Context: an optimization exercise on an open-source flow, tuned for small area. The choices shown serve that exercise and are no tape-out recipe. RTL that was checked went through simulation tests only; none was proved equivalent to the original. Some runs may be left out. An edit can pass the tests and still lose a function that they never use. Function not checked in runs 1 to 3: the RTL went through the layout flow alone.

**run.sh**
```bash
#!/bin/bash
# synth_recipe.tcl (not shown) runs the flow's synth.tcl, then flattens the netlist and writes it again
# the make line also repeats each setting of config.mk as NAME=value (left out here)
make -C /OpenROAD-flow-scripts/flow DESIGN_CONFIG=/design/flow/config.mk WORK_HOME=/design/flow/orfs CLKGATE_MAP_FILE= SYNTH_SCRIPT=/design/flow/synth_recipe.tcl finish
```
**config.mk**
```make
export PLATFORM = sky130hd
export DESIGN_NAME = fir_filter
export DESIGN_NICKNAME = fir_filter
export VERILOG_FILES = /design/flow/design.v
export SDC_FILE = /design/flow/constraint.sdc
export NUM_CORES = 4
export LEC_CHECK = 0
export CAP_MARGIN = 20
export CORE_MARGIN = 2
export CORE_UTILIZATION = 40
export SLEW_MARGIN = 20
```
**constraint.sdc**
```tcl
create_clock -name core_clock -period 6.0 [get_ports {clk}]
set_input_delay 1.2000 -clock core_clock [delete_from_list [all_inputs] [get_ports {clk}]]
set_output_delay 1.2000 -clock core_clock [all_outputs]
set_load 0.01 [all_outputs]
```
**design.v**
```verilog
module fir_filter(
    input               		clk,
    input               		n_rst,
    input  		signed	[7:0] 	din,    
    output reg 	signed 	[7:0] 	dout 
);
localparam signed B0 = -24;
localparam signed B1 = -21;
localparam signed B2 =   0;
localparam signed B3 =  37;
localparam signed B4 =  80;
localparam signed B5 = 114;
localparam signed B6 = 127;
reg signed [7:0] din_d;
reg signed [7:0] din_d1;
reg signed [7:0] din_d2;
reg signed [7:0] din_d3;
reg signed [7:0] din_d4;
reg signed [7:0] din_d5;
reg signed [7:0] din_d6;
reg signed [7:0] din_d7;
reg signed [7:0] din_d8;
reg signed [7:0] din_d9;
reg signed [7:0] din_d10;
reg signed [7:0] din_d11;
reg signed [7:0] din_d12;
wire signed [8:0] sum_w0;
wire signed [8:0] sum_w1;
wire signed [8:0] sum_w2;
wire signed [8:0] sum_w3;
wire signed [8:0] sum_w4;
wire signed [8:0] sum_w5;
wire signed [8:0] sum_w6;
wire signed [16:0] mul_0;
wire signed [16:0] mul_1;
wire signed [16:0] mul_2;
wire signed [16:0] mul_3;
wire signed [16:0] mul_4;
wire signed [16:0] mul_5;
wire signed [16:0] mul_6;
reg signed [16:0] mul_0d;
reg signed [16:0] mul_1d;
reg signed [16:0] mul_2d;
reg signed [16:0] mul_3d;
reg signed [16:0] mul_4d;
reg signed [16:0] mul_5d;
reg signed [16:0] mul_6d;
wire signed [17:0] sum_w00;
wire signed [17:0] sum_w01;
wire signed [17:0] sum_w02;
wire signed [17:0] sum_w03;
reg signed [17:0] sum_w00d;
reg signed [17:0] sum_w01d;
reg signed [17:0] sum_w02d;
reg signed [17:0] sum_w03d;
wire signed [18:0] sum_w000;
wire signed [18:0] sum_w001;
wire signed [19:0] sum_all;
wire signed [7:0] sum_finish;
always @(posedge clk or negedge n_rst) begin
	if (!n_rst) begin 
		din_d <= 8'h0;
	end
	else begin 
		din_d <= din;
	end
end
always @(posedge clk or negedge n_rst) begin
    if (!n_rst) begin 
        dout <= 8'sd0;
	end
    else begin 
        dout <= sum_finish;
	end
end
always @(posedge clk or negedge n_rst) begin
    if (!n_rst) begin
        din_d1  <= 8'sd0; 
        din_d2  <= 8'sd0; 
        din_d3  <= 8'sd0; 
        din_d4  <= 8'sd0;
        din_d5  <= 8'sd0; 
        din_d6  <= 8'sd0; 
        din_d7  <= 8'sd0; 
        din_d8  <= 8'sd0;
        din_d9  <= 8'sd0; 
        din_d10 <= 8'sd0; 
        din_d11 <= 8'sd0; 
        din_d12 <= 8'sd0;
    end else begin
        din_d1  <= din_d;
        din_d2  <= din_d1;
        din_d3  <= din_d2;
        din_d4  <= din_d3;
        din_d5  <= din_d4;
        din_d6  <= din_d5;
        din_d7  <= din_d6;
        din_d8  <= din_d7;
        din_d9  <= din_d8;
        din_d10 <= din_d9;
        din_d11 <= din_d10;
        din_d12 <= din_d11;
    end
end
assign sum_w0 = $signed(din_d) + $signed(din_d12);
assign sum_w1 = $signed(din_d1) + $signed(din_d11);
assign sum_w2 = $signed(din_d2) + $signed(din_d10);
assign sum_w3 = $signed(din_d3) + $signed(din_d9);
assign sum_w4 = $signed(din_d4) + $signed(din_d8);
assign sum_w5 = $signed(din_d5) + $signed(din_d7);
assign sum_w6 = {din_d6[7], din_d6};   
assign mul_0 = $signed(B0) * $signed(sum_w0);
assign mul_1 = $signed(B1) * $signed(sum_w1);
assign mul_2 = $signed(B2) * $signed(sum_w2);
assign mul_3 = $signed(B3) * $signed(sum_w3);
assign mul_4 = $signed(B4) * $signed(sum_w4);
assign mul_5 = $signed(B5) * $signed(sum_w5);
assign mul_6 = $signed(B6) * $signed(sum_w6);
always @(posedge clk or negedge n_rst) begin
    if (!n_rst) begin 
        mul_0d <= 17'sd0;
        mul_1d <= 17'sd0;
        mul_2d <= 17'sd0;
        mul_3d <= 17'sd0;
        mul_4d <= 17'sd0;
        mul_5d <= 17'sd0;
        mul_6d <= 17'sd0;
    end 
	else begin 
        mul_0d <= mul_0;
        mul_1d <= mul_1;
        mul_2d <= mul_2;
        mul_3d <= mul_3;
        mul_4d <= mul_4;
        mul_5d <= mul_5;
        mul_6d <= mul_6;
    end
end
assign sum_w00 = $signed(mul_0d) + $signed(mul_1d); 
assign sum_w01 = $signed(mul_2d) + $signed(mul_3d); 
assign sum_w02 = $signed(mul_4d) + $signed(mul_5d);
assign sum_w03 = $signed(mul_6d);
always @(posedge clk or negedge n_rst) begin
    if (!n_rst) begin
        sum_w00d <= 18'sd0;
        sum_w01d <= 18'sd0;
        sum_w02d <= 18'sd0;
        sum_w03d <= 18'sd0;
    end 
	else begin
        sum_w00d <= sum_w00;
        sum_w01d <= sum_w01;
        sum_w02d <= sum_w02;
        sum_w03d <= sum_w03;
    end
end
assign sum_w000 = $signed(sum_w00d) + $signed(sum_w01d); 
assign sum_w001 = $signed(sum_w02d) + $signed(sum_w03d);
assign sum_all = $signed(sum_w000) + $signed(sum_w001);
assign sum_finish =	((sum_all[19]) && (sum_all[18:16] != 3'b111))? 8'h81 : 
 					((!sum_all[19]) && (sum_all[18:16] != 3'b000))? 8'h7F : sum_all[16:9];
endmodule
```
run_1/port_nets.png
Drawn at 3 px/um.
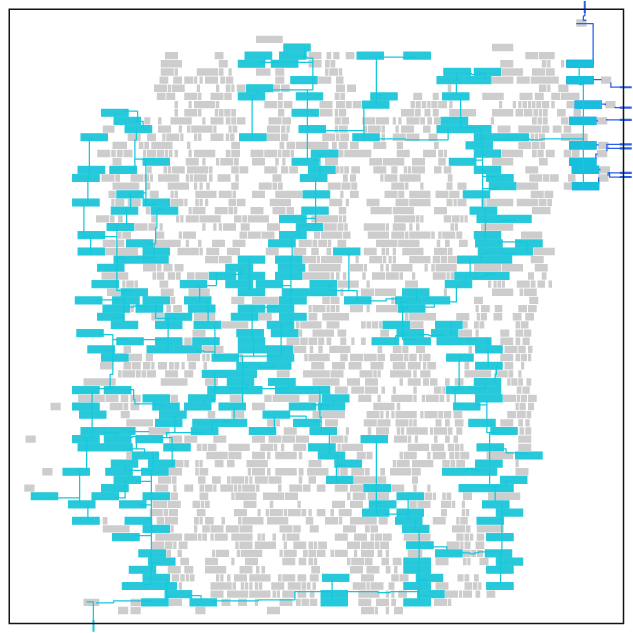
n_rst -> cyan  # bits 1, direction input, edge south, end cells 263, buffers 2, wire 1680 um
dout -> blue  # bits 8, direction output, edge 7 east, 1 north, end cells 8, buffers 8, wire 70.1 um

run_1/cts_layout.png
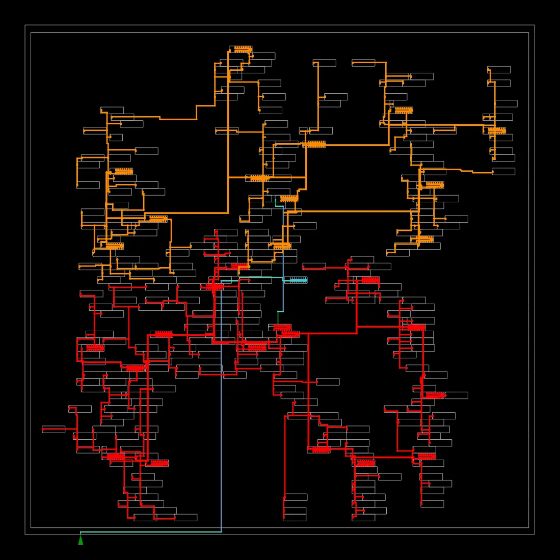
htree depth: 1
clk root buf: clkbuf_16

run_1/met2.png
Drawn at 3 px/um.
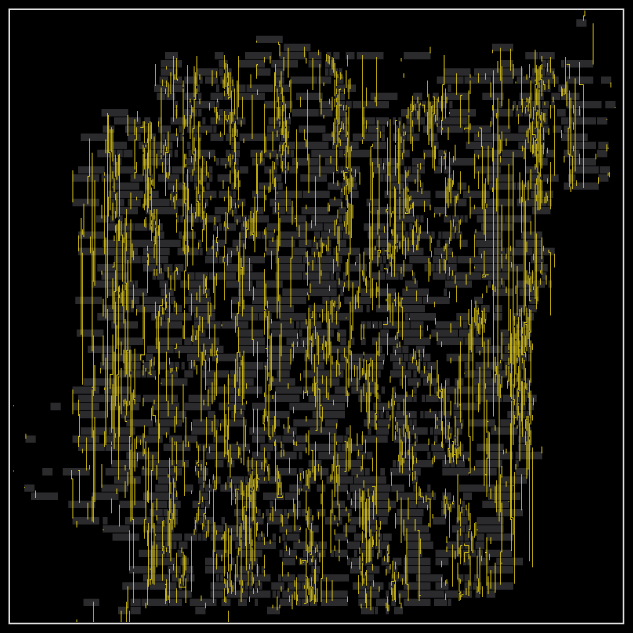
nets with wire on the layer = 1478
share of all routed wire = 46%
main direction = vertical
longest straight run = 115 um
wire length on this layer = 12500 um

==> results.toml, run 1 <==
[synth]
synth-simple-area-share = 0.04236
synthAdderAreaFrac = 0.3209
synth_cells = 1382
async_flop_share = 1.000
synthMuxAreaShare = 0.002262
yosysWarnings = 1

[clock_tree]
clk_latency_ns = 0.56
max-clock-path-buffers = 3
clk_pin_slew_worst_paths_ns = 0.06

[layout]
clk_share = 0.06104
multi_input_cells = 864
antennaDiodeCount = 1
seq_area_um2 = 6581
multiInputGateArea_um2 = 8502
drive_gt1_frac = 0.04742
utilization = 0.4545
buffers = 21
buf_share = 0.01208
inverters = 255
final_area_um2 = 18020
largest_register_ff_count = 17
nNetsFinal = 1805
final.fill_count = 3620

[placed_design]
placed_area_um2 = 16920
routabilityCongestion = 0.8202
dp.cells = 1928
post-place-ws_ns = 0.5755
hpwl_um = 22160

[job]
maxCapViolations = 0

[routing]
m1WireLength_um = 13580
vias = 9147
routed_wirelength_um = 27540
drc = 0
route.met2.wl_um = 12530
drt_iter0_drc = 231

[global_routing]
met2_usage = 0.2390
gr-usage-met3 = 0.01642
grt_max_degree = 142
antenna_found_initial = 0
track_usage = 0.1419
grt_pass1_vias = 9897
grt_pass1_wl_um = 47710
gr-total-overflow = 0
top_usage_layer = "met2"

[worst_setup_path]
worstSetupPathType = "flip-flop to flip-flop"
crit_family = "adder cells"
worstReg2RegStart = "din_d1[0]"
cp.required_ns = 6.47
startpoint_type = "flip-flop"
rr_endpoint = "mul_1d[14]"
slowest_delay_ns = 0.49
rrSetupSlack_ns = 0.54
worstSetupEndpointType = "flip-flop"

[floorplan]
pin_count = 18
core_um2 = 39640
die_w_um = 204.3

[sta]
skew_ns = 0.01171
fin_crit_sh = 0.9095
worst_pin_slew_ns = 0.9038
slew_viol_final = 0
fin_ws_ns = 0.5428
fmax_ghz = 0.1832

[worst_hold_path]
whs_endpoint = "din_d11[5]"
hold_depth = 0

[outcome]
status = "complete, no violations"
## run 1: cell usage after synthesis (2+ instances only)
master	instances	area, um2
o41ai_1	2	17.52
a31o_4	2	35.03
o21a_1	10	75.07
ha_1	277	3466
or3_1	3	18.77
xor2_1	33	289.0
xnor2_1	91	797.0
a21o_1	41	307.8
dfrtp_1	263	6581
nor2_1	42	157.7
nor3_1	18	90.09
o21ai_0	34	170.2
a211oi_1	4	30.03
a31oi_1	4	25.02
a211o_1	2	17.52
and3_1	3	18.77
nand2_1	23	86.33
nor2b_1	16	100.1
a21oi_1	86	430.4
o21bai_1	32	240.2
nand3_1	4	20.02
a21boi_0	8	60.06
nand2b_1	12	75.07
or2_2	6	37.54
fa_1	84	1682
o311a_1	3	30.03
nand4_1	5	31.28
inv_1	255	957.2
## run 1: how the worst max path moves through the flow
stage | start | end | depth (start not counted)
floorplan | din_d3[0] | mul_3d[15] | 23
global placement | din_d1[0] | mul_1d[14] | 22
detailed placement | din_d1[0] | mul_1d[14] | 22
CTS | din_d1[0] | mul_1d[14] | 22
global route | din_d1[0] | mul_1d[14] | 22
finish | din_d1[0] | mul_1d[14] | 22
run_1/final_all.png
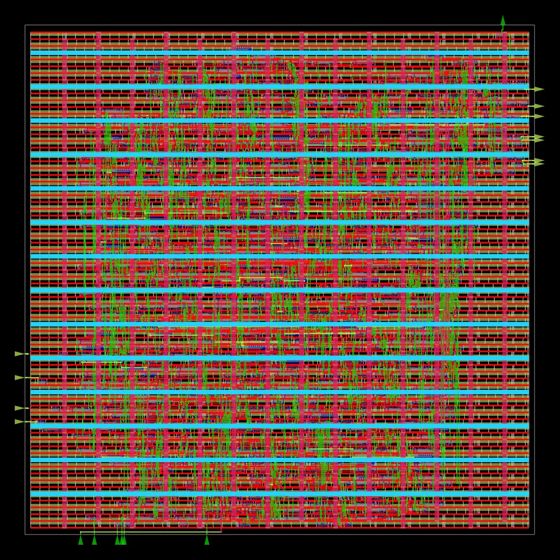

## Run 2: files that changed since run 1, shown whole
==> design.v <==
module fir_filter(
    input              clk,
    input              n_rst,
    input  signed [7:0] din,
    output reg signed [7:0] dout
);
reg [7:0] d0;
reg [7:0] d1;
reg [7:0] d2;
reg [7:0] d3;
reg [7:0] d4;
reg [7:0] d5;
reg [7:0] d6;
reg [7:0] d7;
reg [7:0] d8;
reg [7:0] d9;
reg [7:0] d10;
reg [7:0] d11;
reg [7:0] d12;
reg [7:0] d13;
reg [7:0] d14;
always @(posedge clk or negedge n_rst) begin
    if (!n_rst) begin
        d0 <= 8'd0;
        d1 <= 8'd0;
        d2 <= 8'd0;
        d3 <= 8'd0;
        d4 <= 8'd0;
        d5 <= 8'd0;
        d6 <= 8'd0;
        d7 <= 8'd0;
        d8 <= 8'd0;
        d9 <= 8'd0;
        d10 <= 8'd0;
        d11 <= 8'd0;
        d12 <= 8'd0;
        d13 <= 8'd0;
        d14 <= 8'd0;
    end else begin
        d0 <= din;
        d1 <= d0;
        d2 <= d1;
        d3 <= d2;
        d4 <= d3;
        d5 <= d4;
        d6 <= d5;
        d7 <= d6;
        d8 <= d7;
        d9 <= d8;
        d10 <= d9;
        d11 <= d10;
        d12 <= d11;
        d13 <= d12;
        d14 <= d13;
    end
end
wire s1;
wire c2;
assign s1 = d2[0] ^ d14[0];
assign c2 = d2[0] & d14[0];
wire s3;
wire c4;
assign s3 = d2[1] ^ d14[1] ^ c2;
assign c4 = (d2[1] & d14[1]) | (c2 & (d2[1] ^ d14[1]));
wire s5;
wire c6;
assign s5 = d2[2] ^ d14[2] ^ c4;
assign c6 = (d2[2] & d14[2]) | (c4 & (d2[2] ^ d14[2]));
wire s7;
wire c8;
assign s7 = d2[3] ^ d14[3] ^ c6;
assign c8 = (d2[3] & d14[3]) | (c6 & (d2[3] ^ d14[3]));
wire s9;
wire c10;
assign s9 = d2[4] ^ d14[4] ^ c8;
assign c10 = (d2[4] & d14[4]) | (c8 & (d2[4] ^ d14[4]));
wire s11;
wire c12;
assign s11 = d2[5] ^ d14[5] ^ c10;
assign c12 = (d2[5] & d14[5]) | (c10 & (d2[5] ^ d14[5]));
wire s13;
wire c14;
assign s13 = d2[6] ^ d14[6] ^ c12;
assign c14 = (d2[6] & d14[6]) | (c12 & (d2[6] ^ d14[6]));
wire s15;
wire c16;
assign s15 = ~d2[7] ^ ~d14[7] ^ c14;
assign c16 = (~d2[7] & ~d14[7]) | (c14 & (~d2[7] ^ ~d14[7]));
wire s17;
wire c18;
assign s17 = d3[0] ^ d13[0];
assign c18 = d3[0] & d13[0];
wire s19;
wire c20;
assign s19 = d3[1] ^ d13[1] ^ c18;
assign c20 = (d3[1] & d13[1]) | (c18 & (d3[1] ^ d13[1]));
wire s21;
wire c22;
assign s21 = d3[2] ^ d13[2] ^ c20;
assign c22 = (d3[2] & d13[2]) | (c20 & (d3[2] ^ d13[2]));
wire s23;
wire c24;
assign s23 = d3[3] ^ d13[3] ^ c22;
assign c24 = (d3[3] & d13[3]) | (c22 & (d3[3] ^ d13[3]));
wire s25;
wire c26;
assign s25 = d3[4] ^ d13[4] ^ c24;
assign c26 = (d3[4] & d13[4]) | (c24 & (d3[4] ^ d13[4]));
wire s27;
wire c28;
assign s27 = d3[5] ^ d13[5] ^ c26;
assign c28 = (d3[5] & d13[5]) | (c26 & (d3[5] ^ d13[5]));
wire s29;
wire c30;
assign s29 = d3[6] ^ d13[6] ^ c28;
assign c30 = (d3[6] & d13[6]) | (c28 & (d3[6] ^ d13[6]));
wire s31;
wire c32;
assign s31 = ~d3[7] ^ ~d13[7] ^ c30;
assign c32 = (~d3[7] & ~d13[7]) | (c30 & (~d3[7] ^ ~d13[7]));
wire s33;
wire c34;
assign s33 = d5[0] ^ d11[0];
assign c34 = d5[0] & d11[0];
wire s35;
wire c36;
assign s35 = d5[1] ^ d11[1] ^ c34;
assign c36 = (d5[1] & d11[1]) | (c34 & (d5[1] ^ d11[1]));
wire s37;
wire c38;
assign s37 = d5[2] ^ d11[2] ^ c36;
assign c38 = (d5[2] & d11[2]) | (c36 & (d5[2] ^ d11[2]));
wire s39;
wire c40;
assign s39 = d5[3] ^ d11[3] ^ c38;
assign c40 = (d5[3] & d11[3]) | (c38 & (d5[3] ^ d11[3]));
wire s41;
wire c42;
assign s41 = d5[4] ^ d11[4] ^ c40;
assign c42 = (d5[4] & d11[4]) | (c40 & (d5[4] ^ d11[4]));
wire s43;
wire c44;
assign s43 = d5[5] ^ d11[5] ^ c42;
assign c44 = (d5[5] & d11[5]) | (c42 & (d5[5] ^ d11[5]));
wire s45;
wire c46;
assign s45 = d5[6] ^ d11[6] ^ c44;
assign c46 = (d5[6] & d11[6]) | (c44 & (d5[6] ^ d11[6]));
wire s47;
wire c48;
assign s47 = ~d5[7] ^ ~d11[7] ^ c46;
assign c48 = (~d5[7] & ~d11[7]) | (c46 & (~d5[7] ^ ~d11[7]));
wire s49;
wire c50;
assign s49 = d6[0] ^ d10[0];
assign c50 = d6[0] & d10[0];
wire s51;
wire c52;
assign s51 = d6[1] ^ d10[1] ^ c50;
assign c52 = (d6[1] & d10[1]) | (c50 & (d6[1] ^ d10[1]));
wire s53;
wire c54;
assign s53 = d6[2] ^ d10[2] ^ c52;
assign c54 = (d6[2] & d10[2]) | (c52 & (d6[2] ^ d10[2]));
wire s55;
wire c56;
assign s55 = d6[3] ^ d10[3] ^ c54;
assign c56 = (d6[3] & d10[3]) | (c54 & (d6[3] ^ d10[3]));
wire s57;
wire c58;
assign s57 = d6[4] ^ d10[4] ^ c56;
assign c58 = (d6[4] & d10[4]) | (c56 & (d6[4] ^ d10[4]));
wire s59;
wire c60;
assign s59 = d6[5] ^ d10[5] ^ c58;
assign c60 = (d6[5] & d10[5]) | (c58 & (d6[5] ^ d10[5]));
wire s61;
wire c62;
assign s61 = d6[6] ^ d10[6] ^ c60;
assign c62 = (d6[6] & d10[6]) | (c60 & (d6[6] ^ d10[6]));
wire s63;
wire c64;
assign s63 = ~d6[7] ^ ~d10[7] ^ c62;
assign c64 = (~d6[7] & ~d10[7]) | (c62 & (~d6[7] ^ ~d10[7]));
wire s65;
wire c66;
assign s65 = d7[0] ^ d9[0];
assign c66 = d7[0] & d9[0];
wire s67;
wire c68;
assign s67 = d7[1] ^ d9[1] ^ c66;
assign c68 = (d7[1] & d9[1]) | (c66 & (d7[1] ^ d9[1]));
wire s69;
wire c70;
assign s69 = d7[2] ^ d9[2] ^ c68;
assign c70 = (d7[2] & d9[2]) | (c68 & (d7[2] ^ d9[2]));
wire s71;
wire c72;
assign s71 = d7[3] ^ d9[3] ^ c70;
assign c72 = (d7[3] & d9[3]) | (c70 & (d7[3] ^ d9[3]));
wire s73;
wire c74;
assign s73 = d7[4] ^ d9[4] ^ c72;
assign c74 = (d7[4] & d9[4]) | (c72 & (d7[4] ^ d9[4]));
wire s75;
wire c76;
assign s75 = d7[5] ^ d9[5] ^ c74;
assign c76 = (d7[5] & d9[5]) | (c74 & (d7[5] ^ d9[5]));
wire s77;
wire c78;
assign s77 = d7[6] ^ d9[6] ^ c76;
assign c78 = (d7[6] & d9[6]) | (c76 & (d7[6] ^ d9[6]));
wire s79;
wire c80;
assign s79 = ~d7[7] ^ ~d9[7] ^ c78;
assign c80 = (~d7[7] & ~d9[7]) | (c78 & (~d7[7] ^ ~d9[7]));
wire s81;
wire c82;
assign s81 = ~d8[0] ^ ~s17 ^ s33;
assign c82 = (~d8[0] & ~s17) | (s33 & (~d8[0] ^ ~s17));
wire s83;
wire c84;
assign s83 = ~d8[1] ^ 1'b1 ^ s65;
assign c84 = (~d8[1] & 1'b1) | (s65 & (~d8[1] ^ 1'b1));
wire s85;
wire c86;
assign s85 = ~s19 ^ s35 ^ c82;
assign c86 = (~s19 & s35) | (c82 & (~s19 ^ s35));
wire s87;
wire c88;
assign s87 = s83 ^ s85;
assign c88 = s83 & s85;
wire s89;
wire c90;
assign s89 = ~d8[2] ^ 1'b1 ^ ~s17;
assign c90 = (~d8[2] & 1'b1) | (~s17 & (~d8[2] ^ 1'b1));
wire s91;
wire c92;
assign s91 = s33 ^ s67 ^ c84;
assign c92 = (s33 & s67) | (c84 & (s33 ^ s67));
wire s93;
wire c94;
assign s93 = s89 ^ ~s21 ^ s37;
assign c94 = (s89 & ~s21) | (s37 & (s89 ^ ~s21));
wire s95;
wire c96;
assign s95 = c86 ^ s91 ^ c88;
assign c96 = (c86 & s91) | (c88 & (c86 ^ s91));
wire s97;
wire c98;
assign s97 = s93 ^ s95;
assign c98 = s93 & s95;
wire s99;
wire c100;
assign s99 = ~d8[3] ^ s1 ^ ~s19;
assign c100 = (~d8[3] & s1) | (~s19 & (~d8[3] ^ s1));
wire s101;
wire c102;
assign s101 = s35 ^ c90 ^ s69;
assign c102 = (s35 & c90) | (s69 & (s35 ^ c90));
wire s103;
wire c104;
assign s103 = c92 ^ s99 ^ ~s23;
assign c104 = (c92 & s99) | (~s23 & (c92 ^ s99));
wire s105;
wire c106;
assign s105 = s39 ^ c94 ^ s101;
assign c106 = (s39 & c94) | (s101 & (s39 ^ c94));
wire s107;
wire c108;
assign s107 = c96 ^ s103 ^ s105;
assign c108 = (c96 & s103) | (s105 & (c96 ^ s103));
wire s109;
wire c110;
assign s109 = c98 ^ s107;
assign c110 = c98 & s107;
wire s111;
wire c112;
assign s111 = ~d8[4] ^ ~s17 ^ s49;
assign c112 = (~d8[4] & ~s17) | (s49 & (~d8[4] ^ ~s17));
wire s113;
wire c114;
assign s113 = ~s65 ^ s3 ^ s111;
assign c114 = (~s65 & s3) | (s111 & (~s65 ^ s3));
wire s115;
wire c116;
assign s115 = ~s21 ^ s37 ^ c100;
assign c116 = (~s21 & s37) | (c100 & (~s21 ^ s37));
wire s117;
wire c118;
assign s117 = s113 ^ s71 ^ c102;
assign c118 = (s113 & s71) | (c102 & (s113 ^ s71));
wire s119;
wire c120;
assign s119 = s115 ^ c104 ^ ~s25;
assign c120 = (s115 & c104) | (~s25 & (s115 ^ c104));
wire s121;
wire c122;
assign s121 = s41 ^ s117 ^ c106;
assign c122 = (s41 & s117) | (c106 & (s41 ^ s117));
wire s123;
wire c124;
assign s123 = s119 ^ c108 ^ s121;
assign c124 = (s119 & c108) | (s121 & (s119 ^ c108));
wire s125;
wire c126;
assign s125 = c110 ^ s123;
assign c126 = c110 & s123;
wire s127;
wire c128;
assign s127 = ~d8[5] ^ ~s1 ^ s33;
assign c128 = (~d8[5] & ~s1) | (s33 & (~d8[5] ^ ~s1));
wire s129;
wire c130;
assign s129 = ~s19 ^ s51 ^ ~s67;
assign c130 = (~s19 & s51) | (~s67 & (~s19 ^ s51));
wire s131;
wire c132;
assign s131 = c112 ^ s127 ^ s5;
assign c132 = (c112 & s127) | (s5 & (c112 ^ s127));
wire s133;
wire c134;
assign s133 = c114 ^ s129 ^ ~s23;
assign c134 = (c114 & s129) | (~s23 & (c114 ^ s129));
wire s135;
wire c136;
assign s135 = s39 ^ c116 ^ s131;
assign c136 = (s39 & c116) | (s131 & (s39 ^ c116));
wire s137;
wire c138;
assign s137 = c118 ^ s73 ^ s133;
assign c138 = (c118 & s73) | (s133 & (c118 ^ s73));
wire s139;
wire c140;
assign s139 = s135 ^ ~s27 ^ s43;
assign c140 = (s135 & ~s27) | (s43 & (s135 ^ ~s27));
wire s141;
wire c142;
assign s141 = c120 ^ c122 ^ s137;
assign c142 = (c120 & c122) | (s137 & (c120 ^ c122));
wire s143;
wire c144;
assign s143 = s139 ^ c124 ^ s141;
assign c144 = (s139 & c124) | (s141 & (s139 ^ c124));
wire s145;
wire c146;
assign s145 = c126 ^ s143;
assign c146 = c126 & s143;
wire s147;
wire c148;
assign s147 = ~d8[6] ^ 1'b1 ^ s49;
assign c148 = (~d8[6] & 1'b1) | (s49 & (~d8[6] ^ 1'b1));
wire s149;
wire c150;
assign s149 = ~s3 ^ s35 ^ c128;
assign c150 = (~s3 & s35) | (c128 & (~s3 ^ s35));
wire s151;
wire c152;
assign s151 = s147 ^ ~s21 ^ s53;
assign c152 = (s147 & ~s21) | (s53 & (s147 ^ ~s21));
wire s153;
wire c154;
assign s153 = ~s69 ^ c130 ^ s149;
assign c154 = (~s69 & c130) | (s149 & (~s69 ^ c130));
wire s155;
wire c156;
assign s155 = s7 ^ c132 ^ s151;
assign c156 = (s7 & c132) | (s151 & (s7 ^ c132));
wire s157;
wire c158;
assign s157 = s153 ^ c134 ^ ~s25;
assign c158 = (s153 & c134) | (~s25 & (s153 ^ c134));
wire s159;
wire c160;
assign s159 = s41 ^ c136 ^ s155;
assign c160 = (s41 & c136) | (s155 & (s41 ^ c136));
wire s161;
wire c162;
assign s161 = s75 ^ c138 ^ s157;
assign c162 = (s75 & c138) | (s157 & (s75 ^ c138));
wire s163;
wire c164;
assign s163 = s159 ^ ~s29 ^ s45;
assign c164 = (s159 & ~s29) | (s45 & (s159 ^ ~s29));
wire s165;
wire c166;
assign s165 = c140 ^ c142 ^ s161;
assign c166 = (c140 & c142) | (s161 & (c140 ^ c142));
wire s167;
wire c168;
assign s167 = s163 ^ c144 ^ s165;
assign c168 = (s163 & c144) | (s165 & (s163 ^ c144));
wire s169;
wire c170;
assign s169 = c146 ^ s167;
assign c170 = c146 & s167;
wire s171;
wire c172;
assign s171 = d8[0] ^ d8[7] ^ 1'b1;
assign c172 = (d8[0] & d8[7]) | (1'b1 & (d8[0] ^ d8[7]));
wire s173;
wire c174;
assign s173 = s65 ^ s171 ^ s51;
assign c174 = (s65 & s171) | (s51 & (s65 ^ s171));
wire s175;
wire c176;
assign s175 = c148 ^ ~s5 ^ s37;
assign c176 = (c148 & ~s5) | (s37 & (c148 ^ ~s5));
wire s177;
wire c178;
assign s177 = c150 ^ s173 ^ ~s23;
assign c178 = (c150 & s173) | (~s23 & (c150 ^ s173));
wire s179;
wire c180;
assign s179 = s55 ^ ~s71 ^ c152;
assign c180 = (s55 & ~s71) | (c152 & (s55 ^ ~s71));
wire s181;
wire c182;
assign s181 = c154 ^ s175 ^ s9;
assign c182 = (c154 & s175) | (s9 & (c154 ^ s175));
wire s183;
wire c184;
assign s183 = s177 ^ s179 ^ c156;
assign c184 = (s177 & s179) | (c156 & (s177 ^ s179));
wire s185;
wire c186;
assign s185 = ~s27 ^ s43 ^ c158;
assign c186 = (~s27 & s43) | (c158 & (~s27 ^ s43));
wire s187;
wire c188;
assign s187 = s181 ^ c160 ^ s183;
assign c188 = (s181 & c160) | (s183 & (s181 ^ c160));
wire s189;
wire c190;
assign s189 = s77 ^ c162 ^ s185;
assign c190 = (s77 & c162) | (s185 & (s77 ^ c162));
wire s191;
wire c192;
assign s191 = s187 ^ ~s31 ^ s47;
assign c192 = (s187 & ~s31) | (s47 & (s187 ^ ~s31));
wire s193;
wire c194;
assign s193 = c164 ^ c166 ^ s189;
assign c194 = (c164 & c166) | (s189 & (c164 ^ c166));
wire s195;
wire c196;
assign s195 = s191 ^ c168 ^ s193;
assign c196 = (s191 & c168) | (s193 & (s191 ^ c168));
wire s197;
wire c198;
assign s197 = c170 ^ s195;
assign c198 = c170 & s195;
wire s199;
wire c200;
assign s199 = d8[1] ^ 1'b1 ^ c172;
assign c200 = (d8[1] & 1'b1) | (c172 & (d8[1] ^ 1'b1));
wire s201;
wire c202;
assign s201 = s67 ^ s199 ^ s53;
assign c202 = (s67 & s199) | (s53 & (s67 ^ s199));
wire s203;
wire c204;
assign s203 = c174 ^ ~s7 ^ s39;
assign c204 = (c174 & ~s7) | (s39 & (c174 ^ ~s7));
wire s205;
wire c206;
assign s205 = c176 ^ s201 ^ c178;
assign c206 = (c176 & s201) | (c178 & (c176 ^ s201));
wire s207;
wire c208;
assign s207 = c180 ^ ~s25 ^ s57;
assign c208 = (c180 & ~s25) | (s57 & (c180 ^ ~s25));
wire s209;
wire c210;
assign s209 = ~s73 ^ s203 ^ s11;
assign c210 = (~s73 & s203) | (s11 & (~s73 ^ s203));
wire s211;
wire c212;
assign s211 = c182 ^ c184 ^ s205;
assign c212 = (c182 & c184) | (s205 & (c182 ^ c184));
wire s213;
wire c214;
assign s213 = s207 ^ ~s29 ^ s45;
assign c214 = (s207 & ~s29) | (s45 & (s207 ^ ~s29));
wire s215;
wire c216;
assign s215 = c186 ^ s209 ^ c188;
assign c216 = (c186 & s209) | (c188 & (c186 ^ s209));
wire s217;
wire c218;
assign s217 = s211 ^ ~c32 ^ c48;
assign c218 = (s211 & ~c32) | (c48 & (s211 ^ ~c32));
wire s219;
wire c220;
assign s219 = s79 ^ c190 ^ s213;
assign c220 = (s79 & c190) | (s213 & (s79 ^ c190));
wire s221;
wire c222;
assign s221 = s215 ^ c192 ^ s217;
assign c222 = (s215 & c192) | (s217 & (s215 ^ c192));
wire s223;
wire c224;
assign s223 = c194 ^ s219 ^ s221;
assign c224 = (c194 & s219) | (s221 & (c194 ^ s219));
wire s225;
wire c226;
assign s225 = c196 ^ c198 ^ s223;
assign c226 = (c196 & c198) | (s223 & (c196 ^ c198));
wire s227;
wire c228;
assign s227 = d8[2] ^ 1'b1 ^ c200;
assign c228 = (d8[2] & 1'b1) | (c200 & (d8[2] ^ 1'b1));
wire s229;
wire c230;
assign s229 = s69 ^ s227 ^ s55;
assign c230 = (s69 & s227) | (s55 & (s69 ^ s227));
wire s231;
wire c232;
assign s231 = c202 ^ c204 ^ ~s9;
assign c232 = (c202 & c204) | (~s9 & (c202 ^ c204));
wire s233;
wire c234;
assign s233 = s41 ^ s229 ^ c206;
assign c234 = (s41 & s229) | (c206 & (s41 ^ s229));
wire s235;
wire c236;
assign s235 = ~s27 ^ s59 ^ ~s75;
assign c236 = (~s27 & s59) | (~s75 & (~s27 ^ s59));
wire s237;
wire c238;
assign s237 = c208 ^ s231 ^ s13;
assign c238 = (c208 & s231) | (s13 & (c208 ^ s231));
wire s239;
wire c240;
assign s239 = c210 ^ c212 ^ s233;
assign c240 = (c210 & c212) | (s233 & (c210 ^ c212));
wire s241;
wire c242;
assign s241 = s235 ^ c80 ^ ~s31;
assign c242 = (s235 & c80) | (~s31 & (s235 ^ c80));
wire s243;
wire c244;
assign s243 = s47 ^ c214 ^ s237;
assign c244 = (s47 & c214) | (s237 & (s47 ^ c214));
wire s245;
wire c246;
assign s245 = c216 ^ s239 ^ c218;
assign c246 = (c216 & s239) | (c218 & (c216 ^ s239));
wire s247;
wire c248;
assign s247 = c220 ^ s241 ^ s243;
assign c248 = (c220 & s241) | (s243 & (c220 ^ s241));
wire s249;
wire c250;
assign s249 = c222 ^ s245 ^ s247;
assign c250 = (c222 & s245) | (s247 & (c222 ^ s245));
wire s251;
wire c252;
assign s251 = c224 ^ s249 ^ c226;
assign c252 = (c224 & s249) | (c226 & (c224 ^ s249));
wire s253;
wire c254;
assign s253 = d8[3] ^ c228 ^ s71;
assign c254 = (d8[3] & c228) | (s71 & (d8[3] ^ c228));
wire s255;
wire c256;
assign s255 = c230 ^ s57 ^ s253;
assign c256 = (c230 & s57) | (s253 & (c230 ^ s57));
wire s257;
wire c258;
assign s257 = ~s11 ^ s43 ^ c232;
assign c258 = (~s11 & s43) | (c232 & (~s11 ^ s43));
wire s259;
wire c260;
assign s259 = s255 ^ c234 ^ ~s29;
assign c260 = (s255 & c234) | (~s29 & (s255 ^ c234));
wire s261;
wire c262;
assign s261 = s61 ^ ~s77 ^ c236;
assign c262 = (s61 & ~s77) | (c236 & (s61 ^ ~s77));
wire s263;
wire c264;
assign s263 = s257 ^ ~c32 ^ c48;
assign c264 = (s257 & ~c32) | (c48 & (s257 ^ ~c32));
wire s265;
wire c266;
assign s265 = s15 ^ c238 ^ c240;
assign c266 = (s15 & c238) | (c240 & (s15 ^ c238));
wire s267;
wire c268;
assign s267 = s259 ^ s261 ^ c242;
assign c268 = (s259 & s261) | (c242 & (s259 ^ s261));
wire s269;
wire c270;
assign s269 = s263 ^ c244 ^ s265;
assign c270 = (s263 & c244) | (s265 & (s263 ^ c244));
wire s271;
wire c272;
assign s271 = c246 ^ s267 ^ c248;
assign c272 = (c246 & s267) | (c248 & (c246 ^ s267));
wire s273;
wire c274;
assign s273 = s269 ^ c250 ^ s271;
assign c274 = (s269 & c250) | (s271 & (s269 ^ c250));
wire s275;
wire c276;
assign s275 = c252 ^ s273;
assign c276 = c252 & s273;
wire s277;
wire c278;
assign s277 = d8[4] ^ 1'b1 ^ c254;
assign c278 = (d8[4] & 1'b1) | (c254 & (d8[4] ^ 1'b1));
wire s279;
wire c280;
assign s279 = s73 ^ s59 ^ c256;
assign c280 = (s73 & s59) | (c256 & (s73 ^ s59));
wire s281;
wire c282;
assign s281 = s277 ^ ~s13 ^ s45;
assign c282 = (s277 & ~s13) | (s45 & (s277 ^ ~s13));
wire s283;
wire c284;
assign s283 = c258 ^ s279 ^ c16;
assign c284 = (c258 & s279) | (c16 & (c258 ^ s279));
wire s285;
wire c286;
assign s285 = ~s31 ^ s63 ^ ~s79;
assign c286 = (~s31 & s63) | (~s79 & (~s31 ^ s63));
wire s287;
wire c288;
assign s287 = c260 ^ c262 ^ s281;
assign c288 = (c260 & c262) | (s281 & (c260 ^ c262));
wire s289;
wire c290;
assign s289 = c264 ^ s283 ^ c266;
assign c290 = (c264 & s283) | (c266 & (c264 ^ s283));
wire s291;
wire c292;
assign s291 = s285 ^ s287 ^ c268;
assign c292 = (s285 & s287) | (c268 & (s285 ^ s287));
wire s293;
wire c294;
assign s293 = c270 ^ s289 ^ s291;
assign c294 = (c270 & s289) | (s291 & (c270 ^ s289));
wire s295;
wire c296;
assign s295 = c272 ^ s293 ^ c274;
assign c296 = (c272 & s293) | (c274 & (c272 ^ s293));
wire s297;
wire c298;
assign s297 = c276 ^ s295;
assign c298 = c276 & s295;
wire s299;
wire c300;
assign s299 = d8[5] ^ 1'b1 ^ c278;
assign c300 = (d8[5] & 1'b1) | (c278 & (d8[5] ^ 1'b1));
wire s301;
wire c302;
assign s301 = s75 ^ s61 ^ c280;
assign c302 = (s75 & s61) | (c280 & (s75 ^ s61));
wire s303;
wire c304;
assign s303 = s299 ^ ~c32 ^ c64;
assign c304 = (s299 & ~c32) | (c64 & (s299 ^ ~c32));
wire s305;
wire c306;
assign s305 = ~c80 ^ ~s15 ^ s47;
assign c306 = (~c80 & ~s15) | (s47 & (~c80 ^ ~s15));
wire s307;
wire c308;
assign s307 = c282 ^ s301 ^ c284;
assign c308 = (c282 & s301) | (c284 & (c282 ^ s301));
wire s309;
wire c310;
assign s309 = c286 ^ s303 ^ c288;
assign c310 = (c286 & s303) | (c288 & (c286 ^ s303));
wire s311;
wire c312;
assign s311 = s305 ^ s307 ^ c290;
assign c312 = (s305 & s307) | (c290 & (s305 ^ s307));
wire s313;
wire c314;
assign s313 = s309 ^ c292 ^ s311;
assign c314 = (s309 & c292) | (s311 & (s309 ^ c292));
wire s315;
wire c316;
assign s315 = c294 ^ s313 ^ c296;
assign c316 = (c294 & s313) | (c296 & (c294 ^ s313));
wire s317;
wire c318;
assign s317 = c298 ^ s315;
assign c318 = c298 & s315;
wire s319;
wire c320;
assign s319 = d8[6] ^ 1'b1 ^ c300;
assign c320 = (d8[6] & 1'b1) | (c300 & (d8[6] ^ 1'b1));
wire s321;
wire c322;
assign s321 = s77 ^ ~c16 ^ c48;
assign c322 = (s77 & ~c16) | (c48 & (s77 ^ ~c16));
wire s323;
wire c324;
assign s323 = s63 ^ c302 ^ s319;
assign c324 = (s63 & c302) | (s319 & (s63 ^ c302));
wire s325;
wire c326;
assign s325 = c304 ^ c306 ^ s321;
assign c326 = (c304 & c306) | (s321 & (c304 ^ c306));
wire s327;
wire c328;
assign s327 = s323 ^ c308 ^ c310;
assign c328 = (s323 & c308) | (c310 & (s323 ^ c308));
wire s329;
wire c330;
assign s329 = s325 ^ c312 ^ s327;
assign c330 = (s325 & c312) | (s327 & (s325 ^ c312));
wire s331;
wire c332;
assign s331 = c314 ^ s329 ^ c316;
assign c332 = (c314 & s329) | (c316 & (c314 ^ s329));
wire s333;
wire c334;
assign s333 = c318 ^ s331;
assign c334 = c318 & s331;
wire s335;
wire c336;
assign s335 = ~d8[7] ^ 1'b1 ^ c64;
assign c336 = (~d8[7] & 1'b1) | (c64 & (~d8[7] ^ 1'b1));
wire s337;
wire c338;
assign s337 = c320 ^ s79 ^ c322;
assign c338 = (c320 & s79) | (c322 & (c320 ^ s79));
wire s339;
wire c340;
assign s339 = s335 ^ c324 ^ c326;
assign c340 = (s335 & c324) | (c326 & (s335 ^ c324));
wire s341;
wire c342;
assign s341 = s337 ^ s339 ^ c328;
assign c342 = (s337 & s339) | (c328 & (s337 ^ s339));
wire s343;
wire c344;
assign s343 = c330 ^ s341 ^ c332;
assign c344 = (c330 & s341) | (c332 & (c330 ^ s341));
wire s345;
wire c346;
assign s345 = c334 ^ s343;
assign c346 = c334 & s343;
wire s347;
wire c348;
assign s347 = c80 ^ c336 ^ c338;
assign c348 = (c80 & c336) | (c338 & (c80 ^ c336));
wire s349;
wire c350;
assign s349 = c340 ^ s347 ^ c342;
assign c350 = (c340 & s347) | (c342 & (c340 ^ s347));
wire s351;
wire c352;
assign s351 = s349 ^ c344 ^ c346;
assign c352 = (s349 & c344) | (c346 & (s349 ^ c344));
wire s353;
wire c354;
assign s353 = c348 ^ c350 ^ c352;
assign c354 = (c348 & c350) | (c352 & (c348 ^ c350));
wire s355;
wire c356;
assign s355 = 1'b1 ^ c354;
assign c356 = 1'b1 & c354;
wire [17:0] S = {s355, s353, s351, s345, s333, s317, s297, s275, s251, s225, s197, s169, s145, s125, s109, s97, s87, s81};
wire ovf = S[17] ^ S[16];
wire [7:0] sat = {S[17], ovf ? {6{~S[17]}} : S[15:10], ovf | S[9]};
always @(posedge clk or negedge n_rst) begin
    if (!n_rst) dout <= 8'sd0;
    else        dout <= sat;
end
endmodule
==> config.mk <==
export PLATFORM = sky130hd
export DESIGN_NAME = fir_filter
export DESIGN_NICKNAME = fir_filter
export VERILOG_FILES = /design/flow/design.v
export SDC_FILE = /design/flow/constraint.sdc
export NUM_CORES = 4
export LEC_CHECK = 0
export ABC_AREA = 1
export CAP_MARGIN = 20
export CORE_MARGIN = 2
export CORE_UTILIZATION = 40
export SLEW_MARGIN = 20
run_2/final_all.png
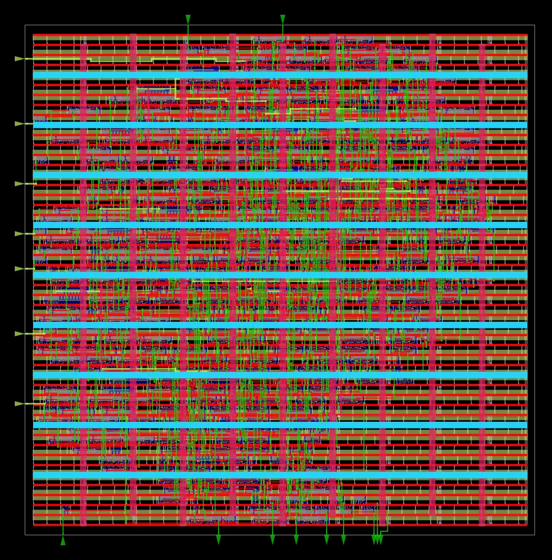
DIE AREA: 19240 um2
Die Ht: 138.7 um
Die Wd: 138.7 um

==> results.toml, run 2 <==
[outcome]
so.violations = "setup timing"
status = "finished with violations"

[layout]
buffers = 87
final.fill_count = 1554
multi_input_cells = 188
utilization = 0.4997
antennaDiodeCount = 0
drive_gt1_frac = 0.2540
inverters = 195

[clock_tree]
max-clock-path-buffers = 2
clock_tree.root_cell = "clkbuf_16"

[synth]
synthAdderAreaFrac = 0.4461
synth-simple-area-share = 0.006032
synth_cells = 511
synthTopCellsByCount = "195 x inv_1, 148 x fa_1, 128 x dfrtp_1"
yosys-top-cells-area = "dfrtp_1 44%, fa_1 41%, inv_1 10%"
async_flop_share = 1.000

[global_routing]
grt_max_degree = 70
grt_pass1_vias = 4360
antenna_found_initial = 0
track_usage = 0.1517

[sta]
fin_crit_sh = 1.320
slew_viol_final = 0
fin_ws_ns = -1.922
setup_viol = 8
fmax_ghz = 0.1262

[floorplan]
pin_count = 18
core_um2 = 17900

[worst_setup_path]
cp.required_ns = 6.30
rr_endpoint = "dout[6]"
rrSetupSlack_ns = -1.92
critPathCapture = "dout[6]"
worstReg2RegStart = "d10[0]"
crit_family = "adder cells"
worstSetupPathDepth = 26
startpoint_type = "flip-flop"
crit_start = "d10[0]"

[routing]
routed_wirelength_um = 12570
drt_iter0_drc = 163

[placed_design]
hpwl_um = 10500
post-place-ws_ns = -2.081
run_2/port_nets.png
Drawn at 4 px/um.
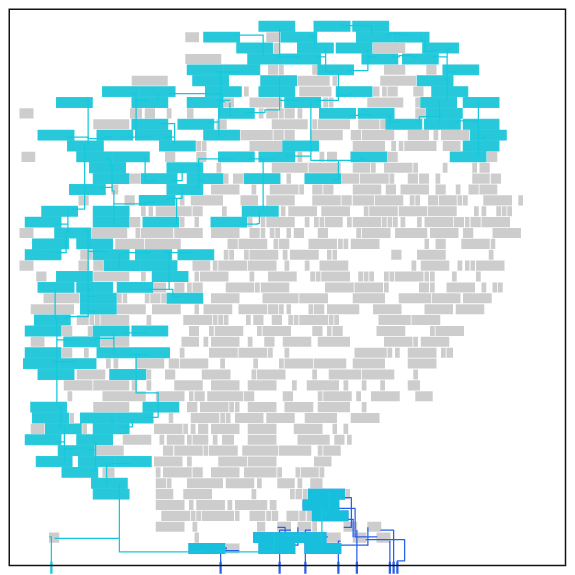
dout -> blue  # bits 8, direction output, edge south, end cells 8, buffers 8, wire 135 um
n_rst -> cyan  # bits 1, direction input, edge south, end cells 128, buffers 2, wire 800 um

## run 2: changes by cell type after synthesis, moves of 40 or more
cell | previous run | this run
ha_1 | 277 | 22
dfrtp_1 | 263 | 128
xnor2_1 | 91 | 0
a21oi_1 | 86 | 7
fa_1 | 84 | 148
inv_1 | 255 | 195
a21o_1 | 41 | 1
## run 2: cell families (layout without fill, tap and decap cells)
group                      Yosys count  in the layout
and+or+nand+nor                     10             10
DFF                                128            128
adders and majority gates          170            170
buffers and inverters              195            314
AOI/OAI and AO/OA                    8              8
## run 2: per-layer routing
layer / vias up / share of wire / global-route usage
met5: - / 0 / 0
met4: 0 / 0.021 / 0.06326
met3: 15 / 0.027 / 0.03764
met2: 35 / 0.48 / 0.2293
met1: 1909 / 0.47 / 0.2133
li1: 1604 / - / -
run_2/drive_strength.png
Drawn at 3 px/um.
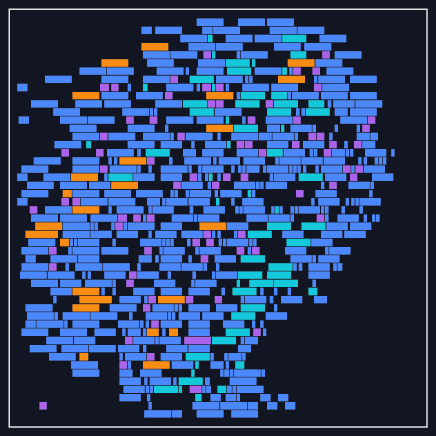

==> inputs of run 3 (changes only) <==
--- a/config.mk
+++ b/config.mk
@@ -8,5 +8,6 @@
 export ABC_AREA = 1
 export CAP_MARGIN = 20
 export CORE_MARGIN = 2
-export CORE_UTILIZATION = 40
+export CORE_UTILIZATION = 60
+export CTS_BUF_LIST = sky130_fd_sc_hd__clkbuf_2 sky130_fd_sc_hd__clkbuf_4
 export SLEW_MARGIN = 20
run_3/drive_strength.png
Drawn at 4 px/um.
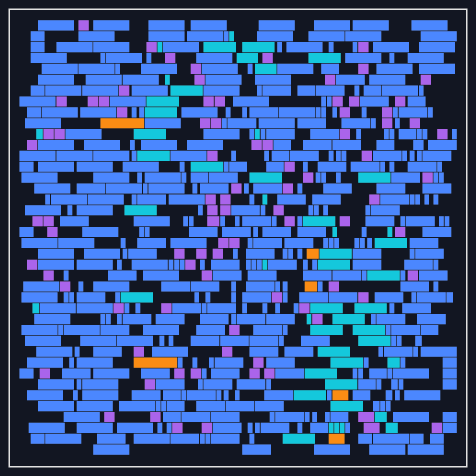
drive 3 to 4 -> purple  # cells 88, share 14%
drive 6 and up -> orange  # cells 6, share 0.96%
drive 1 or less -> blue  # cells 481, share 77%
drive 2 -> cyan  # cells 50, share 8.0%

run_3/met2.png
Drawn at 4 px/um.
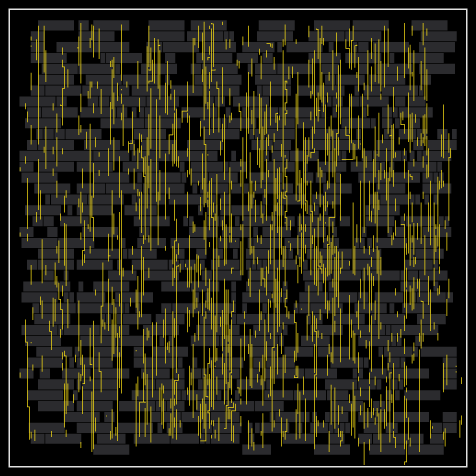
nets with wire on the layer = 699
main direction = vertical
share of all routed wire = 46%
wire length on this layer = 5750 um

==> results.toml, run 3 <==
[routing]
vias_per_cell = 4.585
drt_iter0_drc = 174
route.met2.wl_um = 5753
drc = 0
routed_wirelength_um = 12390
highest_layer = "met4"
wl_met3_um = 451
m1WireLength_um = 6063
wl_per_cell_um = 16.05

[synth]
synth_flop_cell = "dfrtp_1"
synth_top_family_by_area = "adder cells"
post-synth-top-area-cell = "dfrtp_1"
synth_cells = 511
synth-compound-area-share = 0.005860
synthTopCellsByCount = "195 x inv_1, 148 x fa_1, 128 x dfrtp_1"
synth-simple-area-share = 0.006032
syn-num-nets = 691
syn_area_um2 = 7259
synthAdderAreaFrac = 0.4461
yosysMostFrequentCell = "inv_1"
async_flop_share = 1.000
yosys-top-cells-area = "dfrtp_1 44%, fa_1 41%, inv_1 10%"

[clock_tree]
postCtsSetupRepairBufs = 2
clock_tree.root_cell = "clkbuf_4"
h-tree-depth = 4
max-clock-path-buffers = 2
cts_hold_buf = 0

[outcome]
status = "finished with violations"
so.violations = "setup timing"

[worst_setup_path]
crit_family = "adder cells"
rr_endpoint = "dout[4]"
startpoint_type = "flip-flop"
critPathCapture = "dout[4]"
crit_start = "d13[0]"
cp.arrival_ns = 8.41
worstSetupPathDepth = 26
rrSetupSlack_ns = -2.00
cp.required_ns = 6.41
slowest_delay_ns = 0.56
worstReg2RegStart = "d13[0]"

[floorplan]
die_w_um = 114.0
die_height_um = 114.0
core_um2 = 11910
pin_count = 18
dieArea_um2 = 12990

[global_routing]
met2_usage = 0.3278
track_usage = 0.2234
use_met1 = 0.3504
top_usage_layer = "met1"
antenna_found_initial = 0
gr-usage-met3 = 0.04942
gr-total-overflow = 0
grt_max_degree = 77
grt_pass1_vias = 4071

[layout]
drive_gt1_frac = 0.2304
nNetsFinal = 792
utilization = 0.7119
layout_common_cells = "183 x inv_1, 128 x dfrtp_1, 117 x fa_1, 64 x buf_4, 31 x fa_2"
areaGrowthSynthToFinish_pct = 16.80
final_common_cell = "inv_1"
antennaDiodeCount = 0

[placed_design]
placed_area_um2 = 8127
hpwl_um = 10430
post-place-ws_ns = -2.091

[sta]
fin_ws_ns = -2.001
relSlewSlack = 0.3522
slew_viol_final = 0
fmax_ghz = 0.1250
setup_viol = 8
fin_crit_sh = 1.333

[worst_hold_path]
hold_path.class = "flip-flop to flip-flop"
run 3: cell types whose count changed in the layout (fill, tap and decap cells not counted), sizes merged:
cell and delta:
buf -5, clkinvlp +3, inv -3
run 3: through the flow:
step	instances	hold WS [ns]
floorplan	511	0.3312
global placement	735	0.3323
detailed placement	735	0.3347
CTS	769	0.3554
global route	772	0.3634
finish	772	0.3465
run 3: final cells by class:
cell class,instances,area (um2)
multi-input combinational,188,3428
inverter,195,732.0
clock buffer,17,127.6
timing repair buffer,82,663.1
tap,147,183.9
fill,862,3432
sequential,128,3203
clock inverter,15,141.4
run 3: how the worst min path moves through the flow:
stage                 from      to  cells after the start
finish               d1[7]   d2[7]                      0
global route         d1[0]   d2[0]                      0
CTS                 d12[7]  d13[7]                      0
detailed placement  d12[6]  d13[6]                      0
global placement     d0[0]   d1[0]                      0
floorplan           d12[0]  d13[0]                      0
run_3/cts_layout.png
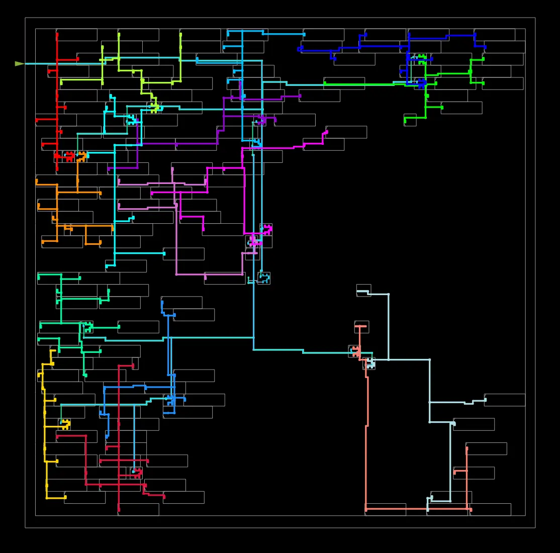

--- run 4 (changed files replaced; the others as in run 3) ---
==> design.v <==
module fir_filter(
    input              clk,
    input              n_rst,
    input  signed [7:0] din,
    output reg signed [7:0] dout
);
reg [7:0] d0;
reg [7:0] d1;
reg [7:0] d2;
reg [7:0] d3;
reg [7:0] d4;
reg [7:0] d5;
reg [7:0] d6;
reg [7:0] d7;
reg [7:0] d8;
reg [7:0] d9;
reg [7:0] d10;
reg [7:0] d11;
reg [7:0] d12;
reg [7:0] d13;
reg [16:0] m;
wire n1, n2, n3, n4, n5, n6, n7, n8, n9, n10, n11, n12, n13, n14, n15, n16, n17, n18, n19, n20, n21, n22, n23, n24, n25, n26, n27, n28, n29, n30, n31, n32, n33, n34, n35, n36, n37, n38, n39, n40, n41, n42, n43, n44, n45, n46, n47, n48, n49, n50, n51, n52, n53, n54, n55, n56, n57, n58, n59, n60, n61, n62, n63, n64, n65, n66, n67, n68, n69, n70, n71, n72, n73, n74, n75, n76, n77, n78, n79, n80, n81, n82, n83, n84, n85, n86, n87, n88, n89, n90, n91, n92, n93, n94, n95, n96, n97, n98, n99, n100, n101, n102, n103, n104, n105, n106, n107, n108, n109, n110, n111, n112, n113, n114, n115, n116, n117, n118, n119, n120, n121, n122, n123, n124, n125, n126, n127, n128, n129, n130, n131, n132, n133, n134, n135, n136, n137, n138, n139, n140, n141, n142, n143, n144, n145, n146, n147, n148, n149, n150, n151, n152, n153, n154, n155, n156, n157, n158, n159, n160, n161, n162, n163, n164, n165, n166, n167, n168, n169, n170, n171, n172, n173, n174, n175, n176, n177, n178, n179, n180, n181, n182, n183, n184, n185, n186, n187, n188, n189, n190, n191, n192, n193, n194, n195, n196, n197, n198, n199, n200, n201, n202, n203, n204, n205, n206, n207, n208, n209, n210, n211, n212, n213, n214, n215, n216, n217, n218, n219, n220, n221, n222, n223, n224, n225, n226, n227, n228, n229, n230, n231, n232, n233, n234, n235, n236, n237, n238, n239, n240, n241, n242, n243, n244, n245, n246, n247, n248, n249, n250, n251, n252, n253, n254, n255, n256, n257, n258, n259, n260, n261, n262, n263, n264, n265, n266, n267, n268, n269, n270, n271, n272, n273, n274, n275, n276, n277, n278, n279, n280, n281, n282, n283, n284, n285, n286, n287, n288, n289, n290, n291, n292, n293, n294, n295, n296, n297, n298, n299, n300, n301, n302, n303, n304, n305, n306, n307, n308, n309, n310, n311, n312, n313, n314, n315, n316, n317, n318, n319, n320, n321, n322, n323, n324, n325, n326, n327, n328, n329, n330, n331, n332, n333, n334, n335, n336, n337, n338, n339, n340, n341, n342, n343, n344, n345, n346, n347, n348, n349, n350, n351, n352, n353, n354, n355, n356, n357, n358, n359, n360, n361, n362, n363, n364, n365, n366, n367, n368, n369, n370, n371, n372, n373, n374, n375, n376, n377, n378, n379, n380, n382, n384, n386, n388, n390, n392, n394, n396, n398, n399, n400, n401, n402, n403, n404, n405, n406, n407, n408, n409, n410, n411, n412, n413, n414, n415, n416, n417, n418, n419, n420, n421, n422, n423, n424;
assign n1 = d1[0] ^ d13[0];
assign n2 = d1[0] & d13[0];
assign n3 = d1[1] ^ d13[1] ^ n2;
assign n4 = (d1[1] & d13[1]) | (n2 & (d1[1] ^ d13[1]));
assign n5 = d1[2] ^ d13[2] ^ n4;
assign n6 = (d1[2] & d13[2]) | (n4 & (d1[2] ^ d13[2]));
assign n7 = d1[3] ^ d13[3] ^ n6;
assign n8 = (d1[3] & d13[3]) | (n6 & (d1[3] ^ d13[3]));
assign n9 = d1[4] ^ d13[4];
assign n10 = d1[4] & d13[4];
assign n11 = d1[5] ^ d13[5] ^ n10;
assign n12 = (d1[5] & d13[5]) | (n10 & (d1[5] ^ d13[5]));
assign n13 = d1[6] ^ d13[6] ^ n12;
assign n14 = (d1[6] & d13[6]) | (n12 & (d1[6] ^ d13[6]));
assign n15 = d1[7] ^ d13[7] ^ n14;
assign n16 = (d1[7] & d13[7]) | (n14 & (d1[7] ^ d13[7]));
assign n17 = d2[0] ^ d12[0];
assign n18 = d2[0] & d12[0];
assign n19 = d2[1] ^ d12[1] ^ n18;
assign n20 = (d2[1] & d12[1]) | (n18 & (d2[1] ^ d12[1]));
assign n21 = d2[2] ^ d12[2] ^ n20;
assign n22 = (d2[2] & d12[2]) | (n20 & (d2[2] ^ d12[2]));
assign n23 = d2[3] ^ d12[3] ^ n22;
assign n24 = (d2[3] & d12[3]) | (n22 & (d2[3] ^ d12[3]));
assign n25 = d2[4] ^ d12[4];
assign n26 = d2[4] & d12[4];
assign n27 = d2[5] ^ d12[5] ^ n26;
assign n28 = (d2[5] & d12[5]) | (n26 & (d2[5] ^ d12[5]));
assign n29 = d2[6] ^ d12[6] ^ n28;
assign n30 = (d2[6] & d12[6]) | (n28 & (d2[6] ^ d12[6]));
assign n31 = d2[7] ^ d12[7] ^ n30;
assign n32 = (d2[7] & d12[7]) | (n30 & (d2[7] ^ d12[7]));
assign n33 = d4[0] ^ d10[0];
assign n34 = d4[0] & d10[0];
assign n35 = d4[1] ^ d10[1] ^ n34;
assign n36 = (d4[1] & d10[1]) | (n34 & (d4[1] ^ d10[1]));
assign n37 = d4[2] ^ d10[2] ^ n36;
assign n38 = (d4[2] & d10[2]) | (n36 & (d4[2] ^ d10[2]));
assign n39 = d4[3] ^ d10[3] ^ n38;
assign n40 = (d4[3] & d10[3]) | (n38 & (d4[3] ^ d10[3]));
assign n41 = d4[4] ^ d10[4];
assign n42 = d4[4] & d10[4];
assign n43 = d4[5] ^ d10[5] ^ n42;
assign n44 = (d4[5] & d10[5]) | (n42 & (d4[5] ^ d10[5]));
assign n45 = d4[6] ^ d10[6] ^ n44;
assign n46 = (d4[6] & d10[6]) | (n44 & (d4[6] ^ d10[6]));
assign n47 = d4[7] ^ d10[7] ^ n46;
assign n48 = (d4[7] & d10[7]) | (n46 & (d4[7] ^ d10[7]));
assign n49 = d5[0] ^ d9[0];
assign n50 = d5[0] & d9[0];
assign n51 = d5[1] ^ d9[1] ^ n50;
assign n52 = (d5[1] & d9[1]) | (n50 & (d5[1] ^ d9[1]));
assign n53 = d5[2] ^ d9[2] ^ n52;
assign n54 = (d5[2] & d9[2]) | (n52 & (d5[2] ^ d9[2]));
assign n55 = d5[3] ^ d9[3] ^ n54;
assign n56 = (d5[3] & d9[3]) | (n54 & (d5[3] ^ d9[3]));
assign n57 = d5[4] ^ d9[4];
assign n58 = d5[4] & d9[4];
assign n59 = d5[5] ^ d9[5] ^ n58;
assign n60 = (d5[5] & d9[5]) | (n58 & (d5[5] ^ d9[5]));
assign n61 = d5[6] ^ d9[6] ^ n60;
assign n62 = (d5[6] & d9[6]) | (n60 & (d5[6] ^ d9[6]));
assign n63 = d5[7] ^ d9[7] ^ n62;
assign n64 = (d5[7] & d9[7]) | (n62 & (d5[7] ^ d9[7]));
assign n65 = d6[0] ^ d8[0];
assign n66 = d6[0] & d8[0];
assign n67 = d6[1] ^ d8[1] ^ n66;
assign n68 = (d6[1] & d8[1]) | (n66 & (d6[1] ^ d8[1]));
assign n69 = d6[2] ^ d8[2] ^ n68;
assign n70 = (d6[2] & d8[2]) | (n68 & (d6[2] ^ d8[2]));
assign n71 = d6[3] ^ d8[3] ^ n70;
assign n72 = (d6[3] & d8[3]) | (n70 & (d6[3] ^ d8[3]));
assign n73 = d6[4] ^ d8[4];
assign n74 = d6[4] & d8[4];
assign n75 = d6[5] ^ d8[5] ^ n74;
assign n76 = (d6[5] & d8[5]) | (n74 & (d6[5] ^ d8[5]));
assign n77 = d6[6] ^ d8[6] ^ n76;
assign n78 = (d6[6] & d8[6]) | (n76 & (d6[6] ^ d8[6]));
assign n79 = d6[7] ^ d8[7] ^ n78;
assign n80 = (d6[7] & d8[7]) | (n78 & (d6[7] ^ d8[7]));
assign n81 = ~n1;
assign n82 = ~n3;
assign n83 = ~n5;
assign n84 = ~n7;
assign n85 = ~n8;
assign n86 = ~n11;
assign n87 = ~n13;
assign n88 = ~n15;
assign n89 = ~n16;
assign n90 = ~n9;
assign n91 = ~n17;
assign n92 = ~n19;
assign n93 = ~n21;
assign n94 = ~n23;
assign n95 = ~n24;
assign n96 = ~n27;
assign n97 = ~n29;
assign n98 = ~n31;
assign n99 = ~n32;
assign n100 = ~n25;
assign n101 = ~n65;
assign n102 = ~n67;
assign n103 = ~n69;
assign n104 = ~n71;
assign n105 = ~n72;
assign n106 = ~n75;
assign n107 = ~n77;
assign n108 = ~n79;
assign n109 = ~n80;
assign n110 = ~n73;
assign n111 = ~d7[0];
assign n112 = ~d7[1];
assign n113 = ~d7[2];
assign n114 = ~d7[3];
assign n115 = ~d7[4];
assign n116 = ~d7[5];
assign n117 = ~d7[6];
assign n118 = ~d7[7];
assign n119 = n111 ^ n33;
assign n120 = n111 & n33;
assign n121 = ~(n112 ^ n65);
assign n122 = n112 | n65;
assign n123 = n120 ^ n121 ^ n35;
assign n124 = (n120 & n121) | (n35 & (n120 ^ n121));
assign n125 = ~(n113 ^ n33);
assign n126 = n113 | n33;
assign n127 = n91 ^ n122 ^ n125;
assign n128 = (n91 & n122) | (n125 & (n91 ^ n122));
assign n129 = n67 ^ n127 ^ n124;
assign n130 = (n67 & n127) | (n124 & (n67 ^ n127));
assign n131 = n37 ^ n93;
assign n132 = n37 & n93;
assign n133 = n114 ^ n1 ^ n126;
assign n134 = (n114 & n1) | (n126 & (n114 ^ n1));
assign n135 = n35 ^ n92 ^ n128;
assign n136 = (n35 & n92) | (n128 & (n35 ^ n92));
assign n137 = n133 ^ n69 ^ n132;
assign n138 = (n133 & n69) | (n132 & (n133 ^ n69));
assign n139 = n135 ^ n130 ^ n39;
assign n140 = (n135 & n130) | (n39 & (n135 ^ n130));
assign n141 = n94 ^ n137;
assign n142 = n94 & n137;
assign n143 = ~(n115 ^ n41);
assign n144 = n115 | n41;
assign n145 = n49 ^ n91 ^ n100;
assign n146 = (n49 & n91) | (n100 & (n49 ^ n91));
assign n147 = n101 ^ n143 ^ n3;
assign n148 = (n101 & n143) | (n3 & (n101 ^ n143));
assign n149 = n145 ^ n134 ^ n37;
assign n150 = (n145 & n134) | (n37 & (n145 ^ n134));
assign n151 = n147 ^ n93 ^ n136;
assign n152 = (n147 & n93) | (n136 & (n147 ^ n93));
assign n153 = n40 ^ n71 ^ n95;
assign n154 = (n40 & n71) | (n95 & (n40 ^ n71));
assign n155 = n149 ^ n138 ^ n151;
assign n156 = (n149 & n138) | (n151 & (n149 ^ n138));
assign n157 = n140 ^ n153 ^ n142;
assign n158 = (n140 & n153) | (n142 & (n140 ^ n153));
assign n159 = ~(n116 ^ n33);
assign n160 = n116 | n33;
assign n161 = n73 ^ n81 ^ n144;
assign n162 = (n73 & n81) | (n144 & (n73 ^ n81));
assign n163 = n159 ^ n43 ^ n51;
assign n164 = (n159 & n43) | (n51 & (n159 ^ n43));
assign n165 = n92 ^ n96 ^ n102;
assign n166 = (n92 & n96) | (n102 & (n92 ^ n96));
assign n167 = n146 ^ n161 ^ n148;
assign n168 = (n146 & n161) | (n148 & (n146 ^ n161));
assign n169 = n5 ^ n163 ^ n165;
assign n170 = (n5 & n163) | (n165 & (n5 ^ n163));
assign n171 = n72 ^ n39 ^ n150;
assign n172 = (n72 & n39) | (n150 & (n72 ^ n39));
assign n173 = n167 ^ n94 ^ n152;
assign n174 = (n167 & n94) | (n152 & (n167 ^ n94));
assign n175 = n169 ^ n154 ^ n171;
assign n176 = (n169 & n154) | (n171 & (n169 ^ n154));
assign n177 = n156 ^ n173 ^ n175;
assign n178 = (n156 & n173) | (n175 & (n156 ^ n173));
assign n179 = ~(n117 ^ n41);
assign n180 = n117 | n41;
assign n181 = n49 ^ n100 ^ n160;
assign n182 = (n49 & n100) | (n160 & (n49 ^ n100));
assign n183 = n179 ^ n35 ^ n75;
assign n184 = (n179 & n35) | (n75 & (n179 ^ n35));
assign n185 = n82 ^ n162 ^ n181;
assign n186 = (n82 & n162) | (n181 & (n82 ^ n162));
assign n187 = n164 ^ n45 ^ n53;
assign n188 = (n164 & n45) | (n53 & (n164 ^ n45));
assign n189 = n183 ^ n93 ^ n97;
assign n190 = (n183 & n93) | (n97 & (n183 ^ n93));
assign n191 = n103 ^ n166 ^ n40;
assign n192 = (n103 & n166) | (n40 & (n103 ^ n166));
assign n193 = n185 ^ n168 ^ n7;
assign n194 = (n185 & n168) | (n7 & (n185 ^ n168));
assign n195 = n95 ^ n187 ^ n189;
assign n196 = (n95 & n187) | (n189 & (n95 ^ n187));
assign n197 = n170 ^ n172 ^ n191;
assign n198 = (n170 & n172) | (n191 & (n170 ^ n172));
assign n199 = n193 ^ n174 ^ n195;
assign n200 = (n193 & n174) | (n195 & (n193 ^ n174));
assign n201 = n176 ^ n197 ^ n199;
assign n202 = (n176 & n197) | (n199 & (n176 ^ n197));
assign n203 = d7[0] ^ n118 ^ n9;
assign n204 = (d7[0] & n118) | (n9 & (d7[0] ^ n118));
assign n205 = n65 ^ n180 ^ n43;
assign n206 = (n65 & n180) | (n43 & (n65 ^ n180));
assign n207 = n51 ^ n203 ^ n96;
assign n208 = (n51 & n203) | (n96 & (n51 ^ n203));
assign n209 = n182 ^ n184 ^ n37;
assign n210 = (n182 & n184) | (n37 & (n182 ^ n184));
assign n211 = n77 ^ n205 ^ n83;
assign n212 = (n77 & n205) | (n83 & (n77 ^ n205));
assign n213 = n207 ^ n186 ^ n8;
assign n214 = (n207 & n186) | (n8 & (n207 ^ n186));
assign n215 = n47 ^ n55 ^ n188;
assign n216 = (n47 & n55) | (n188 & (n47 ^ n55));
assign n217 = n209 ^ n94 ^ n98;
assign n218 = (n209 & n94) | (n98 & (n209 ^ n94));
assign n219 = n104 ^ n190 ^ n211;
assign n220 = (n104 & n190) | (n211 & (n104 ^ n190));
assign n221 = n192 ^ n194 ^ n213;
assign n222 = (n192 & n194) | (n213 & (n192 ^ n194));
assign n223 = n215 ^ n196 ^ n217;
assign n224 = (n215 & n196) | (n217 & (n215 ^ n196));
assign n225 = n219 ^ n198 ^ n221;
assign n226 = (n219 & n198) | (n221 & (n219 ^ n198));
assign n227 = n200 ^ n223 ^ n225;
assign n228 = (n200 & n223) | (n225 & (n200 ^ n223));
assign n229 = ~(d7[1] ^ n57);
assign n230 = d7[1] | n57;
assign n231 = n100 ^ n110 ^ n229;
assign n232 = (n100 & n110) | (n229 & (n100 ^ n110));
assign n233 = n11 ^ n67 ^ n204;
assign n234 = (n11 & n67) | (n204 & (n11 ^ n67));
assign n235 = n231 ^ n206 ^ n45;
assign n236 = (n231 & n206) | (n45 & (n231 ^ n206));
assign n237 = n53 ^ n233 ^ n97;
assign n238 = (n53 & n233) | (n97 & (n53 ^ n233));
assign n239 = n208 ^ n48 ^ n56;
assign n240 = (n208 & n48) | (n56 & (n208 ^ n48));
assign n241 = n39 ^ n79 ^ n210;
assign n242 = (n39 & n79) | (n210 & (n39 ^ n79));
assign n243 = n95 ^ n99 ^ n105;
assign n244 = (n95 & n99) | (n105 & (n95 ^ n99));
assign n245 = n235 ^ n84 ^ n212;
assign n246 = (n235 & n84) | (n212 & (n235 ^ n84));
assign n247 = n237 ^ n214 ^ n216;
assign n248 = (n237 & n214) | (n216 & (n237 ^ n214));
assign n249 = n239 ^ n241 ^ n218;
assign n250 = (n239 & n241) | (n218 & (n239 ^ n241));
assign n251 = n243 ^ n220 ^ n245;
assign n252 = (n243 & n220) | (n245 & (n243 ^ n220));
assign n253 = n222 ^ n247 ^ n224;
assign n254 = (n222 & n247) | (n224 & (n222 ^ n247));
assign n255 = n249 ^ n251 ^ n226;
assign n256 = (n249 & n251) | (n226 & (n249 ^ n251));
assign n257 = n253 ^ n228;
assign n258 = n253 & n228;
assign n259 = ~(d7[2] ^ n41);
assign n260 = d7[2] | n41;
assign n261 = n90 ^ n230 ^ n259;
assign n262 = (n90 & n230) | (n259 & (n90 ^ n230));
assign n263 = n59 ^ n96 ^ n106;
assign n264 = (n59 & n96) | (n106 & (n59 ^ n96));
assign n265 = n232 ^ n261 ^ n13;
assign n266 = (n232 & n261) | (n13 & (n232 ^ n261));
assign n267 = n69 ^ n234 ^ n263;
assign n268 = (n69 & n234) | (n263 & (n69 ^ n234));
assign n269 = n40 ^ n80 ^ n47;
assign n270 = (n40 & n80) | (n47 & (n40 ^ n80));
assign n271 = n55 ^ n236 ^ n85;
assign n272 = (n55 & n236) | (n85 & (n55 ^ n236));
assign n273 = n265 ^ n98 ^ n238;
assign n274 = (n265 & n98) | (n238 & (n265 ^ n98));
assign n275 = n267 ^ n240 ^ n242;
assign n276 = (n267 & n240) | (n242 & (n267 ^ n240));
assign n277 = n244 ^ n269 ^ n246;
assign n278 = (n244 & n269) | (n246 & (n244 ^ n269));
assign n279 = n271 ^ n273 ^ n248;
assign n280 = (n271 & n273) | (n248 & (n271 ^ n273));
assign n281 = n275 ^ n250 ^ n252;
assign n282 = (n275 & n250) | (n252 & (n275 ^ n250));
assign n283 = n277 ^ n279 ^ n254;
assign n284 = (n277 & n279) | (n254 & (n277 ^ n279));
assign n285 = n281 ^ n256 ^ n283;
assign n286 = (n281 & n256) | (n283 & (n281 ^ n256));
assign n287 = ~(d7[3] ^ n57);
assign n288 = d7[3] | n57;
assign n289 = n260 ^ n287 ^ n43;
assign n290 = (n260 & n287) | (n43 & (n260 ^ n287));
assign n291 = n86 ^ n262 ^ n61;
assign n292 = (n86 & n262) | (n61 & (n86 ^ n262));
assign n293 = n289 ^ n97 ^ n107;
assign n294 = (n289 & n97) | (n107 & (n289 ^ n97));
assign n295 = n264 ^ n48 ^ n56;
assign n296 = (n264 & n48) | (n56 & (n264 ^ n48));
assign n297 = n15 ^ n71 ^ n266;
assign n298 = (n15 & n71) | (n266 & (n15 ^ n71));
assign n299 = n99 ^ n291 ^ n293;
assign n300 = (n99 & n291) | (n293 & (n99 ^ n291));
assign n301 = n268 ^ n270 ^ n295;
assign n302 = (n268 & n270) | (n295 & (n268 ^ n270));
assign n303 = n272 ^ n297 ^ n274;
assign n304 = (n272 & n297) | (n274 & (n272 ^ n297));
assign n305 = n299 ^ n276 ^ n301;
assign n306 = (n299 & n276) | (n301 & (n299 ^ n276));
assign n307 = n278 ^ n303 ^ n280;
assign n308 = (n278 & n303) | (n280 & (n278 ^ n303));
assign n309 = n305 ^ n282 ^ n307;
assign n310 = (n305 & n282) | (n307 & (n305 ^ n282));
assign n311 = n284 ^ n309;
assign n312 = n284 & n309;
assign n313 = d7[4] ^ n73 ^ n288;
assign n314 = (d7[4] & n73) | (n288 & (d7[4] ^ n73));
assign n315 = n59 ^ n313 ^ n290;
assign n316 = (n59 & n313) | (n290 & (n59 ^ n313));
assign n317 = n45 ^ n87 ^ n16;
assign n318 = (n45 & n87) | (n16 & (n45 ^ n87));
assign n319 = n72 ^ n63 ^ n292;
assign n320 = (n72 & n63) | (n292 & (n72 ^ n63));
assign n321 = n315 ^ n98 ^ n108;
assign n322 = (n315 & n98) | (n108 & (n315 ^ n98));
assign n323 = n294 ^ n296 ^ n298;
assign n324 = (n294 & n296) | (n298 & (n294 ^ n296));
assign n325 = n317 ^ n319 ^ n300;
assign n326 = (n317 & n319) | (n300 & (n317 ^ n319));
assign n327 = n321 ^ n302 ^ n323;
assign n328 = (n321 & n302) | (n323 & (n321 ^ n302));
assign n329 = n304 ^ n325 ^ n306;
assign n330 = (n304 & n325) | (n306 & (n304 ^ n325));
assign n331 = n327 ^ n308 ^ n329;
assign n332 = (n327 & n308) | (n329 & (n327 ^ n308));
assign n333 = n310 ^ n331;
assign n334 = n310 & n331;
assign n335 = ~(d7[5] ^ n75);
assign n336 = d7[5] | n75;
assign n337 = n314 ^ n335 ^ n61;
assign n338 = (n314 & n335) | (n61 & (n314 ^ n335));
assign n339 = n64 ^ n316 ^ n47;
assign n340 = (n64 & n316) | (n47 & (n64 ^ n316));
assign n341 = n99 ^ n109 ^ n337;
assign n342 = (n99 & n109) | (n337 & (n99 ^ n109));
assign n343 = n88 ^ n318 ^ n320;
assign n344 = (n88 & n318) | (n320 & (n88 ^ n318));
assign n345 = n339 ^ n322 ^ n341;
assign n346 = (n339 & n322) | (n341 & (n339 ^ n322));
assign n347 = n324 ^ n343 ^ n326;
assign n348 = (n324 & n343) | (n326 & (n324 ^ n343));
assign n349 = n345 ^ n328 ^ n347;
assign n350 = (n345 & n328) | (n347 & (n345 ^ n328));
assign n351 = n330 ^ n349 ^ n332;
assign n352 = (n330 & n349) | (n332 & (n330 ^ n349));
assign n353 = ~(d7[6] ^ n336);
assign n354 = d7[6] | n336;
assign n355 = n77 ^ n353 ^ n48;
assign n356 = (n77 & n353) | (n48 & (n77 ^ n353));
assign n357 = n63 ^ n338 ^ n89;
assign n358 = (n63 & n338) | (n89 & (n63 ^ n338));
assign n359 = n340 ^ n355 ^ n342;
assign n360 = (n340 & n355) | (n342 & (n340 ^ n355));
assign n361 = n357 ^ n344 ^ n346;
assign n362 = (n357 & n344) | (n346 & (n357 ^ n344));
assign n363 = n359 ^ n348 ^ n361;
assign n364 = (n359 & n348) | (n361 & (n359 ^ n348));
assign n365 = n350 ^ n363;
assign n366 = n350 & n363;
assign n367 = ~(d7[7] ^ n354);
assign n368 = d7[7] | n354;
assign n369 = n367 ^ n64 ^ n79;
assign n370 = (n367 & n64) | (n79 & (n367 ^ n64));
assign n371 = n356 ^ n358 ^ n369;
assign n372 = (n356 & n358) | (n369 & (n356 ^ n358));
assign n373 = n360 ^ n371 ^ n362;
assign n374 = (n360 & n371) | (n362 & (n360 ^ n371));
assign n375 = n364 ^ n373;
assign n376 = n364 & n373;
assign n377 = n368 ^ n80 ^ n370;
assign n378 = (n368 & n80) | (n370 & (n368 ^ n80));
assign n379 = n372 ^ n377 ^ n374;
assign n380 = (n372 & n377) | (n374 & (n372 ^ n377));
assign n382 = n91 & n119;
assign n384 = (n382 & n92) | (n123 & (n382 ^ n92));
assign n386 = (n131 & n129) | (n384 & (n131 ^ n129));
assign n388 = (n139 & n386) | (n141 & (n139 ^ n386));
assign n390 = (n155 & n157) | (n388 & (n155 ^ n157));
assign n392 = (n158 & n177) | (n390 & (n158 ^ n177));
assign n394 = (n178 & n201) | (n392 & (n178 ^ n201));
assign n396 = (n202 & n227) | (n394 & (n202 ^ n227));
assign n398 = (n255 & n257) | (n396 & (n255 ^ n257));
assign n399 = m[0] ^ m[1] ^ m[2];
assign n400 = (m[0] & m[1]) | (m[2] & (m[0] ^ m[1]));
assign n401 = m[3] ^ m[4] ^ n400;
assign n402 = (m[3] & m[4]) | (n400 & (m[3] ^ m[4]));
assign n403 = m[5] ^ m[6] ^ n402;
assign n404 = (m[5] & m[6]) | (n402 & (m[5] ^ m[6]));
assign n405 = m[7] ^ m[8] ^ n404;
assign n406 = (m[7] & m[8]) | (n404 & (m[7] ^ m[8]));
assign n407 = m[9] ^ m[10] ^ n406;
assign n408 = (m[9] & m[10]) | (n406 & (m[9] ^ m[10]));
assign n409 = m[11] ^ m[12] ^ n408;
assign n410 = (m[11] & m[12]) | (n408 & (m[11] ^ m[12]));
assign n411 = m[13] ^ m[14] ^ n410;
assign n412 = (m[13] & m[14]) | (n410 & (m[13] ^ m[14]));
assign n413 = m[15] ^ m[16] ^ n412;
assign n414 = (m[15] & m[16]) | (n412 & (m[15] ^ m[16]));
assign n415 = ~n414;
assign n416 = n415 ^ n413;
assign n417 = n416 ? n413 : n401;
assign n418 = n416 ? n413 : n403;
assign n419 = n416 ? n413 : n405;
assign n420 = n416 ? n413 : n407;
assign n421 = n416 ? n413 : n409;
assign n422 = n416 ? n413 : n411;
assign n423 = n416 | n399;
assign n424 = ~din[7];
always @(posedge clk or negedge n_rst) begin
    if (!n_rst) begin
        d0 <= 8'h80;
        d1 <= 8'h80;
        d2 <= 8'h80;
        d3 <= 8'h80;
        d4 <= 8'h80;
        d5 <= 8'h80;
        d6 <= 8'h80;
        d7 <= 8'h80;
        d8 <= 8'h80;
        d9 <= 8'h80;
        d10 <= 8'h80;
        d11 <= 8'h80;
        d12 <= 8'h80;
        d13 <= 8'h80;
        m <= 17'h18000;
        dout <= 8'sd0;
    end else begin
        d0[0] <= din[0];
        d0[1] <= din[1];
        d0[2] <= din[2];
        d0[3] <= din[3];
        d0[4] <= din[4];
        d0[5] <= din[5];
        d0[6] <= din[6];
        d0[7] <= n424;
        d1[0] <= d0[0];
        d1[1] <= d0[1];
        d1[2] <= d0[2];
        d1[3] <= d0[3];
        d1[4] <= d0[4];
        d1[5] <= d0[5];
        d1[6] <= d0[6];
        d1[7] <= d0[7];
        d2[0] <= d1[0];
        d2[1] <= d1[1];
        d2[2] <= d1[2];
        d2[3] <= d1[3];
        d2[4] <= d1[4];
        d2[5] <= d1[5];
        d2[6] <= d1[6];
        d2[7] <= d1[7];
        d3[0] <= d2[0];
        d3[1] <= d2[1];
        d3[2] <= d2[2];
        d3[3] <= d2[3];
        d3[4] <= d2[4];
        d3[5] <= d2[5];
        d3[6] <= d2[6];
        d3[7] <= d2[7];
        d4[0] <= d3[0];
        d4[1] <= d3[1];
        d4[2] <= d3[2];
        d4[3] <= d3[3];
        d4[4] <= d3[4];
        d4[5] <= d3[5];
        d4[6] <= d3[6];
        d4[7] <= d3[7];
        d5[0] <= d4[0];
        d5[1] <= d4[1];
        d5[2] <= d4[2];
        d5[3] <= d4[3];
        d5[4] <= d4[4];
        d5[5] <= d4[5];
        d5[6] <= d4[6];
        d5[7] <= d4[7];
        d6[0] <= d5[0];
        d6[1] <= d5[1];
        d6[2] <= d5[2];
        d6[3] <= d5[3];
        d6[4] <= d5[4];
        d6[5] <= d5[5];
        d6[6] <= d5[6];
        d6[7] <= d5[7];
        d7[0] <= d6[0];
        d7[1] <= d6[1];
        d7[2] <= d6[2];
        d7[3] <= d6[3];
        d7[4] <= d6[4];
        d7[5] <= d6[5];
        d7[6] <= d6[6];
        d7[7] <= d6[7];
        d8[0] <= d7[0];
        d8[1] <= d7[1];
        d8[2] <= d7[2];
        d8[3] <= d7[3];
        d8[4] <= d7[4];
        d8[5] <= d7[5];
        d8[6] <= d7[6];
        d8[7] <= d7[7];
        d9[0] <= d8[0];
        d9[1] <= d8[1];
        d9[2] <= d8[2];
        d9[3] <= d8[3];
        d9[4] <= d8[4];
        d9[5] <= d8[5];
        d9[6] <= d8[6];
        d9[7] <= d8[7];
        d10[0] <= d9[0];
        d10[1] <= d9[1];
        d10[2] <= d9[2];
        d10[3] <= d9[3];
        d10[4] <= d9[4];
        d10[5] <= d9[5];
        d10[6] <= d9[6];
        d10[7] <= d9[7];
        d11[0] <= d10[0];
        d11[1] <= d10[1];
        d11[2] <= d10[2];
        d11[3] <= d10[3];
        d11[4] <= d10[4];
        d11[5] <= d10[5];
        d11[6] <= d10[6];
        d11[7] <= d10[7];
        d12[0] <= d11[0];
        d12[1] <= d11[1];
        d12[2] <= d11[2];
        d12[3] <= d11[3];
        d12[4] <= d11[4];
        d12[5] <= d11[5];
        d12[6] <= d11[6];
        d12[7] <= d11[7];
        d13[0] <= d12[0];
        d13[1] <= d12[1];
        d13[2] <= d12[2];
        d13[3] <= d12[3];
        d13[4] <= d12[4];
        d13[5] <= d12[5];
        d13[6] <= d12[6];
        d13[7] <= d12[7];
        m[0] <= n258;
        m[1] <= n285;
        m[2] <= n398;
        m[3] <= n286;
        m[4] <= n311;
        m[5] <= n312;
        m[6] <= n333;
        m[7] <= n334;
        m[8] <= n351;
        m[9] <= n352;
        m[10] <= n365;
        m[11] <= n366;
        m[12] <= n375;
        m[13] <= n376;
        m[14] <= n379;
        m[15] <= n378;
        m[16] <= n380;
        dout[0] <= n423;
        dout[1] <= n417;
        dout[2] <= n418;
        dout[3] <= n419;
        dout[4] <= n420;
        dout[5] <= n421;
        dout[6] <= n422;
        dout[7] <= n415;
    end
end
endmodule
==> config.mk <==
export PLATFORM = sky130hd
export DESIGN_NAME = fir_filter
export DESIGN_NICKNAME = fir_filter
export VERILOG_FILES = /design/flow/design.v
export SDC_FILE = /design/flow/constraint.sdc
export NUM_CORES = 4
export LEC_CHECK = 0
export CAP_MARGIN = 20
export CORE_MARGIN = 2
export CORE_UTILIZATION = 40
export SLEW_MARGIN = 20
run_4/cts_layout.png
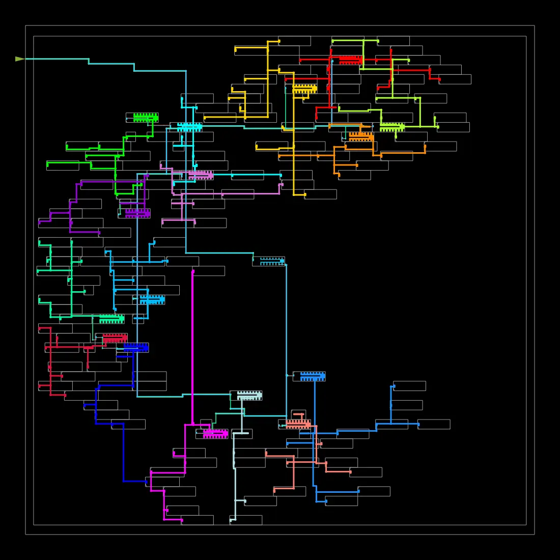
CTS buffer count: 17
htree depth: 4
seq_cells: 137
clock sink count: 137

==> results.toml, run 4 <==
[synth]
syn_area_um2 = 7894
synthTopCellsByCount = "222 x inv_1, 149 x fa_1, 121 x dfrtp_1"
synth_flop_cell = "dfrtp_1"
synth_cells = 566
ys_seq_area_frac = 0.4368
post-synth-top-area-cell = "dfrtp_1"
synth_top_family_by_area = "adder cells"
yosys-top-cells-area = "dfrtp_1 38%, fa_1 38%, inv_1 11%"
synthAdderAreaFrac = 0.4457
syn-num-nets = 763
yosysMostFrequentCell = "inv_1"
synth-simple-area-share = 0.002695
async_flop_share = 1.000

[layout]
final.fill_count = 1749
final_cells = 881
drive_gt1_frac = 0.08117
antennaDiodeCount = 0
final_common_cell = "inv_1"
layout_common_cells = "222 x inv_1, 149 x fa_1, 121 x dfrtp_1, 38 x ha_1, 17 x clkbuf_16"
nNetsFinal = 800
areaGrowthSynthToFinish_pct = 13.84
utilization = 0.4632

[clock_tree]
cts_hold_buf = 0
postCtsSetupRepairBufs = 0
clock_tree.root_cell = "clkbuf_16"
max-clock-path-buffers = 2

[worst_setup_path]
critPathCapture = "m[2]"
startpoint_type = "flip-flop"
crit_start = "d4[1]"
worstReg2RegStart = "d4[1]"
cp.arrival_ns = 5.14
cp.required_ns = 6.30
worstSetupPathDepth = 14
crit_family = "adder cells"
slowest_delay_ns = 0.62
rrSetupSlack_ns = 1.16
rr_endpoint = "m[2]"

[worst_hold_path]
hold_depth = 0
whs_endpoint = "d1[0]"
hold_path.class = "flip-flop to flip-flop"

[routing]
drc = 0
drt_iter0_drc = 126
vias_per_cell = 4.146
wl_per_cell_um = 14.86

[global_routing]
antenna_found_initial = 0
grt_pass1_vias = 4294
gr-total-overflow = 0
grt_max_degree = 71

[placed_design]
placed_area_um2 = 8404
hpwl_um = 10880
post-place-ws_ns = 1.087

[outcome]
status = "complete, no violations"

[sta]
fin_crit_sh = 0.8071
fin_ws_ns = 1.157
setup_viol = 0
slew_viol_final = 0
fmax_ghz = 0.2065
relSlewSlack = 0.4340

[floorplan]
dieArea_um2 = 20870
pin_count = 18
run_4/final_all.png
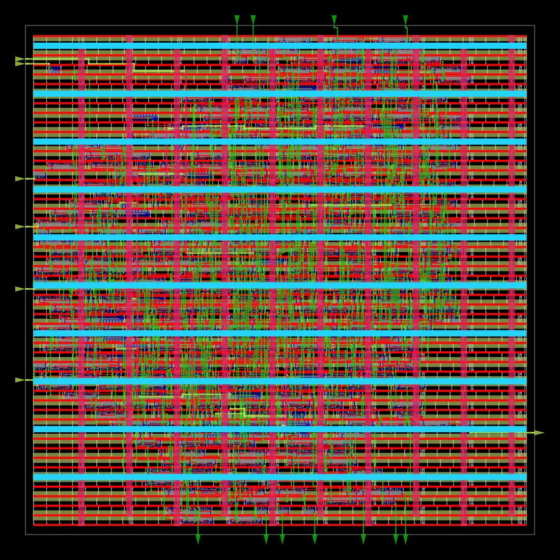
final WL: 13090 um
Die Wd: 144.5 um

-- run 4: cell count changes after synthesis, moves of 2 or more --
cell / change
ha_1: +16
maj3_1: +6
inv_1: +27
dfrtp_1: -7
nand2_1: -3
dfstp_2: +16
a21o_1: +2
a21oi_1: -5
nor2_1: -3
-- run 4: layer usage --
| metal | up-vias | share of wire | global-route usage |
|---|---|---|---|
| li1 | 1631 | - | - |
| met2 | 26 | 0.52 | 0.2387 |
| met1 | 1979 | 0.44 | 0.1940 |
| met4 | 0 | 0.018 | 0.04752 |
| met3 | 17 | 0.020 | 0.03510 |
| met5 | - | 0 | 0 |
-- run 4: area by class of cell --
cell class,count,area (um2),share of cell area
clock buffers,17,425.4,0.04734
well taps,265,331.6,0.03690
clock inverters,15,156.4,0.01740
flip-flops and latches,137,3448,0.3837
multi-input cells,207,3612,0.4020
repair buffers,18,178.9,0.01991
inverters,222,833.3,0.09273
-- run 4: kinds of logic after synthesis --
group           Yosys count
buf+inv                 222
simple gates              4
xor+xnor                  2
flops                   137
compound gates            8
fa+ha+maj               193

==> re-timing with driven ports <==
How much do the figures lean on ideal ports? The routed layouts below were timed once more, with nothing changed but the port constraints. Step 1: set_driving_cell puts a clkbuf_16 on clk and a buf_2 on each other input, an assumption about the parent block. Step 2 times the ports against the registers' clock, not the clock port: input delays grow and output delays shrink by t, the midpoint of the rising clock arrivals with the driver on. a / b / c = no drivers / after step 1 / after step 2; a / b = the first two.
run	shift t [ns]	setup slack, ns	hold WS [ns]	latest minus earliest clock arrival (ns)	worst register clock-pin slew, ns
run 1	0.601	0.543 / 0.543 / 0.543	0.342 / 0.342 / 0.342	0.015 / 0.015	0.07 / 0.07
run 2	0.457	-1.922 / -1.922 / -1.922	0.346 / 0.346 / 0.346	0.010 / 0.010	0.06 / 0.06
run 3	0.548	-2.001 / -2.001 / -2.001	0.347 / 0.347 / 0.347	0.018 / 0.017	0.12 / 0.12
run 4	0.463	1.157 / 1.157 / 1.157	0.346 / 0.346 / 0.346	0.014 / 0.014	0.07 / 0.07
